From an optimization exercise on the open Yosys and OpenROAD flow, aimed at a short achievable clock period and few clock cycles; shortcuts taken in it are not production practice.
In this exercise RTL edits were held to simulation tests only and were not proved equivalent to the original.
The series may have gaps, and a smaller design here may also do less where the tests do not look.
Power and IR drop assume default switching activity.

$ cat flow/run.sh
#!/bin/bash
# synth_recipe.tcl (not shown) runs the flow's synth.tcl, then flattens the netlist and writes it again
# the make line also repeats each setting of config.mk as NAME=value (left out here)
make -C /OpenROAD-flow-scripts/flow DESIGN_CONFIG=/design/flow/config.mk WORK_HOME=/design/flow/orfs CLKGATE_MAP_FILE= SYNTH_SCRIPT=/design/flow/synth_recipe.tcl finish
$ cat flow/config.mk
export PLATFORM = sky130hd
export DESIGN_NAME = riscV32I
export DESIGN_NICKNAME = riscV32I
export VERILOG_FILES = /design/flow/design.v
export SDC_FILE = /design/flow/constraint.sdc
export NUM_CORES = 4
export LEC_CHECK = 0
export CAP_MARGIN = 20
export CORE_MARGIN = 2
export CORE_UTILIZATION = 40
export SLEW_MARGIN = 20
$ cat flow/constraint.sdc
create_clock -name core_clock -period 11.0 [get_ports {clk}]
set_input_delay 2.2000 -clock core_clock [delete_from_list [all_inputs] [get_ports {clk}]]
set_output_delay 2.2000 -clock core_clock [all_outputs]
set_load 0.01 [all_outputs]
$ cat flow/design.v
`timescale 1ns / 1ps
module ALU (
    input signed [31:0] A, B,
    output [31:0] ALU_o,
    input [3:0] ALUSel
    );
    wire signed [31:0] ADD, SUB, SLL, SLT, SLTU, XOR, SRL, SRA, OR, AND;
    assign ADD  = A + B;
    assign SUB  = A - B;
    assign SLL  = A << B;
    assign SLT  = A < B;
    assign SLTU = A < B;
    assign XOR  = A ^ B;
    assign SRL  = A >> B;
    assign SRA  = A >>> B;
    assign OR   = A | B;
    assign AND  = A & B;
    assign ALU_o =
        (ALUSel == 4'b0000) ? ADD  :
        (ALUSel == 4'b1000) ? SUB  :
        (ALUSel == 4'b0001) ? SLL  :
        (ALUSel == 4'b0010) ? SLT  :
        (ALUSel == 4'b0011) ? SLTU :
        (ALUSel == 4'b0100) ? XOR  :
        (ALUSel == 4'b0101) ? SRL  :
        (ALUSel == 4'b1101) ? SRA  :
        (ALUSel == 4'b0110) ? OR   :
        (ALUSel == 4'b0111) ? AND  : 0;
endmodule
`timescale 1ns / 1ps
module BranchComp (
    output BrEq, BrLT,
    input [31:0] RD1, RD2,
    input BrUn
    );
    wire s_BrLT;
    assign s_BrLT = (RD1[31] > RD2[31]) ? 1 :
                    (RD1[30:0] < RD2[30:0]) ? 1 : 0;
    assign BrEq = (RD1 == RD2);
    assign BrLT = BrUn ? (RD1 < RD2) : s_BrLT;
endmodule
`timescale 1ns / 1ps
module ImmGen(
    input [2:0] ImmSel, 
    input [24:0] inst_Imm,  
    output [31:0] Imm
    );
    wire [31:0] I, B, U, J, S;
    assign I = {{20{inst_Imm[24]}}, inst_Imm[24-:12]};
    assign B = {{19{inst_Imm[24]}}, inst_Imm[24], inst_Imm[0], inst_Imm[23-:6], inst_Imm[4:1], 1'b0};
    assign U = {inst_Imm[24-:20], 12'b0};
    assign J = {{11{inst_Imm[24]}}, inst_Imm[24], inst_Imm[12-:8], inst_Imm[13], inst_Imm[23-:10], 1'b0};
    assign S = {{20{inst_Imm[24]}}, inst_Imm[24-:7], inst_Imm[4:0]};
    assign Imm = (ImmSel == 0) ? I :
                 (ImmSel == 1) ? B :
                 (ImmSel == 2) ? U :
                 (ImmSel == 3) ? J :
                 (ImmSel == 4) ? S : 0;
endmodule
`timescale 1ns / 1ps
module register_file (
    output [31:0] RD1, RD2,
    input [4:0] RR1, RR2, WR,
    input [31:0] WD,
    input RegWrite, clk, reset_p
    );
    reg [31:0] Register_file [0:31];
    assign RD1 = Register_file[RR1];
    assign RD2 = Register_file[RR2];
    always @(posedge clk) begin
        if (reset_p) begin  
            Register_file [0]  <= 0;
            Register_file [1]  <= 0;
            Register_file [2]  <= 0;
            Register_file [3]  <= 0;
            Register_file [4]  <= 0;
            Register_file [5]  <= 0;
            Register_file [6]  <= 0;
            Register_file [7]  <= 0;
            Register_file [8]  <= 0;
            Register_file [9]  <= 0;
            Register_file [10] <= 0;
            Register_file [11] <= 0;
            Register_file [12] <= 0;
            Register_file [13] <= 0;
            Register_file [14] <= 0;
            Register_file [15] <= 0;
            Register_file [16] <= 0;
            Register_file [17] <= 0;
            Register_file [18] <= 0;
            Register_file [19] <= 0;
            Register_file [20] <= 0;
            Register_file [21] <= 0;
            Register_file [22] <= 0;
            Register_file [23] <= 0;
            Register_file [24] <= 0;
            Register_file [25] <= 0;
            Register_file [26] <= 0;
            Register_file [27] <= 0;
            Register_file [28] <= 0;
            Register_file [29] <= 0;
            Register_file [30] <= 0;
            Register_file [31] <= 0;
        end
        else if (RegWrite) begin
            if (WR) Register_file[WR] <= WD;  
        end
    end
endmodule
`timescale 1ns / 1ps
module control_unit (
    input [31:0] instruction,
    input BrEq, BrLT,
    output [3:0] ALUSel,
    output [2:0] ImmSel,  
    output [2:0] WordSizeSel,  
    output [1:0] WBSel, 
    output [1:0] PCSel,
    output BSel, MemRW, BrUn,
    output RegEn
    );
    wire I_cond, B_cond, U_cond, J_cond, S_cond, R_cond;
    wire [8:0] inst_opcode = {instruction[30], instruction[14:12], instruction[6:2]};
    assign I_cond = {inst_opcode[4:3], inst_opcode[1:0]} == 4'b0000;
    assign B_cond = inst_opcode[4:0] == 5'b11000;
    assign U_cond = {inst_opcode[4], inst_opcode[2:0]} == 4'b0101;
    assign J_cond = inst_opcode[4:0] == 5'b11011;
    assign S_cond = inst_opcode[4:0] == 5'b01000;
    assign R_cond = inst_opcode[4:0] == 5'b01100;
    assign ALUSel = inst_opcode[8:5];
    assign ImmSel = (I_cond == 1) ? 0 :
                    (B_cond == 1) ? 1 :
                    (U_cond == 1) ? 2 :
                    (J_cond == 1) ? 3 :
                    (S_cond == 1) ? 4 : 5;
    assign BSel = R_cond;
    assign MemRW = S_cond;
    assign RegEn = ~(S_cond | B_cond);  
    assign WBSel = J_cond ? 2 : ((inst_opcode[4:0] == 5'b00000) ? 0 : 1);
    assign WordSizeSel = inst_opcode[7:5];
    assign BrUn = inst_opcode[6];
    assign PCSel = (inst_opcode[4:0] == 5'b11001) ? 2 :
                   (((B_cond & BrEq & (inst_opcode[7:5] == 3'b000))  |
                     (B_cond & ~BrEq & (inst_opcode[7:5] == 3'b001)) |
                     (B_cond & BrLT & (inst_opcode[7:5] == 3'b100))  |
                     (B_cond & ~BrLT & (inst_opcode[7:5] == 3'b101)) |
                     (B_cond & BrLT & (inst_opcode[7:5] == 3'b110))  |
                     (B_cond & ~BrLT & (inst_opcode[7:5] == 3'b111)) | J_cond) ? 1 : 0);
endmodule
`timescale 1ns / 1ps
module riscV32I (
    input clk, reset_p,
    output [6:0] imem_addr,
    input [31:0] imem_data,
    output [31:0] dmem_addr,
    output [31:0] dmem_wdata,
    output dmem_we,
    input [31:0] dmem_rdata
    );
    reg [6:0] PC;
    wire [6:0] PC_NEXT;
    wire [31:0] instruction;
    wire [31:0] DataA, DataB, ALU_o, ALU_B, Imm, DMEM;
    wire [31:0] WB, WB_Byte, WB_Half, WB_cut;  
    wire [3:0] ALUSel;
    wire [2:0] ImmSel, WordSizeSel;
    wire [1:0] WBSel, PCSel;
    wire RegEn, BSel, MemRW, BrEq, BrLT, BrUn;
    assign imem_addr = PC;
    assign instruction = imem_data;
    register_file REGFILE (.RD1(DataA), .RD2(DataB), .WD(WB_cut),
        .RR1(instruction[19:15]), .RR2(instruction[24:20]), .WR(instruction[11:7]),
        .RegWrite(RegEn), .clk(clk), .reset_p(reset_p));
    ALU ALU_2 (.A(DataA), .B(ALU_B), .ALU_o(ALU_o), .ALUSel(ALUSel));
    control_unit CNTR (.instruction(instruction), .BrEq(BrEq), .BrLT(BrLT),
        .ALUSel(ALUSel), .ImmSel(ImmSel), .WordSizeSel(WordSizeSel),
        .BSel(BSel), .MemRW(MemRW), .WBSel(WBSel), .BrUn(BrUn), .PCSel(PCSel),
        .RegEn(RegEn));
    ImmGen immgen (.ImmSel(ImmSel), .inst_Imm(instruction[31:7]), .Imm(Imm));
    assign dmem_addr = ALU_o;
    assign dmem_wdata = DataB;
    assign dmem_we = MemRW;
    assign DMEM = dmem_rdata;
    BranchComp BrComp (.BrEq(BrEq), .BrLT(BrLT), .RD1(DataA), .RD2(DataB), .BrUn(BrUn));
    assign PC_NEXT = (PCSel == 2) ? ALU_o :
                     (PCSel == 1) ? Imm : (PC + 1);
    assign ALU_B = BSel ? DataB : Imm;
    assign WB = (WBSel == 2) ? (PC + 1) : ((WBSel == 1) ? ALU_o : DMEM);
    assign WB_Byte = WordSizeSel[2] ? {24'b0, WB[7:0]} : {{24{WB[7]}}, WB[7:0]};  
    assign WB_Half = WordSizeSel[2] ? {16'b0, WB[15:0]} : {{16{WB[15]}}, WB[15:0]};
    assign WB_cut = (WordSizeSel[1:0] == 0) ? WB_Byte :
                    (WordSizeSel[1:0] == 1) ? WB_Half : WB;
    always @(posedge clk, posedge reset_p) begin
        if (reset_p) PC <= 0;
        else PC <= PC_NEXT;
    end
endmodule
**Run 1: power grid**

(1 px per um) Pins as bars on the die edge. Tap cells in grey.
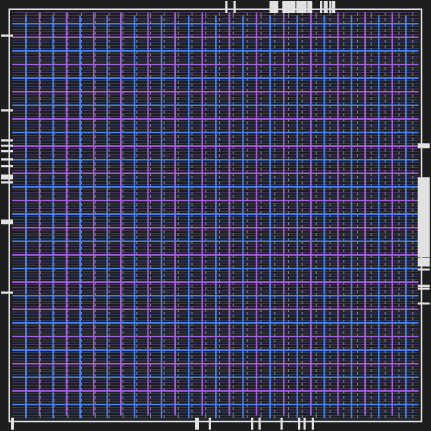
| colour | net |
|---|---|
| purple | VDD |
| blue | VSS |
met1 rails: 150
rows: 149

**Run 1: sequential cells coloured by netlist name**

(1 px per um) Other cells in grey.
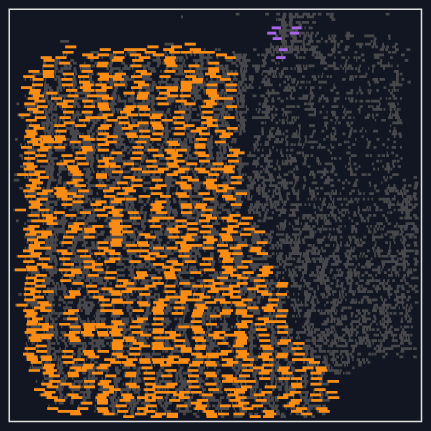
| colour | netlist name | flops |
|---|---|---|
| orange | `REGFILE.Register_file` | 1024 |
| purple | `PC` | 7 |
Reg area: 30900 um2
fraction of area in registers: 0.400
sequential power: 4.58 mW
post-layout util: 0.469

**Run 1: full-chip view from the flow's report step**

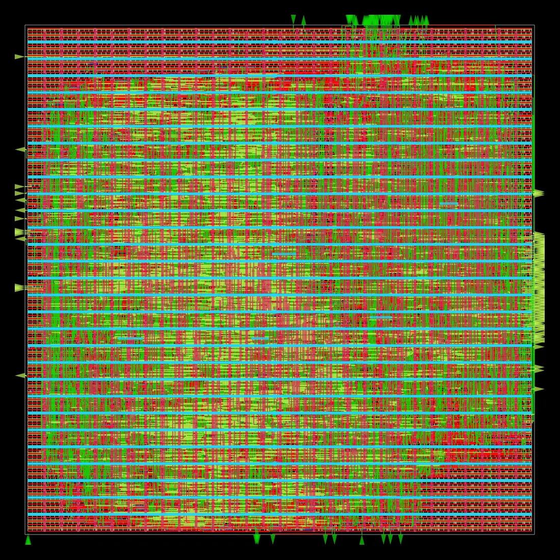
final std cells w/o fill: 8971
Die Width: 411 um
row count: 149
Die Area: 169000 um2

**Run 1: placement by cell class**

(1 px per um) Fill, decap, tap and diode cells in grey.
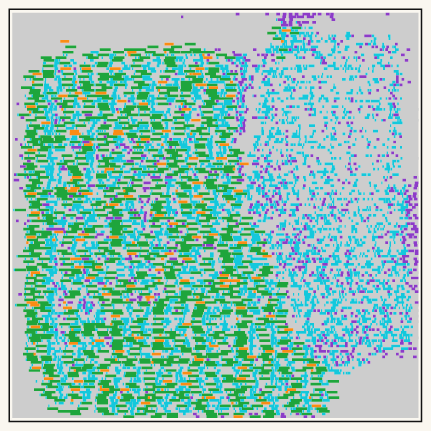
| colour | class | cells |
|---|---|---|
| purple | remaining buffers and delay cells | 846 |
| green | sequential cells | 1031 |
| orange | clock drivers and dummy loads | 195 |
| cyan | combinational and other logic | 4700 |

==> impl_metrics.py, run 1 <==
metrics = {
    "run_status": {
        "status": "complete, no violations",
    },
    "yosys": {
        "avgSynthCellArea_um2": 10.5,
        "netlist.area_leader.share": 0.465,
        "synth-seq-cells": 1031,
        "synthMostInstantiatedCell": "nor2_1",
        "synth_top_family_by_area": "multiplexers",
        "netlist_instances": 6299,
        "ys_seq_area_frac": 0.467,
        "synthAdderAreaFrac": 0.0250,
        "synth_common_cells": "nor2_1, edfxtp_1, mux2i_1, a21oi_1, nand2_1",
        "synth_area_um2": 66200,
        "yosysWarningCount": 2,
        "synthXorXnorAreaFrac": 0.00569,
        "synth-simple-area-share": 0.136,
        "synth_ff_type": "edfxtp_1",
    },
    "grt": {
        "grt_util_met3": 0.113,
        "antenna_found_initial": 20,
        "use_met2": 0.601,
        "grt_use_met1": 0.495,
        "grt_pass1_wl_mm": 473,
        "groute.usage.overall": 0.406,
        "first_global_vias": 58100,
        "grt_overflow_total": 0,
    },
    "timing": {
        "hold_viol_final": 0,
        "timing.fmax_mhz": 92.2,
        "setup_viol": 0,
        "fin_crit_ps": 10850,
        "max_slew_margin": 0.216,
        "worst-slew-pin-transition_ps": 1160,
        "fin_skew_ps": 62.4,
        "slew_violations": 0,
        "hold_slack_ps": 726,
        "setup_tns_ps": 0,
        "layout_worst_path_cycle_share": 0.986,
    },
    "critical_path": {
        "path_buf_inv": 7,
        "crit_end": "dmem_addr[6]",
        "startpoint": "imem_data[17]",
        "path_common_cell": "buf_4",
        "ff2ff_path_depth": 27,
        "path_depth": 18,
        "reg2reg_slack_ps": 3910,
        "arrival_ps": 8650,
        "path_delay_family": "buffers and inverters",
        "cp_slowest_cell": "a311oi_1",
        "crit_path_max_incr_delay_ps": 720,
        "cp_cell_sequence": "buf_8, buf_12, buf_4, mux2i_1, o22ai_1, nor4_1, and3_1, inv_1, a21oi_1, nor2_1, a2111oi_0, buf_4, o21a_1, o21ai_0, a311oi_1, o21ai_0, buf_4, clkdlybuf4s50_1",
    },
    "power": {
        "cell_internal_pwr_mw": 7.52,
        "p_comb_mw": 3.05,
        "p_per_area_nw_per_um2": 146,
        "finalPower_mw": 11.3,
        "p_leak_nw": 29.5,
        "p_clk_frac": 0.325,
        "pwr-share-seq": 0.406,
        "pg_clk_mw": 3.66,
        "peakVddDrop_mv": 0.145,
    },
    "layout": {
        "largest_register_ff_count": 1024,
        "layout_common_cells": "nor2_1, edfxtp_1, mux2i_1",
        "buf_share": 0.0918,
        "clockBufferCount": 125,
        "seq_cells": 1031,
        "area_dominant_class": "multi-input gates",
        "syn_to_final_growth_pct": 16.7,
        "layout_commonest_cell": "nor2_1",
        "nNetsFinal": 6882,
        "inverters": 137,
        "clkCellAreaFrac": 0.0447,
    },
    "route": {
        "drt-initial-drc-count": 9832,
        "drt_wl_total_mm": 353,
        "drcViolationCount": 0,
        "dr_total_vias": 60800,
        "drtAntennaViolNets": 0,
        "met3_length_mm": 45.4,
        "first_pass_iters": 9,
        "wl_per_cell_um": 39.3,
    },
    "floorplanning": {
        "io_pins": 138,
        "taps": 2189,
    },
    "clock_tree": {
        "clock_latency_ps": 780,
        "cts_sinks": 1031,
        "clkTransAtPathRegs_ps": 60,
        "cts-root-buf": "clkbuf_16",
        "cts_tree": "built",
        "cts_htree_levels": 3,
    },
    "placed_design": {
        "placed_area_um2": 73600,
        "dpl.hpwl_mm": 234,
        "dp_worst_setup_slack_ps": 15.1,
        "gp_congestion": 1.04,
        "dp.cells": 8759,
    },
    "worst_hold_path": {
        "worstHoldEndpoint": "PC[0]",
        "hp-class": "reg -> reg",
        "worstHoldPathCells": 2,
    },
    "flow_run": {
        "maxCapViolCount": 0,
    },
}
Testbench counts for the RTL of run 1, summed over its fixed seeds: cycles 80,554.
==> run 2: a larger rewrite; changed files in full <==
==> flow/design.v <==
`timescale 1ns / 1ps
module ALU (
    input signed [31:0] A, B,
    output [31:0] ALU_o,
    input [3:0] ALUSel
    );
    wire signed [31:0] ADD, SUB, SLL, SLT, SLTU, XOR, SRL, SRA, OR, AND;
    assign ADD  = A + B;
    assign SUB  = A - B;
    assign SLL  = A << B;
    assign SLT  = A < B;
    assign SLTU = A < B;
    assign XOR  = A ^ B;
    assign SRL  = A >> B;
    assign SRA  = A >>> B;
    assign OR   = A | B;
    assign AND  = A & B;
    assign ALU_o =
        (ALUSel == 4'b0000) ? ADD  :
        (ALUSel == 4'b1000) ? SUB  :
        (ALUSel == 4'b0001) ? SLL  :
        (ALUSel == 4'b0010) ? SLT  :
        (ALUSel == 4'b0011) ? SLTU :
        (ALUSel == 4'b0100) ? XOR  :
        (ALUSel == 4'b0101) ? SRL  :
        (ALUSel == 4'b1101) ? SRA  :
        (ALUSel == 4'b0110) ? OR   :
        (ALUSel == 4'b0111) ? AND  : 0;
endmodule
`timescale 1ns / 1ps
module BranchComp (
    output BrEq, BrLT,
    input [31:0] RD1, RD2,
    input BrUn
    );
    wire s_BrLT;
    assign s_BrLT = (RD1[31] > RD2[31]) ? 1 :
                    (RD1[30:0] < RD2[30:0]) ? 1 : 0;
    assign BrEq = (RD1 == RD2);
    assign BrLT = BrUn ? (RD1 < RD2) : s_BrLT;
endmodule
`timescale 1ns / 1ps
module ImmGen(
    input [2:0] ImmSel, 
    input [24:0] inst_Imm,  
    output [31:0] Imm
    );
    wire [31:0] I, B, U, J, S;
    assign I = {{20{inst_Imm[24]}}, inst_Imm[24-:12]};
    assign B = {{19{inst_Imm[24]}}, inst_Imm[24], inst_Imm[0], inst_Imm[23-:6], inst_Imm[4:1], 1'b0};
    assign U = {inst_Imm[24-:20], 12'b0};
    assign J = {{11{inst_Imm[24]}}, inst_Imm[24], inst_Imm[12-:8], inst_Imm[13], inst_Imm[23-:10], 1'b0};
    assign S = {{20{inst_Imm[24]}}, inst_Imm[24-:7], inst_Imm[4:0]};
    assign Imm = (ImmSel == 0) ? I :
                 (ImmSel == 1) ? B :
                 (ImmSel == 2) ? U :
                 (ImmSel == 3) ? J :
                 (ImmSel == 4) ? S : 0;
endmodule
`timescale 1ns / 1ps
module register_file (
    output [31:0] RD1, RD2,
    input [4:0] RR1, RR2, WR,
    input [31:0] WD,
    input RegWrite, clk, reset_p
    );
    reg [31:0] Register_file [1:31];
    assign RD1 = (RR1 == 5'd0) ? 32'd0 : Register_file[RR1];
    assign RD2 = (RR2 == 5'd0) ? 32'd0 : Register_file[RR2];
    integer i;
    always @(posedge clk) begin
        if (reset_p) begin
            for (i = 1; i < 32; i = i + 1) Register_file[i] <= 32'd0;
        end
        else if (RegWrite && WR != 5'd0) begin
            Register_file[WR] <= WD;
        end
    end
endmodule
`timescale 1ns / 1ps
module control_unit (
    input [31:0] instruction,
    input BrEq, BrLT,
    output [3:0] ALUSel,
    output [2:0] ImmSel,  
    output [2:0] WordSizeSel,  
    output [1:0] WBSel, 
    output [1:0] PCSel,
    output BSel, MemRW, BrUn,
    output RegEn
    );
    wire I_cond, B_cond, U_cond, J_cond, S_cond, R_cond;
    wire [8:0] inst_opcode = {instruction[30], instruction[14:12], instruction[6:2]};
    assign I_cond = {inst_opcode[4:3], inst_opcode[1:0]} == 4'b0000;
    assign B_cond = inst_opcode[4:0] == 5'b11000;
    assign U_cond = {inst_opcode[4], inst_opcode[2:0]} == 4'b0101;
    assign J_cond = inst_opcode[4:0] == 5'b11011;
    assign S_cond = inst_opcode[4:0] == 5'b01000;
    assign R_cond = inst_opcode[4:0] == 5'b01100;
    assign ALUSel = inst_opcode[8:5];
    assign ImmSel = (I_cond == 1) ? 0 :
                    (B_cond == 1) ? 1 :
                    (U_cond == 1) ? 2 :
                    (J_cond == 1) ? 3 :
                    (S_cond == 1) ? 4 : 5;
    assign BSel = R_cond;
    assign MemRW = S_cond;
    assign RegEn = ~(S_cond | B_cond);  
    assign WBSel = J_cond ? 2 : ((inst_opcode[4:0] == 5'b00000) ? 0 : 1);
    assign WordSizeSel = inst_opcode[7:5];
    assign BrUn = inst_opcode[6];
    assign PCSel = (inst_opcode[4:0] == 5'b11001) ? 2 :
                   (((B_cond & BrEq & (inst_opcode[7:5] == 3'b000))  |
                     (B_cond & ~BrEq & (inst_opcode[7:5] == 3'b001)) |
                     (B_cond & BrLT & (inst_opcode[7:5] == 3'b100))  |
                     (B_cond & ~BrLT & (inst_opcode[7:5] == 3'b101)) |
                     (B_cond & BrLT & (inst_opcode[7:5] == 3'b110))  |
                     (B_cond & ~BrLT & (inst_opcode[7:5] == 3'b111)) | J_cond) ? 1 : 0);
endmodule
`timescale 1ns / 1ps
module riscV32I (
    input clk, reset_p,
    output [6:0] imem_addr,
    input [31:0] imem_data,
    output [31:0] dmem_addr,
    output [31:0] dmem_wdata,
    output dmem_we,
    input [31:0] dmem_rdata
    );
    function [31:0] cut;
        input [31:0] v;
        input [2:0] f3;
        begin
            case (f3[1:0])
                2'b00: cut = f3[2] ? {24'b0, v[7:0]} : {{24{v[7]}}, v[7:0]};
                2'b01: cut = f3[2] ? {16'b0, v[15:0]} : {{16{v[15]}}, v[15:0]};
                default: cut = v;
            endcase
        end
    endfunction
    reg [6:0]  pc;
    reg [1:0]  bht [0:127];
    reg        d_valid;
    reg [31:0] d_ir;
    reg [6:0]  d_pc;
    reg        d_pred, d_static;
    reg        x_valid, x_wen, x_isL, x_isS, x_isB, x_isJ, x_isJR;
    reg [4:0]  x_rd;
    reg [2:0]  x_f3;
    reg        x_i30;
    reg [31:0] x_a, x_b, x_s;
    reg        x_fa_m, x_fa_w, x_fb_m, x_fb_w, x_fs_m, x_fs_w;
    reg [31:0] x_link;
    reg [6:0]  x_pc1, x_btgt, x_pc;
    reg        x_pred, x_static;
    reg        m_we, m_wen, m_isL;
    reg [4:0]  m_rd;
    reg [2:0]  m_f3;
    reg [31:0] m_addr, m_wdata, m_res;
    reg        w_wen;
    reg [4:0]  w_rd;
    reg [31:0] w_res;
    wire       x_redirect;
    wire [6:0] x_target;
    wire       stall;
    assign imem_addr = pc;
    wire [31:0] fi = imem_data;
    wire f_isB = fi[6:2] == 5'b11000;
    wire f_isJ = fi[6:2] == 5'b11011;
    wire [6:0] f_btgt = {fi[26:25], fi[11:8], 1'b0};
    wire [6:0] f_jtgt = {fi[26:21], 1'b0};
    wire f_never = (fi[14:13] == 2'b01);           
    wire f_static = ~f_never & (f_btgt <= pc);     
    wire f_flip = bht[pc][1];
    wire f_pred = f_isB & ~f_never & (f_static ^ f_flip);
    always @(posedge clk or posedge reset_p) begin
        if (reset_p) pc <= 7'd0;
        else if (x_redirect) pc <= x_target;
        else if (stall) pc <= pc;
        else if (f_isJ) pc <= f_jtgt;
        else if (f_pred) pc <= f_btgt;
        else pc <= pc + 7'd1;
    end
    always @(posedge clk or posedge reset_p) begin
        if (reset_p) d_valid <= 1'b0;
        else if (x_redirect) d_valid <= 1'b0;
        else if (!stall) d_valid <= 1'b1;
    end
    always @(posedge clk) begin
        if (!stall) begin
            d_ir <= fi;
            d_pc <= pc;
            d_pred <= f_pred;
            d_static <= f_static;
        end
    end
    wire [4:0] d_op = d_ir[6:2];
    wire [2:0] d_f3 = d_ir[14:12];
    wire d_isB  = d_op == 5'b11000;
    wire d_isJ  = d_op == 5'b11011;
    wire d_isJR = d_op == 5'b11001;
    wire d_isS  = d_op == 5'b01000;
    wire d_isL  = d_op == 5'b00000;
    wire d_isR  = d_op == 5'b01100;
    wire d_isI  = (d_op[4:3] == 2'b00) && (d_op[1:0] == 2'b00);
    wire d_isU  = ~d_op[4] && (d_op[2:0] == 3'b101);
    wire [4:0] d_rs1 = d_ir[19:15];
    wire [4:0] d_rs2 = d_ir[24:20];
    wire [4:0] d_rd  = d_ir[11:7];
    wire d_wen = ~(d_isS | d_isB) & (d_rd != 5'd0);
    wire [31:0] d_imm =
        d_isI ? {{20{d_ir[31]}}, d_ir[31:20]} :
        d_isB ? {{19{d_ir[31]}}, d_ir[31], d_ir[7], d_ir[30:25], d_ir[11:8], 1'b0} :
        d_isU ? {d_ir[31:12], 12'b0} :
        d_isJ ? {{11{d_ir[31]}}, d_ir[31], d_ir[19:12], d_ir[20], d_ir[30:21], 1'b0} :
        d_isS ? {{20{d_ir[31]}}, d_ir[31:25], d_ir[11:7]} : 32'd0;
    wire [31:0] rf1, rf2;
    register_file REGFILE (.RD1(rf1), .RD2(rf2), .RR1(d_rs1), .RR2(d_rs2), .WR(w_rd),
        .WD(w_res), .RegWrite(w_wen), .clk(clk), .reset_p(reset_p));
    wire [31:0] d_v1 = (w_wen && w_rd == d_rs1) ? w_res : rf1;
    wire [31:0] d_v2 = (w_wen && w_rd == d_rs2) ? w_res : rf2;
    wire d_use1 = ~d_isJ;
    wire d_use2 = d_isR | d_isS | d_isB;
    assign stall = d_valid & x_valid & x_isL & x_wen &
                   ((d_use1 & (x_rd == d_rs1)) | (d_use2 & (x_rd == d_rs2)));
    wire d_hit1_x = x_valid & x_wen & (x_rd == d_rs1);
    wire d_hit1_m = m_wen & (m_rd == d_rs1);
    wire d_hit2_x = x_valid & x_wen & (x_rd == d_rs2);
    wire d_hit2_m = m_wen & (m_rd == d_rs2);
    wire [7:0] d_link8 = {1'b0, d_pc} + 8'd1;
    wire d_go = d_valid & ~stall & ~x_redirect;
    always @(posedge clk or posedge reset_p) begin
        if (reset_p) begin
            x_valid <= 1'b0;
            x_wen <= 1'b0;
            x_isL <= 1'b0; x_isS <= 1'b0; x_isB <= 1'b0; x_isJ <= 1'b0; x_isJR <= 1'b0;
        end else begin
            x_valid <= d_go;
            x_wen <= d_go & d_wen;
            x_isL <= d_go & d_isL;
            x_isS <= d_go & d_isS;
            x_isB <= d_go & d_isB;
            x_isJ <= d_go & d_isJ;
            x_isJR <= d_go & d_isJR;
        end
    end
    always @(posedge clk) begin
        x_rd <= d_rd;
        x_f3 <= d_f3;
        x_i30 <= d_ir[30];
        x_a <= d_v1;
        x_b <= d_isR ? d_v2 : d_imm;
        x_s <= d_v2;
        x_fa_m <= d_hit1_x;
        x_fa_w <= d_hit1_m;
        x_fb_m <= d_isR & d_hit2_x;
        x_fb_w <= d_isR & d_hit2_m;
        x_fs_m <= d_hit2_x;
        x_fs_w <= d_hit2_m;
        x_link <= cut({24'b0, d_link8}, d_f3);
        x_pc1 <= d_pc + 7'd1;
        x_btgt <= d_imm[6:0];
        x_pc <= d_pc;
        x_pred <= d_pred;
        x_static <= d_static;
    end
    wire [31:0] xa = x_fa_m ? m_res : x_fa_w ? w_res : x_a;
    wire [31:0] xb = x_fb_m ? m_res : x_fb_w ? w_res : x_b;
    wire [31:0] xs = x_fs_m ? m_res : x_fs_w ? w_res : x_s;
    wire [3:0] x_sel = {x_i30, x_f3};
    wire [31:0] alu_full;
    ALU ALU_2 (.A(xa), .B(xb), .ALU_o(alu_full), .ALUSel(x_sel));
    wire [7:0]  add8 = xa[7:0] + xb[7:0];
    wire [7:0]  sub8 = xa[7:0] - xb[7:0];
    wire [15:0] sll16 = (|xb[31:4]) ? 16'd0 : (xa[15:0] << xb[3:0]);
    wire [31:0] srl32 = xa >> xb[4:0];
    wire signed [31:0] xa_s = xa;
    wire signed [31:0] xb_s = xb;
    wire [31:0] sra32 = xa_s >>> xb[4:0];
    wire        big = |xb[31:5];
    wire [15:0] srl16 = big ? 16'd0 : srl32[15:0];
    wire [15:0] sra16 = big ? {16{xa[31]}} : sra32[15:0];
    wire        slt = xa_s < xb_s;
    reg  [31:0] x_alu;
    always @* begin
        case (x_sel)
            4'b0000: x_alu = {{24{add8[7]}}, add8};
            4'b1000: x_alu = {{24{sub8[7]}}, sub8};
            4'b0001: x_alu = {{16{sll16[15]}}, sll16};
            4'b0010, 4'b0011: x_alu = {31'd0, slt};
            4'b0100: x_alu = {24'd0, xa[7:0] ^ xb[7:0]};
            4'b0101: x_alu = {16'd0, srl16};
            4'b1101: x_alu = {16'd0, sra16};
            4'b0110: x_alu = xa | xb;
            4'b0111: x_alu = xa & xb;
            default: x_alu = 32'd0;
        endcase
    end
    wire [31:0] x_res = x_isJ ? x_link : x_alu;
    wire br_eq = xa == xs;
    wire br_ltu = xa < xs;
    wire br_lts = (xa[31] & ~xs[31]) | (xa[30:0] < xs[30:0]);
    wire br_lt = x_f3[1] ? br_ltu : br_lts;
    reg  taken;
    always @* begin
        case (x_f3)
            3'b000: taken = br_eq;
            3'b001: taken = ~br_eq;
            3'b100, 3'b110: taken = br_lt;
            3'b101, 3'b111: taken = ~br_lt;
            default: taken = 1'b0;
        endcase
    end
    reg [6:0] jr_tgt;
    always @* begin
        case (x_sel)
            4'b0000, 4'b1000, 4'b0001, 4'b0100, 4'b0101, 4'b1101, 4'b0110: jr_tgt = xa[6:0];
            4'b0010, 4'b0011: jr_tgt = {6'd0, xa[31]};
            default: jr_tgt = 7'd0;
        endcase
    end
    assign x_redirect = x_isJR | (x_isB & (taken ^ x_pred));
    assign x_target = x_isJR ? jr_tgt : (taken ? x_btgt : x_pc1);
    integer k;
    always @(posedge clk) begin
        if (reset_p) begin
            for (k = 0; k < 128; k = k + 1) bht[k] <= 2'd0;
        end else if (x_isB && x_f3[2:1] != 2'b01) begin
            if (taken ^ x_static) begin
                if (bht[x_pc] != 2'd3) bht[x_pc] <= bht[x_pc] + 2'd1;
            end else begin
                if (bht[x_pc] != 2'd0) bht[x_pc] <= bht[x_pc] - 2'd1;
            end
        end
    end
    always @(posedge clk or posedge reset_p) begin
        if (reset_p) begin
            m_we <= 1'b0;
            m_wen <= 1'b0;
            m_isL <= 1'b0;
        end else begin
            m_we <= x_isS;
            m_wen <= x_wen;
            m_isL <= x_isL;
        end
    end
    always @(posedge clk) begin
        m_rd <= x_rd;
        m_f3 <= x_f3;
        m_addr <= alu_full;
        m_wdata <= xs;
        m_res <= x_res;
    end
    assign dmem_addr = m_addr;
    assign dmem_wdata = m_wdata;
    assign dmem_we = m_we;
    always @(posedge clk or posedge reset_p) begin
        if (reset_p) w_wen <= 1'b0;
        else w_wen <= m_wen;
    end
    always @(posedge clk) begin
        w_rd <= m_rd;
        w_res <= m_isL ? cut(dmem_rdata, m_f3) : m_res;
    end
endmodule
**Run 2: power grid**

(1 px per um) Pins as bars on the die edge. Tap cells in grey.
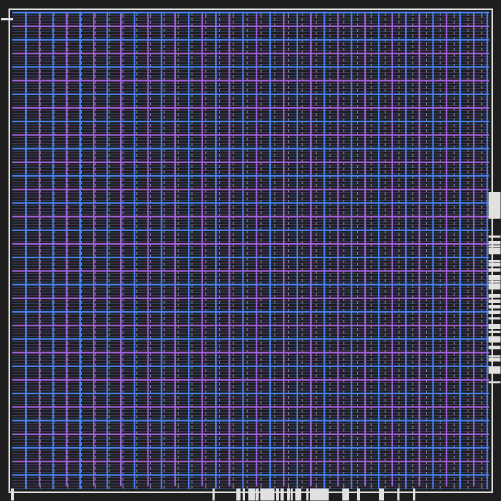
| colour | net |
|---|---|
| blue | VSS |
| purple | VDD |
tap cells: 3009
met1 rails: 176
signal pins: 138
met5 straps: 35
rows: 175

**Run 2: sequential cells coloured by netlist name**

(1 px per um) Other sequential cells in the stronger grey, the rest of the logic in the fainter grey.
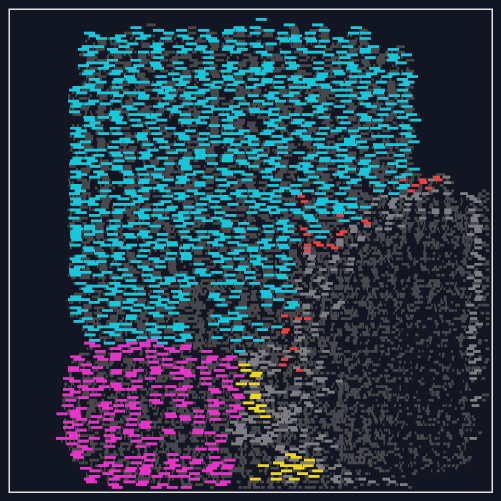
| colour | netlist name | flops |
|---|---|---|
| yellow | `d_ir` | 30 |
| red | `x_a` | 32 |
| cyan | `REGFILE.Register_file` | 1024 |
| magenta | `bht` | 256 |

**Run 2: placement by cell class**

(1 px per um) Fill, decap, tap and diode cells in grey.
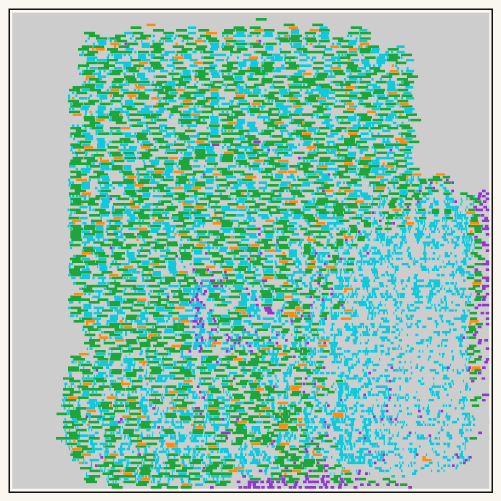
| colour | class | cells |
|---|---|---|
| cyan | combinational and other logic | 5056 |
| purple | remaining buffers and delay cells | 348 |
| orange | clock drivers and dummy loads | 318 |
| green | sequential cells | 1625 |
fraction of area in registers: 0.452
core box area: 227000 um2
row count: 175
final instance area: 101000 um2

==> run 2 against run 1 <==
Against the previous run: core utilization shrank 2.2 points; sequential share of layout area grew 5.2 points; fmax grew 39%; via count grew 7.6%; clock power grew 58%; clock-buffer cell count grew 106; largest power group unchanged; final area grew 31%; flip-flop and latch count grew 594; wire length shrank 3.0%; worst hold slack lost 380 ps.
==> impl_metrics.py, run 2 <==
metrics = {
    "yosys": {
        "synth_ff_type": "edfxtp_1",
        "avgSynthCellArea_um2": 12.4,
        "yosysWarningCount": 2,
        "async_flop_share": 0.0117,
        "synth_compound_area_frac": 0.0835,
        "synth_edf_count": 1319,
        "synth-seq-cells": 1625,
        "yosysTopAreaCell": "edfxtp_1",
        "synth_area_um2": 91200,
        "netlist_instances": 7350,
        "synthMostInstantiatedCell": "edfxtp_1",
        "synth_top_family_by_area": "multiplexers",
        "synth_common_cells": "edfxtp_1, and2_1, mux4_2, nor2_1, clkbuf_1",
        "synthAdderAreaFrac": 0.0192,
        "ys_seq_area_frac": 0.503,
        "synthXorXnorAreaFrac": 0.00490,
        "netlist.area_leader.share": 0.434,
        "synth-simple-area-share": 0.134,
        "yosys.cell_types.count": 100,
        "yosys-top-cells-area": "edfxtp_1, mux4_2, and2_1",
        "muxShareOfSynthArea": 0.219,
    },
    "grt": {
        "groute.usage.overall": 0.292,
        "grt_util_met3": 0.0602,
        "use_met2": 0.465,
        "antenna_found_initial": 22,
        "grt_overflow_total": 0,
        "first_global_vias": 64700,
        "grt_max_degree": 110,
        "grt_pass1_wl_mm": 482,
        "grt_use_met1": 0.378,
        "busiest_layer": "met2",
    },
    "route": {
        "drt-initial-drc-count": 8667,
        "drt_wl_total_mm": 342,
        "viasPerCell": 6.31,
        "wl_met2_mm": 159,
        "top_layer": "met5",
        "drcViolationCount": 0,
        "first_pass_iters": 12,
        "met3_length_mm": 34.6,
        "wl_per_cell_um": 33.0,
        "m1WireLength_mm": 128,
        "dr_total_vias": 65400,
        "drtAntennaViolNets": 0,
    },
    "clock_tree": {
        "ctsResizeCount": 0,
        "cts_buffers": 174,
        "cts_sinks": 1625,
        "cts-root-buf": "clkbuf_16",
        "cts_tree": "built",
        "cts_htree_levels": 4,
        "clkTransAtPathRegs_ps": 60,
        "clock_latency_ps": 870,
        "hold_buffers": 0,
        "cts_buffer_depth": 3,
        "postCtsSetupBuffers": 0,
    },
    "layout": {
        "seq_cells": 1625,
        "clkCellAreaFrac": 0.0542,
        "area_dominant_class": "sequential cells",
        "largest_register_ff_count": 1024,
        "n_fill_cell": 20200,
        "drive_above_1_share": 0.188,
        "multiInputGateArea_um2": 42600,
        "fin_cells": 10400,
        "seqCellArea_um2": 45900,
        "buf_share": 0.0299,
        "layout_common_cells": "edfxtp_1, and2_1, mux4_2",
        "multi_input_area_share": 0.420,
        "layout_commonest_cell": "edfxtp_1",
        "largest_register": "REGFILE.Register_file",
        "inverters": 159,
        "final_util": 0.447,
        "diodes": 8,
        "nNetsFinal": 7410,
        "nMultiInputCombCells": 4897,
        "clockBufferCount": 231,
        "reg.largest.list": "REGFILE.Register_file: 1024 flops, bht: 256 flops",
        "syn_to_final_growth_pct": 11.3,
        "signal_buffers": 348,
    },
    "power": {
        "cell_internal_pwr_mw": 12.0,
        "p_leak_nw": 36.5,
        "finalPower_mw": 18.9,
        "p_clk_frac": 0.306,
        "peakVddDrop_mv": 0.381,
        "p_comb_mw": 5.68,
        "pg_clk_mw": 5.79,
        "pwr-share-seq": 0.394,
        "power.group.top": "sequential cells",
        "seq-power_mw": 7.47,
        "netSwitchingFraction": 0.366,
        "p_comb_frac": 0.300,
        "p_switching_mw": 6.93,
        "p_per_area_nw_per_um2": 187,
    },
    "critical_path": {
        "endpoint_kind": "flop",
        "path_delay_family": "compound AO/OA/AOI/OAI gates",
        "startpoint": "w_res[29]",
        "cp_slowest_cell": "a211oi_2",
        "r2r_start": "w_res[29]",
        "critPathKind": "reg -> reg",
        "required_ps": 11570,
        "arrival_ps": 8390,
        "crit_path_max_incr_delay_ps": 850,
        "timing.rr.end": "bht[113][1]",
        "path_buf_inv": 4,
        "path_depth": 15,
        "cp_cell_sequence": "buf_4, mux2i_1, o21ai_1, ha_1, nand4_1, inv_1, a221oi_2, o2111ai_1, o211a_1, a211oi_2, xnor2_1, mux2i_4, buf_4, buf_4, nor2_1",
        "reg2reg_slack_ps": 3180,
        "crit_fanout": 68,
        "path_common_cell": "buf_4",
        "cp-start-kind": "flop",
        "crit_end": "bht[113][1]",
        "ff2ff_path_depth": 15,
    },
    "timing": {
        "rsz0062_at_grt": "false",
        "max_slew_margin": 0.205,
        "slew_violations": 0,
        "worst-slew-pin-transition_ps": 1180,
        "layout_worst_path_cycle_share": 0.710,
        "setup_viol": 0,
        "finalWorstSetupSlack_ps": 3180,
        "fin_skew_ps": 43.7,
        "timing.fmax_mhz": 128,
        "setup_tns_ps": 0,
        "hold_viol_final": 0,
        "fin_crit_ps": 7820,
        "hold_slack_ps": 349,
    },
    "placed_design": {
        "gp_congestion": 0.996,
        "numPortBuffers": 135,
        "dp.cells": 10000,
        "dp_worst_setup_slack_ps": 3290,
        "dpl.hpwl_mm": 222,
        "placed_area_um2": 95900,
    },
    "worst_hold_path": {
        "min_from": "d_static",
        "worstHoldEndpoint": "x_static",
        "worstHoldPathCells": 0,
        "hp-class": "reg -> reg",
    },
    "floorplanning": {
        "die_x_um": 481,
        "taps": 3009,
        "die_area_um2": 232000,
        "dieHeight_um": 481,
        "initial_core_util": 0.401,
        "io_pins": 138,
    },
    "run_status": {
        "status": "complete, no violations",
    },
    "flow_run": {
        "maxCapViolCount": 0,
    },
}
Testbench counts for the RTL of run 2, summed over its fixed seeds: cycles 86,617.
==> run 3, diff against run 2 <==
--- a/flow/config.mk
+++ b/flow/config.mk
@@ -6,6 +6,8 @@
 export NUM_CORES = 4
 export LEC_CHECK = 0
+export ABC_CLOCK_PERIOD_IN_PS = 2500
 export CAP_MARGIN = 20
 export CORE_MARGIN = 2
 export CORE_UTILIZATION = 40
+export SETUP_SLACK_MARGIN = 5
 export SLEW_MARGIN = 20
**Run 3: sequential cells coloured by netlist name**

(1 px per um) Other sequential cells in the stronger grey, the rest of the logic in the fainter grey.
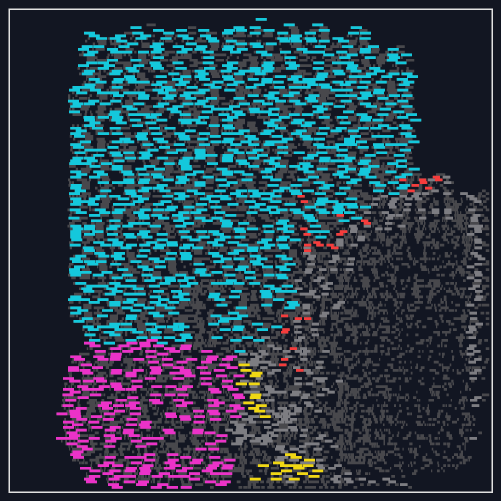
| colour | netlist name | flops |
|---|---|---|
| magenta | `bht` | 256 |
| cyan | `REGFILE.Register_file` | 1024 |
| yellow | `d_ir` | 30 |
| red | `x_a` | 32 |
not coloured: 283
sequential power: 7.47 mW
Reg area: 45900 um2
post-layout util: 0.448
fraction of area in registers: 0.451

**Run 3: wiring by layer**

(1 px per um)
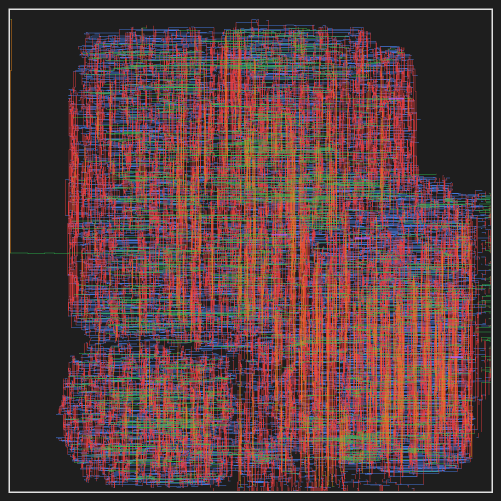
| colour | layer | wire length |
|---|---|---|
| orange | metal 4 | 20.1 mm |
| red | metal 2 | 159 mm |
| purple | metal 5 | 52.4 um |
| green | metal 3 | 34.4 mm |
| blue | metal 1 | 129 mm |
routed wire length: 343 mm
Vias: 65500
routed len/inst: 33.1 um

**Run 3: placement by cell class**

(1 px per um) Fill, decap, tap and diode cells in grey.
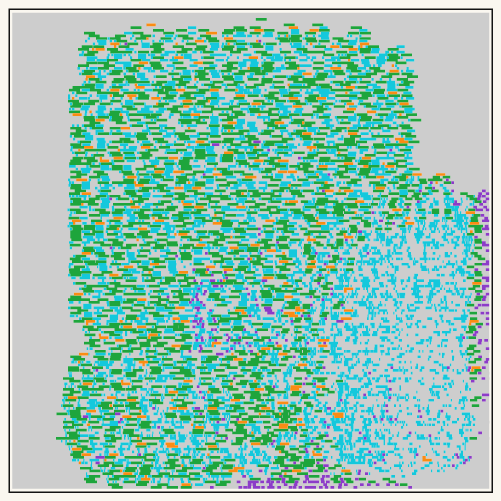
| colour | class | cells |
|---|---|---|
| green | sequential cells | 1625 |
| orange | clock drivers and dummy loads | 318 |
| cyan | combinational and other logic | 5058 |
| purple | remaining buffers and delay cells | 353 |

==> run 3 against run 2 <==
Against the previous run: flip-flop and latch count stayed put; global-route usage up 0.063 points; power rose by 1.3%; synthesized cell count stayed put; area after synthesis is the same; die area is the same; combinational power rose by 4.0%; sequential share of layout area down 0.10 points; clock-buffer cell count did not move; largest power group unchanged.
==> impl_metrics.py, run 3 <==
metrics = {
    "layout": {
        "fin_cells": 10400,
        "nMultiInputCombCells": 4899,
        "multi_input_area_share": 0.421,
        "clkCellAreaFrac": 0.0541,
        "layout_commonest_cell": "edfxtp_1",
        "signal_buffers": 353,
        "multiInputGateArea_um2": 42800,
        "diodes": 8,
        "nNetsFinal": 7417,
        "n_fill_cell": 20200,
        "area_dominant_class": "sequential cells",
        "largest_register": "REGFILE.Register_file",
        "inverters": 159,
    },
    "power": {
        "p_per_area_nw_per_um2": 189,
        "p_comb_mw": 5.91,
        "p_clk_frac": 0.302,
        "pwr-share-seq": 0.389,
        "peakVddDrop_mv": 0.389,
        "p_comb_frac": 0.308,
        "cell_internal_pwr_mw": 12.1,
        "power.group.top": "sequential cells",
        "netSwitchingFraction": 0.369,
        "pg_clk_mw": 5.80,
    },
    "timing": {
        "setup_viol": 0,
        "fin_crit_ps": 5990,
        "worst-slew-pin-transition_ps": 1260,
        "timing.fmax_mhz": 167,
        "max_slew_margin": 0.153,
    },
    "grt": {
        "antenna_found_initial": 19,
        "grt_pass1_wl_mm": 483,
        "grt_use_met1": 0.380,
        "use_met2": 0.466,
    },
    "floorplanning": {
        "core_area_um2": 227000,
        "taps": 3009,
        "io_pins": 138,
        "die_area_um2": 232000,
        "dieHeight_um": 481,
        "die_x_um": 481,
        "fp-row-count": 175,
    },
    "yosys": {
        "muxShareOfSynthArea": 0.219,
        "ys_seq_area_frac": 0.503,
        "synth_common_cells": "edfxtp_1, and2_1, mux4_2, nor2_1, clkbuf_1",
        "synth_edf_count": 1319,
        "synth_compound_area_frac": 0.0835,
        "synthXorXnorAreaFrac": 0.00490,
        "yosysWarningCount": 2,
        "netlist_instances": 7350,
        "synth-simple-area-share": 0.134,
        "synth_area_um2": 91200,
        "synth_top_family_by_area": "multiplexers",
        "yosys-top-cells-area": "edfxtp_1, mux4_2, and2_1",
        "avgSynthCellArea_um2": 12.4,
        "async_flop_share": 0.0117,
    },
    "clock_tree": {
        "cts_buffer_depth": 3,
        "cts-root-buf": "clkbuf_16",
        "ctsResizeCount": 20,
        "postCtsSetupBuffers": 3,
        "clock_latency_ps": 870,
        "cts_htree_levels": 4,
    },
    "route": {
        "wl_met2_mm": 159,
        "drcViolationCount": 0,
        "first_pass_iters": 6,
        "met3_length_mm": 34.4,
    },
    "placed_design": {
        "placed_area_um2": 95900,
        "gp_congestion": 0.996,
        "dp.cells": 10000,
    },
    "critical_path": {
        "timing.rr.end": "m_addr[14]",
        "ff2ff_path_depth": 9,
        "path_depth": 9,
        "r2r_start": "x_fb_w",
        "cp_cell_sequence": "buf_4, mux2_2, mux2i_1, nand4_1, nor3_2, nand3_1, o31ai_1, o211ai_1, a32oi_1",
        "crit_fanout": 32,
        "startpoint": "x_fb_w",
    },
    "worst_hold_path": {
        "worstHoldPathCells": 0,
        "worstHoldEndpoint": "x_static",
    },
    "run_status": {
        "status": "complete, no violations",
    },
    "flow_run": {
        "maxCapViolCount": 0,
    },
}
==> run 4: a larger rewrite; changed files in full <==
==> flow/design.v <==
`timescale 1ns / 1ps
module ALU (
    input signed [31:0] A, B,
    output [31:0] ALU_o,
    input [3:0] ALUSel
    );
    wire signed [31:0] ADD, SUB, SLL, SLT, SLTU, XOR, SRL, SRA, OR, AND;
    assign ADD  = A + B;
    assign SUB  = A - B;
    assign SLL  = A << B;
    assign SLT  = A < B;
    assign SLTU = A < B;
    assign XOR  = A ^ B;
    assign SRL  = A >> B;
    assign SRA  = A >>> B;
    assign OR   = A | B;
    assign AND  = A & B;
    assign ALU_o =
        (ALUSel == 4'b0000) ? ADD  :
        (ALUSel == 4'b1000) ? SUB  :
        (ALUSel == 4'b0001) ? SLL  :
        (ALUSel == 4'b0010) ? SLT  :
        (ALUSel == 4'b0011) ? SLTU :
        (ALUSel == 4'b0100) ? XOR  :
        (ALUSel == 4'b0101) ? SRL  :
        (ALUSel == 4'b1101) ? SRA  :
        (ALUSel == 4'b0110) ? OR   :
        (ALUSel == 4'b0111) ? AND  : 0;
endmodule
`timescale 1ns / 1ps
module BranchComp (
    output BrEq, BrLT,
    input [31:0] RD1, RD2,
    input BrUn
    );
    wire s_BrLT;
    assign s_BrLT = (RD1[31] > RD2[31]) ? 1 :
                    (RD1[30:0] < RD2[30:0]) ? 1 : 0;
    assign BrEq = (RD1 == RD2);
    assign BrLT = BrUn ? (RD1 < RD2) : s_BrLT;
endmodule
`timescale 1ns / 1ps
module ImmGen(
    input [2:0] ImmSel, 
    input [24:0] inst_Imm,  
    output [31:0] Imm
    );
    wire [31:0] I, B, U, J, S;
    assign I = {{20{inst_Imm[24]}}, inst_Imm[24-:12]};
    assign B = {{19{inst_Imm[24]}}, inst_Imm[24], inst_Imm[0], inst_Imm[23-:6], inst_Imm[4:1], 1'b0};
    assign U = {inst_Imm[24-:20], 12'b0};
    assign J = {{11{inst_Imm[24]}}, inst_Imm[24], inst_Imm[12-:8], inst_Imm[13], inst_Imm[23-:10], 1'b0};
    assign S = {{20{inst_Imm[24]}}, inst_Imm[24-:7], inst_Imm[4:0]};
    assign Imm = (ImmSel == 0) ? I :
                 (ImmSel == 1) ? B :
                 (ImmSel == 2) ? U :
                 (ImmSel == 3) ? J :
                 (ImmSel == 4) ? S : 0;
endmodule
`timescale 1ns / 1ps
module register_file (
    output [31:0] RD1, RD2,
    input [4:0] RR1, RR2, WR,
    input [31:0] WD,
    input RegWrite, clk, reset_p
    );
    reg [31:0] Register_file [1:31];
    assign RD1 = (RR1 == 5'd0) ? 32'd0 : Register_file[RR1];
    assign RD2 = (RR2 == 5'd0) ? 32'd0 : Register_file[RR2];
    integer i;
    always @(posedge clk) begin
        if (reset_p) begin
            for (i = 1; i < 32; i = i + 1) Register_file[i] <= 32'd0;
        end
        else if (RegWrite && WR != 5'd0) begin
            Register_file[WR] <= WD;
        end
    end
endmodule
`timescale 1ns / 1ps
module control_unit (
    input [31:0] instruction,
    input BrEq, BrLT,
    output [3:0] ALUSel,
    output [2:0] ImmSel,  
    output [2:0] WordSizeSel,  
    output [1:0] WBSel, 
    output [1:0] PCSel,
    output BSel, MemRW, BrUn,
    output RegEn
    );
    wire I_cond, B_cond, U_cond, J_cond, S_cond, R_cond;
    wire [8:0] inst_opcode = {instruction[30], instruction[14:12], instruction[6:2]};
    assign I_cond = {inst_opcode[4:3], inst_opcode[1:0]} == 4'b0000;
    assign B_cond = inst_opcode[4:0] == 5'b11000;
    assign U_cond = {inst_opcode[4], inst_opcode[2:0]} == 4'b0101;
    assign J_cond = inst_opcode[4:0] == 5'b11011;
    assign S_cond = inst_opcode[4:0] == 5'b01000;
    assign R_cond = inst_opcode[4:0] == 5'b01100;
    assign ALUSel = inst_opcode[8:5];
    assign ImmSel = (I_cond == 1) ? 0 :
                    (B_cond == 1) ? 1 :
                    (U_cond == 1) ? 2 :
                    (J_cond == 1) ? 3 :
                    (S_cond == 1) ? 4 : 5;
    assign BSel = R_cond;
    assign MemRW = S_cond;
    assign RegEn = ~(S_cond | B_cond);  
    assign WBSel = J_cond ? 2 : ((inst_opcode[4:0] == 5'b00000) ? 0 : 1);
    assign WordSizeSel = inst_opcode[7:5];
    assign BrUn = inst_opcode[6];
    assign PCSel = (inst_opcode[4:0] == 5'b11001) ? 2 :
                   (((B_cond & BrEq & (inst_opcode[7:5] == 3'b000))  |
                     (B_cond & ~BrEq & (inst_opcode[7:5] == 3'b001)) |
                     (B_cond & BrLT & (inst_opcode[7:5] == 3'b100))  |
                     (B_cond & ~BrLT & (inst_opcode[7:5] == 3'b101)) |
                     (B_cond & BrLT & (inst_opcode[7:5] == 3'b110))  |
                     (B_cond & ~BrLT & (inst_opcode[7:5] == 3'b111)) | J_cond) ? 1 : 0);
endmodule
`timescale 1ns / 1ps
module riscV32I (
    input clk, reset_p,
    output [6:0] imem_addr,
    input [31:0] imem_data,
    output [31:0] dmem_addr,
    output [31:0] dmem_wdata,
    output dmem_we,
    input [31:0] dmem_rdata
    );
    function [31:0] cut;
        input [31:0] v;
        input [2:0] f3;
        begin
            case (f3[1:0])
                2'b00: cut = f3[2] ? {24'b0, v[7:0]} : {{24{v[7]}}, v[7:0]};
                2'b01: cut = f3[2] ? {16'b0, v[15:0]} : {{16{v[15]}}, v[15:0]};
                default: cut = v;
            endcase
        end
    endfunction
    reg [6:0]  pc;
    reg [1:0]  bht [0:127];
    reg        u_valid, u_inc;
    reg [6:0]  u_pc;
    reg        x_valid, x_wen, x_isL, x_isS, x_isB, x_isJ, x_isJR;
    reg [4:0]  x_rd;
    reg [2:0]  x_f3;
    reg        x_i30;
    reg [31:0] x_a, x_b, x_s;
    reg        x_fa_m, x_fa_w, x_fb_m, x_fb_w, x_fs_m, x_fs_w;
    reg [31:0] x_link;
    reg [6:0]  x_pc1, x_btgt, x_pc;
    reg        x_pred, x_static;
    reg        m_we, m_wen, m_isL;
    reg [4:0]  m_rd;
    reg [2:0]  m_f3;
    reg [31:0] m_addr, m_wdata, m_res;
    reg        w_wen;
    reg [4:0]  w_rd;
    reg [31:0] w_res;
    wire       x_redirect;
    wire [6:0] x_target;
    assign imem_addr = pc;
    wire [31:0] fi = imem_data;
    wire [4:0] f_op = fi[6:2];
    wire [2:0] f_f3 = fi[14:12];
    wire f_isB  = f_op == 5'b11000;
    wire f_isJ  = f_op == 5'b11011;
    wire f_isJR = f_op == 5'b11001;
    wire f_isS  = f_op == 5'b01000;
    wire f_isL  = f_op == 5'b00000;
    wire f_isR  = f_op == 5'b01100;
    wire f_isI  = (f_op[4:3] == 2'b00) && (f_op[1:0] == 2'b00);
    wire f_isU  = ~f_op[4] && (f_op[2:0] == 3'b101);
    wire [4:0] f_rs1 = fi[19:15];
    wire [4:0] f_rs2 = fi[24:20];
    wire [4:0] f_rd  = fi[11:7];
    wire f_wen = ~(f_isS | f_isB) & (f_rd != 5'd0);
    wire [31:0] f_imm =
        f_isI ? {{20{fi[31]}}, fi[31:20]} :
        f_isB ? {{19{fi[31]}}, fi[31], fi[7], fi[30:25], fi[11:8], 1'b0} :
        f_isU ? {fi[31:12], 12'b0} :
        f_isJ ? {{11{fi[31]}}, fi[31], fi[19:12], fi[20], fi[30:21], 1'b0} :
        f_isS ? {{20{fi[31]}}, fi[31:25], fi[11:7]} : 32'd0;
    wire [6:0] f_btgt = {fi[26:25], fi[11:8], 1'b0};
    wire [6:0] f_jtgt = {fi[26:21], 1'b0};
    wire f_never = (fi[14:13] == 2'b01);           
    wire f_static = ~f_never & (f_btgt <= pc);     
    wire f_flip = bht[pc][1];
    wire f_pred = f_isB & ~f_never & (f_static ^ f_flip);
    wire [31:0] rf1, rf2;
    register_file REGFILE (.RD1(rf1), .RD2(rf2), .RR1(f_rs1), .RR2(f_rs2), .WR(w_rd),
        .WD(w_res), .RegWrite(w_wen), .clk(clk), .reset_p(reset_p));
    wire [31:0] f_v1 = (w_wen && w_rd == f_rs1) ? w_res : rf1;
    wire [31:0] f_v2 = (w_wen && w_rd == f_rs2) ? w_res : rf2;
    wire f_use1 = ~f_isJ;
    wire f_use2 = f_isR | f_isS | f_isB;
    wire stall = x_isL & x_wen &
                 ((f_use1 & (x_rd == f_rs1)) | (f_use2 & (x_rd == f_rs2)));
    wire f_hit1_x = x_wen & (x_rd == f_rs1);
    wire f_hit1_m = m_wen & (m_rd == f_rs1);
    wire f_hit2_x = x_wen & (x_rd == f_rs2);
    wire f_hit2_m = m_wen & (m_rd == f_rs2);
    wire [7:0] f_link8 = {1'b0, pc} + 8'd1;
    wire f_go = ~stall & ~x_redirect;
    always @(posedge clk or posedge reset_p) begin
        if (reset_p) pc <= 7'd0;
        else if (x_redirect) pc <= x_target;
        else if (stall) pc <= pc;
        else if (f_isJ) pc <= f_jtgt;
        else if (f_pred) pc <= f_btgt;
        else pc <= f_link8[6:0];
    end
    always @(posedge clk or posedge reset_p) begin
        if (reset_p) begin
            x_valid <= 1'b0;
            x_wen <= 1'b0;
            x_isL <= 1'b0; x_isS <= 1'b0; x_isB <= 1'b0; x_isJ <= 1'b0; x_isJR <= 1'b0;
        end else begin
            x_valid <= f_go;
            x_wen <= f_go & f_wen;
            x_isL <= f_go & f_isL;
            x_isS <= f_go & f_isS;
            x_isB <= f_go & f_isB;
            x_isJ <= f_go & f_isJ;
            x_isJR <= f_go & f_isJR;
        end
    end
    always @(posedge clk) begin
        x_rd <= f_rd;
        x_f3 <= f_f3;
        x_i30 <= fi[30];
        x_a <= f_v1;
        x_b <= f_isR ? f_v2 : f_imm;
        x_s <= f_v2;
        x_fa_m <= f_hit1_x;
        x_fa_w <= f_hit1_m;
        x_fb_m <= f_isR & f_hit2_x;
        x_fb_w <= f_isR & f_hit2_m;
        x_fs_m <= f_hit2_x;
        x_fs_w <= f_hit2_m;
        x_link <= cut({24'b0, f_link8}, f_f3);
        x_pc1 <= f_link8[6:0];
        x_btgt <= f_btgt;
        x_pc <= pc;
        x_pred <= f_pred;
        x_static <= f_static;
    end
    wire [31:0] xa = x_fa_m ? m_res : x_fa_w ? w_res : x_a;
    wire [31:0] xb = x_fb_m ? m_res : x_fb_w ? w_res : x_b;
    wire [31:0] xs = x_fs_m ? m_res : x_fs_w ? w_res : x_s;
    wire [3:0] x_sel = {x_i30, x_f3};
    wire [31:0] alu_full;
    ALU ALU_2 (.A(xa), .B(xb), .ALU_o(alu_full), .ALUSel(x_sel));
    wire signed [31:0] xa_s = xa;
    wire signed [31:0] xb_s = xb;
    wire [7:0]  add8 = xa[7:0] + xb[7:0];
    wire [7:0]  sub8 = xa[7:0] - xb[7:0];
    wire [15:0] sll16 = (|xb[31:4]) ? 16'd0 : (xa[15:0] << xb[3:0]);
    wire [31:0] srl32 = xa >> xb[4:0];
    wire [31:0] sra32 = xa_s >>> xb[4:0];
    wire        big = |xb[31:5];
    wire [15:0] srl16 = big ? 16'd0 : srl32[15:0];
    wire [15:0] sra16 = big ? {16{xa[31]}} : sra32[15:0];
    wire        slt = xa_s < xb_s;
    reg  [31:0] x_alu;
    always @* begin
        case (x_sel)
            4'b0000: x_alu = {{24{add8[7]}}, add8};
            4'b1000: x_alu = {{24{sub8[7]}}, sub8};
            4'b0001: x_alu = {{16{sll16[15]}}, sll16};
            4'b0010, 4'b0011: x_alu = {31'd0, slt};
            4'b0100: x_alu = {24'd0, xa[7:0] ^ xb[7:0]};
            4'b0101: x_alu = {16'd0, srl16};
            4'b1101: x_alu = {16'd0, sra16};
            4'b0110: x_alu = xa | xb;
            4'b0111: x_alu = xa & xb;
            default: x_alu = 32'd0;
        endcase
    end
    wire [31:0] x_res = x_isJ ? x_link : x_alu;
    wire br_eq = xa == xs;
    wire br_ltu = xa < xs;
    wire br_lts = (xa[31] & ~xs[31]) | (xa[30:0] < xs[30:0]);
    wire br_lt = x_f3[1] ? br_ltu : br_lts;
    reg  taken;
    always @* begin
        case (x_f3)
            3'b000: taken = br_eq;
            3'b001: taken = ~br_eq;
            3'b100, 3'b110: taken = br_lt;
            3'b101, 3'b111: taken = ~br_lt;
            default: taken = 1'b0;
        endcase
    end
    reg [6:0] jr_tgt;
    always @* begin
        case (x_sel)
            4'b0000, 4'b1000, 4'b0001, 4'b0100, 4'b0101, 4'b1101, 4'b0110: jr_tgt = xa[6:0];
            4'b0010, 4'b0011: jr_tgt = {6'd0, xa[31]};
            default: jr_tgt = 7'd0;
        endcase
    end
    assign x_redirect = x_isJR | (x_isB & (taken ^ x_pred));
    assign x_target = x_isJR ? jr_tgt : (taken ? x_btgt : x_pc1);
    always @(posedge clk or posedge reset_p) begin
        if (reset_p) u_valid <= 1'b0;
        else u_valid <= x_isB & (x_f3[2:1] != 2'b01);
    end
    always @(posedge clk) begin
        u_inc <= taken ^ x_static;
        u_pc <= x_pc;
    end
    integer k;
    always @(posedge clk) begin
        if (reset_p) begin
            for (k = 0; k < 128; k = k + 1) bht[k] <= 2'd0;
        end else if (u_valid) begin
            if (u_inc) begin
                if (bht[u_pc] != 2'd3) bht[u_pc] <= bht[u_pc] + 2'd1;
            end else begin
                if (bht[u_pc] != 2'd0) bht[u_pc] <= bht[u_pc] - 2'd1;
            end
        end
    end
    always @(posedge clk or posedge reset_p) begin
        if (reset_p) begin
            m_we <= 1'b0;
            m_wen <= 1'b0;
            m_isL <= 1'b0;
        end else begin
            m_we <= x_isS;
            m_wen <= x_wen;
            m_isL <= x_isL;
        end
    end
    always @(posedge clk) begin
        m_rd <= x_rd;
        m_f3 <= x_f3;
        m_addr <= alu_full;
        m_wdata <= xs;
        m_res <= x_res;
    end
    assign dmem_addr = m_addr;
    assign dmem_wdata = m_wdata;
    assign dmem_we = m_we;
    always @(posedge clk or posedge reset_p) begin
        if (reset_p) w_wen <= 1'b0;
        else w_wen <= m_wen;
    end
    always @(posedge clk) begin
        w_rd <= m_rd;
        w_res <= m_isL ? cut(dmem_rdata, m_f3) : m_res;
    end
endmodule
**Run 4: sequential cells coloured by netlist name**

(1 px per um) Other sequential cells in the stronger grey, the rest of the logic in the fainter grey.
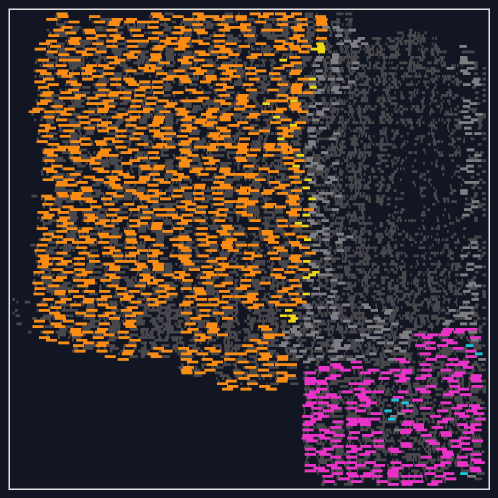
| colour | netlist name | flops |
|---|---|---|
| yellow | `x_a` | 32 |
| cyan | `x_pc` | 7 |
| magenta | `bht` | 256 |
| orange | `REGFILE.Register_file` | 1024 |
not coloured: 259

**Run 4: placement by cell class**

(1 px per um) Fill, decap, tap and diode cells in grey.
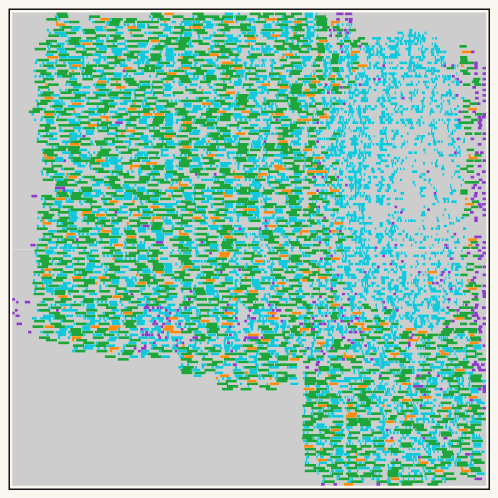
| colour | class | cells |
|---|---|---|
| purple | remaining buffers and delay cells | 359 |
| cyan | combinational and other logic | 5079 |
| green | sequential cells | 1578 |
| orange | clock drivers and dummy loads | 312 |

**Run 4: full-chip view from the flow's report step**

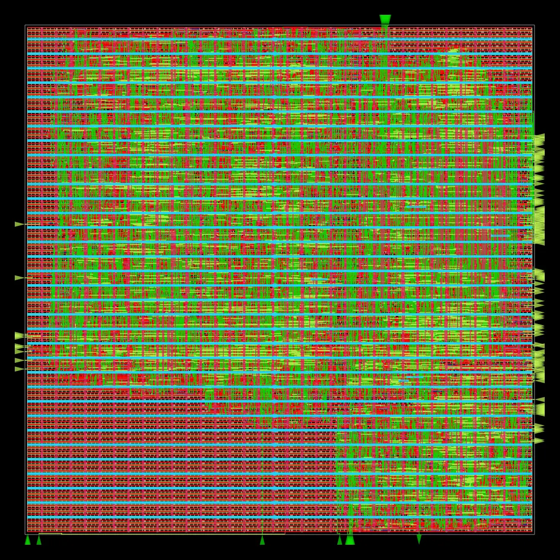
routed wire length: 326 mm
final instance area: 100000 um2
Die Span Y: 478 um

==> run 4 against run 3 <==
Against the previous run: critical path type unchanged; core utilization shrank 0.071 points; wire length shrank 4.9%; sequential share of layout area shrank 0.72 points; non-clock buffer count grew 6; first-iteration DRC count shrank 3.4%; sequential power shrank 4.6%; register-to-register slack lost 80 ps; final cell count shrank 0.41%; die area shrank 1.2%; critical path depth grew 10; final area shrank 1.4%.
==> impl_metrics.py, run 4 <==
metrics = {
    "run_status": {
        "status": "complete, no violations",
    },
    "layout": {
        "fin_cells": 10300,
        "clkCellAreaFrac": 0.0544,
        "inverters": 157,
        "multiInputGateArea_um2": 42800,
        "syn_to_final_growth_pct": 11.3,
        "final_util": 0.447,
        "diodes": 8,
        "drive_above_1_share": 0.193,
        "layout_common_cells": "edfxtp_1, and2_1, mux4_2",
        "multi_input_area_share": 0.427,
        "seq_cells": 1578,
        "signal_buffers": 359,
        "largest_register_ff_count": 1024,
        "nMultiInputCombCells": 4922,
        "seq_share": 0.444,
        "clockBufferCount": 219,
        "largest_register": "REGFILE.Register_file",
        "area_dominant_class": "sequential cells",
        "n_fill_cell": 20300,
        "nNetsFinal": 7397,
    },
    "power": {
        "netSwitchingFraction": 0.348,
        "p_clk_frac": 0.315,
        "seq-power_mw": 7.13,
        "finalPower_mw": 18.0,
        "pg_clk_mw": 5.66,
        "power.group.top": "sequential cells",
        "cell_internal_pwr_mw": 11.7,
        "peakVddDrop_mv": 0.393,
        "p_leak_nw": 36.0,
        "p_comb_mw": 5.20,
    },
    "placed_design": {
        "placed_area_um2": 94600,
        "gp_congestion": 1.01,
        "numPortBuffers": 135,
        "dpl.hpwl_mm": 214,
        "dp_worst_setup_slack_ps": 4660,
    },
    "clock_tree": {
        "ctsResizeCount": 5,
        "postCtsSetupBuffers": 1,
        "cts_buffer_depth": 3,
        "clkTransAtPathRegs_ps": 60,
        "clock_latency_ps": 860,
        "hold_buffers": 0,
        "cts_tree": "built",
        "cts-root-buf": "clkbuf_16",
        "cts_buffers": 175,
    },
    "critical_path": {
        "required_ps": 11700,
        "path_buf_inv": 5,
        "r2r_start": "x_fb_w",
        "timing.rr.end": "m_res[0]",
        "crit_path_max_incr_delay_ps": 580,
        "reg2reg_slack_ps": 4940,
        "startpoint": "x_fb_w",
        "endpoint_kind": "flop",
        "path_delay_family": "compound AO/OA/AOI/OAI gates",
        "arrival_ps": 6770,
        "cp_cell_sequence": "buf_6, mux2i_1, o21a_2, clkbuf_8, inv_2, ha_1, inv_1, fa_1, nor2b_1, o21ai_0, a31oi_1, a311oi_1, a21oi_1, and3_1, a211oi_1, buf_4, o311ai_0, o211ai_1, a221o_1",
    },
    "route": {
        "drt-initial-drc-count": 8721,
        "wl_per_cell_um": 31.6,
        "viasPerCell": 6.25,
        "drtAntennaViolNets": 0,
        "first_pass_iters": 6,
        "wl_met2_mm": 153,
        "top_layer": "met5",
        "m1WireLength_mm": 129,
        "met3_length_mm": 31.6,
    },
    "timing": {
        "hold_slack_ps": 325,
        "setup_viol": 0,
        "rsz0062_at_grt": "false",
        "worst-slew-pin-transition_ps": 1310,
        "fin_skew_ps": 53.7,
        "layout_worst_path_cycle_share": 0.551,
        "timing.fmax_mhz": 165,
        "max_slew_margin": 0.117,
    },
    "flow_run": {
        "maxCapViolCount": 0,
    },
    "yosys": {
        "yosysTopAreaCell": "edfxtp_1",
        "synth_compound_area_frac": 0.0905,
        "ys_seq_area_frac": 0.494,
        "synth-seq-cells": 1578,
        "synth_area_um2": 90100,
        "yosysWarningCount": 2,
        "synthMostInstantiatedCell": "edfxtp_1",
        "netlist_instances": 7376,
        "async_flop_share": 0.0114,
        "synth-simple-area-share": 0.139,
        "netlist.area_leader.share": 0.427,
        "synthAdderAreaFrac": 0.0193,
        "synth_common_cells": "edfxtp_1, and2_1, mux4_2, clkbuf_1, nor2_1",
        "synth_edf_count": 1280,
        "synth_ff_type": "edfxtp_1",
    },
    "grt": {
        "grt_overflow_total": 0,
        "grt_util_met3": 0.0539,
        "grt_pass1_wl_mm": 466,
        "grt_max_degree": 99,
        "groute.usage.overall": 0.280,
        "antenna_found_initial": 24,
        "grt_use_met1": 0.380,
    },
    "worst_hold_path": {
        "min_from": "x_pc[2]",
        "hp-class": "reg -> reg",
        "worstHoldEndpoint": "u_pc[2]",
    },
    "floorplanning": {
        "core_area_um2": 224000,
        "initial_core_util": 0.402,
        "fp-row-count": 174,
        "io_pins": 138,
        "taps": 2992,
        "die_x_um": 478,
    },
}
Testbench counts for the RTL of run 4, summed over its fixed seeds: cycles 85,006.
==> run 5: a larger rewrite; changed files in full <==
removed: flow/run.sh
==> flow/design.v <==
`timescale 1ns / 1ps
module ks_add #(parameter W = 32, parameter L = 5) (
    input [W-1:0] A, B,
    input CI,
    output [W-1:0] S,
    output CO
    );
    wire [W-1:0] g [0:L];
    wire [W-1:0] p [0:L];
    wire [W-1:0] hp = A ^ B;
    assign g[0] = (A & B) | {{(W-1){1'b0}}, hp[0] & CI};
    assign p[0] = hp;
    genvar l, i;
    generate
        for (l = 0; l < L; l = l + 1) begin : row
            for (i = 0; i < W; i = i + 1) begin : col
                if (i >= (1 << l)) begin : comb
                    assign g[l+1][i] = g[l][i] | (p[l][i] & g[l][i - (1 << l)]);
                    assign p[l+1][i] = p[l][i] & p[l][i - (1 << l)];
                end else begin : pass
                    assign g[l+1][i] = g[l][i];
                    assign p[l+1][i] = p[l][i];
                end
            end
        end
    endgenerate
    wire [W:0] c = {g[L], CI};
    assign S = hp ^ c[W-1:0];
    assign CO = c[W];
endmodule
`timescale 1ns / 1ps
module BranchComp (
    output BrEq, BrLT,
    input [31:0] RD1, RD2,
    input BrUn
    );
    wire s_BrLT;
    assign s_BrLT = (RD1[31] > RD2[31]) ? 1 :
                    (RD1[30:0] < RD2[30:0]) ? 1 : 0;
    assign BrEq = (RD1 == RD2);
    assign BrLT = BrUn ? (RD1 < RD2) : s_BrLT;
endmodule
`timescale 1ns / 1ps
module ImmGen(
    input [2:0] ImmSel, 
    input [24:0] inst_Imm,  
    output [31:0] Imm
    );
    wire [31:0] I, B, U, J, S;
    assign I = {{20{inst_Imm[24]}}, inst_Imm[24-:12]};
    assign B = {{19{inst_Imm[24]}}, inst_Imm[24], inst_Imm[0], inst_Imm[23-:6], inst_Imm[4:1], 1'b0};
    assign U = {inst_Imm[24-:20], 12'b0};
    assign J = {{11{inst_Imm[24]}}, inst_Imm[24], inst_Imm[12-:8], inst_Imm[13], inst_Imm[23-:10], 1'b0};
    assign S = {{20{inst_Imm[24]}}, inst_Imm[24-:7], inst_Imm[4:0]};
    assign Imm = (ImmSel == 0) ? I :
                 (ImmSel == 1) ? B :
                 (ImmSel == 2) ? U :
                 (ImmSel == 3) ? J :
                 (ImmSel == 4) ? S : 0;
endmodule
`timescale 1ns / 1ps
module register_file (
    output [31:0] RD1, RD2,
    input [4:0] RR1, RR2, WR,
    input [31:0] WD,
    input RegWrite, clk, reset_p
    );
    reg [31:0] Register_file [1:31];
    reg [31:1] valid;
    wire [31:0] q [0:31];
    assign q[0] = 32'd0;
    genvar g;
    generate
        for (g = 1; g < 32; g = g + 1) begin : rd
            assign q[g] = Register_file[g] & {32{valid[g]}};
        end
    endgenerate
    assign RD1 = q[RR1];
    assign RD2 = q[RR2];
    always @(posedge clk) begin
        if (reset_p) valid <= 31'd0;
        else if (RegWrite && WR != 5'd0) valid[WR] <= 1'b1;
    end
    always @(posedge clk) begin
        if (RegWrite && WR != 5'd0) Register_file[WR] <= WD;
    end
endmodule
`timescale 1ns / 1ps
module control_unit (
    input [31:0] instruction,
    input BrEq, BrLT,
    output [3:0] ALUSel,
    output [2:0] ImmSel,  
    output [2:0] WordSizeSel,  
    output [1:0] WBSel, 
    output [1:0] PCSel,
    output BSel, MemRW, BrUn,
    output RegEn
    );
    wire I_cond, B_cond, U_cond, J_cond, S_cond, R_cond;
    wire [8:0] inst_opcode = {instruction[30], instruction[14:12], instruction[6:2]};
    assign I_cond = {inst_opcode[4:3], inst_opcode[1:0]} == 4'b0000;
    assign B_cond = inst_opcode[4:0] == 5'b11000;
    assign U_cond = {inst_opcode[4], inst_opcode[2:0]} == 4'b0101;
    assign J_cond = inst_opcode[4:0] == 5'b11011;
    assign S_cond = inst_opcode[4:0] == 5'b01000;
    assign R_cond = inst_opcode[4:0] == 5'b01100;
    assign ALUSel = inst_opcode[8:5];
    assign ImmSel = (I_cond == 1) ? 0 :
                    (B_cond == 1) ? 1 :
                    (U_cond == 1) ? 2 :
                    (J_cond == 1) ? 3 :
                    (S_cond == 1) ? 4 : 5;
    assign BSel = R_cond;
    assign MemRW = S_cond;
    assign RegEn = ~(S_cond | B_cond);  
    assign WBSel = J_cond ? 2 : ((inst_opcode[4:0] == 5'b00000) ? 0 : 1);
    assign WordSizeSel = inst_opcode[7:5];
    assign BrUn = inst_opcode[6];
    assign PCSel = (inst_opcode[4:0] == 5'b11001) ? 2 :
                   (((B_cond & BrEq & (inst_opcode[7:5] == 3'b000))  |
                     (B_cond & ~BrEq & (inst_opcode[7:5] == 3'b001)) |
                     (B_cond & BrLT & (inst_opcode[7:5] == 3'b100))  |
                     (B_cond & ~BrLT & (inst_opcode[7:5] == 3'b101)) |
                     (B_cond & BrLT & (inst_opcode[7:5] == 3'b110))  |
                     (B_cond & ~BrLT & (inst_opcode[7:5] == 3'b111)) | J_cond) ? 1 : 0);
endmodule
`timescale 1ns / 1ps
module riscV32I (
    input clk, reset_p,
    output [6:0] imem_addr,
    input [31:0] imem_data,
    output [31:0] dmem_addr,
    output [31:0] dmem_wdata,
    output dmem_we,
    input [31:0] dmem_rdata
    );
    function [31:0] cut;
        input [31:0] v;
        input [2:0] f3;
        begin
            case (f3[1:0])
                2'b00: cut = f3[2] ? {24'b0, v[7:0]} : {{24{v[7]}}, v[7:0]};
                2'b01: cut = f3[2] ? {16'b0, v[15:0]} : {{16{v[15]}}, v[15:0]};
                default: cut = v;
            endcase
        end
    endfunction
    reg [6:0]  pc;
    reg [127:0] bht;
    reg        u_valid, u_inc;
    reg [6:0]  u_pc;
    reg        xr_valid, xr_wen, xr_isL, xr_isS, xr_isB, xr_isJ, xr_isJR, x_kill;
    wire       x_valid = xr_valid & ~x_kill;
    wire       x_wen = xr_wen & ~x_kill;
    wire       x_isL = xr_isL & ~x_kill;
    wire       x_isS = xr_isS & ~x_kill;
    wire       x_isB = xr_isB & ~x_kill;
    wire       x_isJ = xr_isJ & ~x_kill;
    wire       x_isJR = xr_isJR & ~x_kill;
    reg [4:0]  x_rd;
    reg [2:0]  x_f3;
    reg [31:0] x_a, x_b, x_s;
    reg [31:0] x_link;
    reg [6:0]  x_pc1, x_btgt, x_pc;
    reg        x_pred, x_static;
    reg        x_o_add, x_o_sub, x_o_sll, x_o_slt, x_o_xor, x_o_sr, x_o_sra, x_o_or, x_o_and;
    reg        x_c_eq, x_c_ne, x_c_lts, x_c_ges, x_c_ltu, x_c_geu;
    reg        x_jr_a, x_jr_s;
    reg        x_la, x_lb, x_ls;
    reg        m_we, m_wen, m_isL;
    reg [4:0]  m_rd;
    reg [2:0]  m_f3;
    reg [31:0] m_addr, m_wdata, m_res;
    reg        w_wen;
    reg [4:0]  w_rd;
    reg [31:0] w_res;
    wire [31:0] m_ld = cut(dmem_rdata, m_f3);
    wire       x_redirect;
    wire [6:0] x_target;
    assign imem_addr = pc;
    wire [31:0] fi = imem_data;
    wire [4:0] f_op = fi[6:2];
    wire [2:0] f_f3 = fi[14:12];
    wire f_isB  = f_op == 5'b11000;
    wire f_isJ  = f_op == 5'b11011;
    wire f_isJR = f_op == 5'b11001;
    wire f_isS  = f_op == 5'b01000;
    wire f_isL  = f_op == 5'b00000;
    wire f_isR  = f_op == 5'b01100;
    wire f_isI  = (f_op[4:3] == 2'b00) && (f_op[1:0] == 2'b00);
    wire f_isU  = ~f_op[4] && (f_op[2:0] == 3'b101);
    wire [4:0] f_rs1 = fi[19:15];
    wire [4:0] f_rs2 = fi[24:20];
    wire [4:0] f_rd  = fi[11:7];
    wire f_wen = ~(f_isS | f_isB) & (f_rd != 5'd0);
    wire [31:0] f_imm =
        f_isI ? {{20{fi[31]}}, fi[31:20]} :
        f_isB ? {{19{fi[31]}}, fi[31], fi[7], fi[30:25], fi[11:8], 1'b0} :
        f_isU ? {fi[31:12], 12'b0} :
        f_isJ ? {{11{fi[31]}}, fi[31], fi[19:12], fi[20], fi[30:21], 1'b0} :
        f_isS ? {{20{fi[31]}}, fi[31:25], fi[11:7]} : 32'd0;
    wire [6:0] f_btgt = {fi[26:25], fi[11:8], 1'b0};
    wire [6:0] f_jtgt = {fi[26:21], 1'b0};
    wire f_never = (fi[14:13] == 2'b01);           
    wire f_static = ~f_never & (f_btgt <= pc);     
    wire f_flip = bht[pc] & ~bht_rst;
    wire f_pred = f_isB & ~f_never & (f_static ^ f_flip);
    wire [31:0] rf1, rf2;
    register_file REGFILE (.RD1(rf1), .RD2(rf2), .RR1(f_rs1), .RR2(f_rs2), .WR(w_rd),
        .WD(w_res), .RegWrite(w_wen), .clk(clk), .reset_p(reset_p));
    wire [31:0] f_v1 = (w_wen && w_rd == f_rs1) ? w_res : rf1;
    wire [31:0] f_v2 = (w_wen && w_rd == f_rs2) ? w_res : rf2;
    wire [3:0] f_sel = {fi[30], f_f3};
    wire f_o_add = f_sel == 4'b0000;
    wire f_o_sub = f_sel == 4'b1000;
    wire f_o_sll = f_sel == 4'b0001;
    wire f_o_slt = (f_sel == 4'b0010) | (f_sel == 4'b0011);
    wire f_o_xor = f_sel == 4'b0100;
    wire f_o_sr  = (f_sel == 4'b0101) | (f_sel == 4'b1101);
    wire f_o_sra = f_sel == 4'b1101;
    wire f_o_or  = f_sel == 4'b0110;
    wire f_o_and = f_sel == 4'b0111;
    wire f_jr_a = f_o_add | f_o_sub | f_o_sll | f_o_xor | f_o_sr | f_o_or;
    wire f_use1 = ~f_isJ;
    wire f_use2 = f_isR | f_isS | f_isB;
    wire f_lf1 = x_isL & x_wen & f_use1 & (x_rd == f_rs1);
    wire f_lf2 = x_isL & x_wen & f_use2 & (x_rd == f_rs2);
    wire f_simple = ~(f_isL | f_isS | f_isB | f_isJR) &
                    ~(f_o_sll | f_o_slt | f_o_sr);
    wire stall = (f_lf1 & ~f_simple) | (f_lf2 & ~((f_isR & f_simple) | f_isS));
    wire f_hit1_x = x_wen & (x_rd == f_rs1);
    wire f_hit1_m = m_wen & (m_rd == f_rs1);
    wire f_hit2_x = x_wen & (x_rd == f_rs2);
    wire f_hit2_m = m_wen & (m_rd == f_rs2);
    wire [7:0] f_link8 = {1'b0, pc} + 8'd1;
    always @(posedge clk or posedge reset_p) begin
        if (reset_p) pc <= 7'd0;
        else if (x_redirect) pc <= x_target;
        else if (stall) pc <= pc;
        else if (f_isJ) pc <= f_jtgt;
        else if (f_pred) pc <= f_btgt;
        else pc <= f_link8[6:0];
    end
    always @(posedge clk or posedge reset_p) begin
        if (reset_p) begin
            xr_valid <= 1'b0;
            xr_wen <= 1'b0;
            xr_isL <= 1'b0; xr_isS <= 1'b0; xr_isB <= 1'b0; xr_isJ <= 1'b0; xr_isJR <= 1'b0;
            x_kill <= 1'b0;
        end else begin
            xr_valid <= ~stall;
            xr_wen <= ~stall & f_wen;
            xr_isL <= ~stall & f_isL;
            xr_isS <= ~stall & f_isS;
            xr_isB <= ~stall & f_isB;
            xr_isJ <= ~stall & f_isJ;
            xr_isJR <= ~stall & f_isJR;
            x_kill <= x_redirect;
        end
    end
    always @(posedge clk) begin
        x_rd <= f_rd;
        x_f3 <= f_f3;
        x_link <= cut({24'b0, f_link8}, f_f3);
        x_pc1 <= f_link8[6:0];
        x_btgt <= f_btgt;
        x_pc <= pc;
        x_pred <= f_pred;
        x_static <= f_static;
        x_o_add <= f_o_add & ~f_isJ;
        x_o_sub <= f_o_sub & ~f_isJ;
        x_o_sll <= f_o_sll & ~f_isJ;
        x_o_slt <= f_o_slt & ~f_isJ;
        x_o_xor <= f_o_xor & ~f_isJ;
        x_o_sr  <= f_o_sr & ~f_isJ;
        x_o_sra <= f_o_sra;
        x_o_or  <= f_o_or & ~f_isJ;
        x_o_and <= f_o_and & ~f_isJ;
        x_c_eq  <= f_f3 == 3'b000;
        x_c_ne  <= f_f3 == 3'b001;
        x_c_lts <= f_f3 == 3'b100;
        x_c_ges <= f_f3 == 3'b101;
        x_c_ltu <= f_f3 == 3'b110;
        x_c_geu <= f_f3 == 3'b111;
        x_jr_a <= f_jr_a;
        x_la <= f_lf1;
        x_lb <= f_lf2 & f_isR;
        x_ls <= f_lf2;
        x_jr_s <= f_o_slt;
    end
    wire [31:0] xa = x_a;
    wire [31:0] xb = x_b;
    wire [31:0] xs = x_s;
    wire [31:0] add32, sub32;
    wire add_co, sub_co, alo_ge, blo_ge;
    ks_add #(32) ADD (.A(xa), .B(xb), .CI(1'b0), .S(add32), .CO(add_co));
    ks_add #(32) SUB (.A(xa), .B(~xb), .CI(1'b1), .S(sub32), .CO(sub_co));
    wire        big = |xb[31:5];
    wire [31:0] sll32 = xa << xb[4:0];
    wire [63:0] sr_in = {{32{x_o_sra & xa[31]}}, xa};
    wire [63:0] sr64 = sr_in >> xb[4:0];
    wire [31:0] sr32 = sr64[31:0];
    wire        fill = x_o_sra & xa[31];
    wire [30:0] alo_d, blo_d;
    ks_add #(31) ALT (.A(xa[30:0]), .B(~xb[30:0]), .CI(1'b1), .S(alo_d), .CO(alo_ge));
    wire        alo_lt = ~alo_ge;
    wire        slt = (xa[31] & ~xb[31]) | (~(xa[31] ^ xb[31]) & alo_lt);
    wire [31:0] lxor = xa ^ xb;
    wire [31:0] lor = xa | xb;
    wire [31:0] land = xa & xb;
    wire [31:0] alu_full =
        ({32{x_o_add}} & add32) |
        ({32{x_o_sub}} & sub32) |
        ({32{x_o_sll & ~big}} & sll32) |
        ({32{x_o_slt}} & {31'd0, slt}) |
        ({32{x_o_xor}} & lxor) |
        ({32{x_o_sr & ~big}} & sr32) |
        ({32{x_o_sr & big}} & {32{fill}}) |
        ({32{x_o_or}} & lor) |
        ({32{x_o_and}} & land);
    wire [7:0]  add8 = add32[7:0];
    wire [7:0]  sub8 = sub32[7:0];
    wire [15:0] sll16 = (|xb[31:4]) ? 16'd0 : sll32[15:0];
    wire [15:0] sr16 = big ? {16{fill}} : sr32[15:0];
    wire [31:0] x_res =
        ({32{x_o_add}} & {{24{add8[7]}}, add8}) |
        ({32{x_o_sub}} & {{24{sub8[7]}}, sub8}) |
        ({32{x_o_sll}} & {{16{sll16[15]}}, sll16}) |
        ({32{x_o_slt}} & {31'd0, slt}) |
        ({32{x_o_xor}} & {24'd0, lxor[7:0]}) |
        ({32{x_o_sr}} & {16'd0, sr16}) |
        ({32{x_o_or}} & lor) |
        ({32{x_o_and}} & land) |
        ({32{x_isJ}} & x_link);
    wire [31:0] la = x_la ? m_ld : xa;
    wire [31:0] lb = x_lb ? m_ld : xb;
    wire [7:0]  ladd8 = la[7:0] + lb[7:0];
    wire [7:0]  lsub8 = la[7:0] - lb[7:0];
    wire [31:0] l_res =
        ({32{x_o_add}} & {{24{ladd8[7]}}, ladd8}) |
        ({32{x_o_sub}} & {{24{lsub8[7]}}, lsub8}) |
        ({32{x_o_xor}} & {24'd0, la[7:0] ^ lb[7:0]}) |
        ({32{x_o_or}} & (la | lb)) |
        ({32{x_o_and}} & (la & lb));
    wire x_luse = x_la | x_lb;
    wire br_eq = xa == xs;
    ks_add #(31) BLT (.A(xa[30:0]), .B(~xs[30:0]), .CI(1'b1), .S(blo_d), .CO(blo_ge));
    wire blo_lt = ~blo_ge;
    wire br_lts = (xa[31] & ~xs[31]) | blo_lt;
    wire br_ltu = (~xa[31] & xs[31]) | (~(xa[31] ^ xs[31]) & blo_lt);
    wire taken = (x_c_eq & br_eq) | (x_c_ne & ~br_eq) |
                 (x_c_lts & br_lts) | (x_c_ges & ~br_lts) |
                 (x_c_ltu & br_ltu) | (x_c_geu & ~br_ltu);
    wire [6:0] jr_tgt = x_jr_a ? xa[6:0] : {6'd0, x_jr_s & xa[31]};
    wire [31:0] m_wb = m_isL ? m_ld : m_res;
    wire [31:0] x_out = x_luse ? l_res : x_res;
    wire [31:0] f_fw1 = f_hit1_x ? x_out : f_hit1_m ? m_wb : f_v1;
    wire [31:0] f_fw2 = f_hit2_x ? x_out : f_hit2_m ? m_wb : f_v2;
    always @(posedge clk) begin
        x_a <= f_fw1;
        x_b <= f_isR ? f_fw2 : f_imm;
        x_s <= f_fw2;
    end
    assign x_redirect = x_isJR | (x_isB & (taken ^ x_pred));
    assign x_target = x_isJR ? jr_tgt : (taken ? x_btgt : x_pc1);
    always @(posedge clk or posedge reset_p) begin
        if (reset_p) u_valid <= 1'b0;
        else u_valid <= x_isB & (x_f3[2:1] != 2'b01);
    end
    always @(posedge clk) begin
        u_inc <= taken ^ x_static;
        u_pc <= x_pc;
    end
    reg bht_rst;
    always @(posedge clk) bht_rst <= reset_p;
    always @(posedge clk) begin
        if (bht_rst) begin
            bht <= 128'd0;
        end else if (u_valid) begin
            bht[u_pc] <= u_inc;
        end
    end
    always @(posedge clk or posedge reset_p) begin
        if (reset_p) begin
            m_we <= 1'b0;
            m_wen <= 1'b0;
            m_isL <= 1'b0;
        end else begin
            m_we <= x_isS;
            m_wen <= x_wen;
            m_isL <= x_isL;
        end
    end
    always @(posedge clk) begin
        m_rd <= x_rd;
        m_f3 <= x_f3;
        m_addr <= alu_full;
        m_wdata <= x_ls ? m_ld : xs;
        m_res <= x_out;
    end
    assign dmem_addr = m_addr;
    assign dmem_wdata = m_wdata;
    assign dmem_we = m_we;
    always @(posedge clk or posedge reset_p) begin
        if (reset_p) w_wen <= 1'b0;
        else w_wen <= m_wen;
    end
    always @(posedge clk) begin
        w_rd <= m_rd;
        w_res <= m_wb;
    end
endmodule
==> flow/flow/run.sh <==
#!/bin/bash
set -euo pipefail
bash standard.sh SETUP_SLACK_MARGIN=7.2 finish > standard_flow.log 2>&1
==> flow/standard.sh <==
#!/bin/bash
# synth_recipe.tcl (not shown) runs the flow's synth.tcl, then flattens the netlist and writes it again
# the make line also repeats each setting of config.mk as NAME=value (left out here)
make -C /OpenROAD-flow-scripts/flow DESIGN_CONFIG=/design/flow/config.mk WORK_HOME=/design/flow/orfs CLKGATE_MAP_FILE= SYNTH_SCRIPT=/design/flow/synth_recipe.tcl "${@:-finish}"
==> flow/config.mk <==
export PLATFORM = sky130hd
export DESIGN_NAME = riscV32I
export DESIGN_NICKNAME = riscV32I
export VERILOG_FILES = /design/flow/design.v
export SDC_FILE = /design/flow/constraint.sdc
export NUM_CORES = 4
export LEC_CHECK = 0
export ABC_CLOCK_PERIOD_IN_PS = 1000
export CAP_MARGIN = 35
export CORE_MARGIN = 2
export CORE_UTILIZATION = 40
export PLACE_DENSITY = 0.5
export SLEW_MARGIN = 35
export TNS_END_PERCENT = 50
**Run 5: sequential cells coloured by netlist name**

(1 px per um) Other sequential cells in the stronger grey, the rest of the logic in the fainter grey.
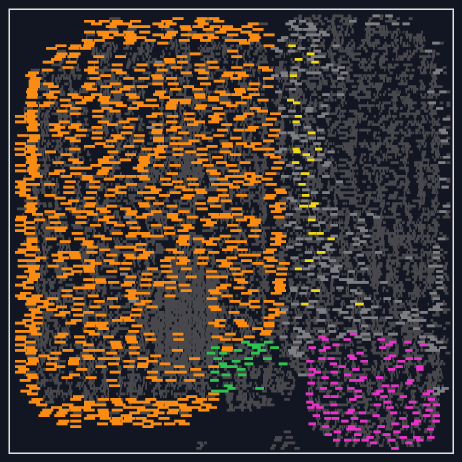
sequential power: 6.43 mW
post-layout util: 0.521
Reg area: 39600 um2
fraction of area in registers: 0.398

**Run 5: wiring by layer**

(1 px per um)
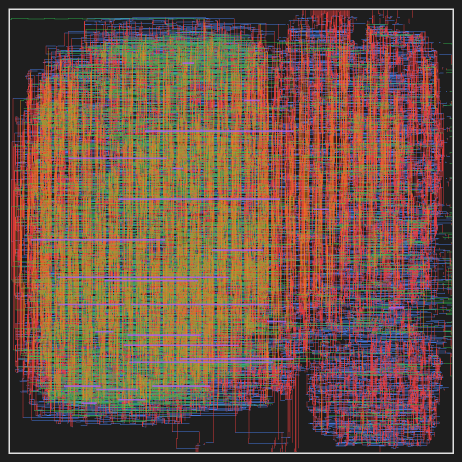
| colour | layer | wire length |
|---|---|---|
| orange | metal 4 | 55.0 mm |
| green | metal 3 | 79.6 mm |
| red | metal 2 | 186 mm |
| blue | metal 1 | 158 mm |
| purple | metal 5 | 1750 um |
routed len/inst: 42.4 um
GRT Overall Usage: 0.466

**Run 5: full-chip view from the flow's report step**

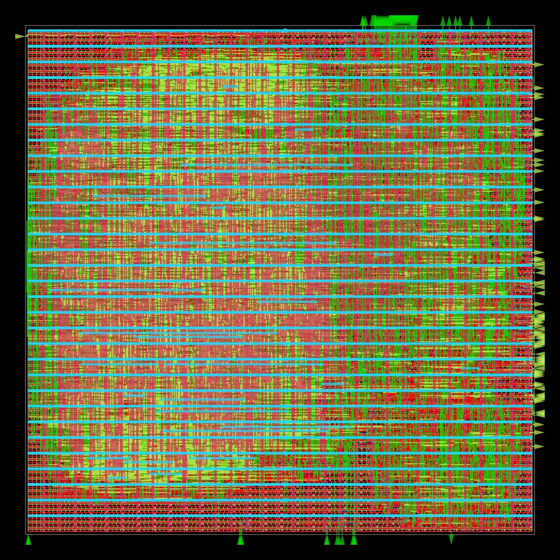
Die Span Y: 442 um
Die Area: 196000 um2

==> run 5 against run 4 <==
Against the previous run: clock-buffer cell count grew 1; sequential power shrank 9.8%; register-to-register slack gained 1600 ps; die area shrank 15%; synthesized cell count grew 10%; critical path depth shrank 6; final cell count grew 9.5%; via count grew 30%; largest cell class unchanged.
==> impl_metrics.py, run 5 <==
metrics = {
    "yosys": {
        "synthAdderAreaFrac": 0.0295,
        "avgSynthCellArea_um2": 9.45,
        "synthXorXnorAreaFrac": 0.0109,
        "yosys.cell_types.count": 93,
        "ys_seq_area_frac": 0.512,
        "yosysWarningCount": 4,
        "async_flop_share": 0.0130,
        "synth_ff_type": "edfxtp_1",
        "synth_edf_count": 992,
        "synth_area_um2": 76900,
        "yosysTopAreaCell": "edfxtp_1",
        "synth-simple-area-share": 0.249,
        "synth_common_cells": "nand3_1, edfxtp_1, clkbuf_1, nor2_1, a21oi_1",
    },
    "critical_path": {
        "crit_end": "x_b[0]",
        "path_depth": 13,
        "cp-start-kind": "input pin",
        "cp_slowest_cell": "or4_1",
        "crit_fanout": 5,
        "path_delay_family": "simple AND/OR/NAND/NOR gates",
        "startpoint": "imem_data[24]",
        "endpoint_kind": "flop",
        "arrival_ps": 5270,
    },
    "timing": {
        "finalWorstSetupSlack_ps": 6500,
        "layout_worst_path_cycle_share": 0.409,
        "setup_viol": 0,
        "rsz0062_at_grt": "true",
        "fin_skew_ps": 76.6,
        "fin_crit_ps": 4500,
        "timing.fmax_mhz": 222,
        "slew_violations": 0,
    },
    "power": {
        "pwr-share-seq": 0.423,
        "power.group.top": "sequential cells",
        "p_switching_mw": 4.61,
        "finalPower_mw": 15.2,
        "p_leak_nw": 34.6,
        "netSwitchingFraction": 0.303,
        "pg_clk_mw": 6.21,
        "p_per_area_nw_per_um2": 153,
    },
    "run_status": {
        "status": "complete, no violations",
    },
    "clock_tree": {
        "clock_latency_ps": 920,
        "cts_tree": "built",
        "postCtsSetupBuffers": 327,
        "cts_sinks": 1464,
        "cts_htree_levels": 4,
    },
    "grt": {
        "busiest_layer": "met2",
        "grt_util_met3": 0.244,
        "grt_pass1_wl_mm": 630,
        "use_met2": 0.639,
        "grt_max_degree": 82,
        "first_global_vias": 74600,
    },
    "placed_design": {
        "dp_worst_setup_slack_ps": 3950,
        "placed_area_um2": 82100,
        "dpl.hpwl_mm": 263,
        "gp_congestion": 1.00,
    },
    "layout": {
        "nMultiInputCombCells": 5755,
        "largest_register": "REGFILE.Register_file",
        "clkCellAreaFrac": 0.0605,
        "fin_cells": 11300,
        "layout_commonest_cell": "nand3_1",
        "area_dominant_class": "sequential cells",
        "nNetsFinal": 8830,
        "syn_to_final_growth_pct": 29.2,
        "n_fill_cell": 16900,
        "signal_buffers": 976,
        "finalInstanceArea_um2": 99300,
    },
    "worst_hold_path": {
        "min_from": "x_f3[0]",
        "worstHoldPathCells": 0,
    },
    "route": {
        "met3_length_mm": 79.6,
        "top_layer": "met5",
        "drt_wl_total_mm": 480,
        "drcViolationCount": 0,
        "drtAntennaViolNets": 0,
    },
    "floorplanning": {
        "fp-row-count": 160,
        "core_area_um2": 191000,
        "initial_core_util": 0.403,
        "io_pins": 138,
    },
}
Testbench counts for the RTL of run 5, summed over its fixed seeds: cycles 83,618.

[static timing again, ports no longer ideal]
The results above use ideal ports. As a check the final layouts listed here were re-extracted and re-timed, cells and wires unchanged.
Step 1 sets driving cells, clkbuf_16 on the clock port and buf_2 on the other inputs (assumed; they add their load-dependent delay and slew).
Step 2 also shifts input and output timing later by t, the mid clock arrival at the registers, as if the neighbouring blocks saw the same clock.
Three values: ideal, step 1, step 2; two values: the first two.
run	shift t [ns]	setup WS [ns]	worst register clock-pin slew, ns
run 1	0.829	0.151 / 0.098 / 0.098	0.07 / 0.07
run 2	0.941	3.185 / 3.185 / 3.185	0.07 / 0.07
run 3	0.940	5.014 / 5.014 / 4.969	0.07 / 0.07
run 4	0.899	4.936 / 4.936 / 4.721	0.07 / 0.07
run 5	0.983	6.500 / 6.542 / 5.584	0.07 / 0.07
After both steps setup and hold are still met in every run listed. For run 5, which loses most, drivers alone change the setup slack by +0.042 ns; drivers and shift together by -0.916 ns.
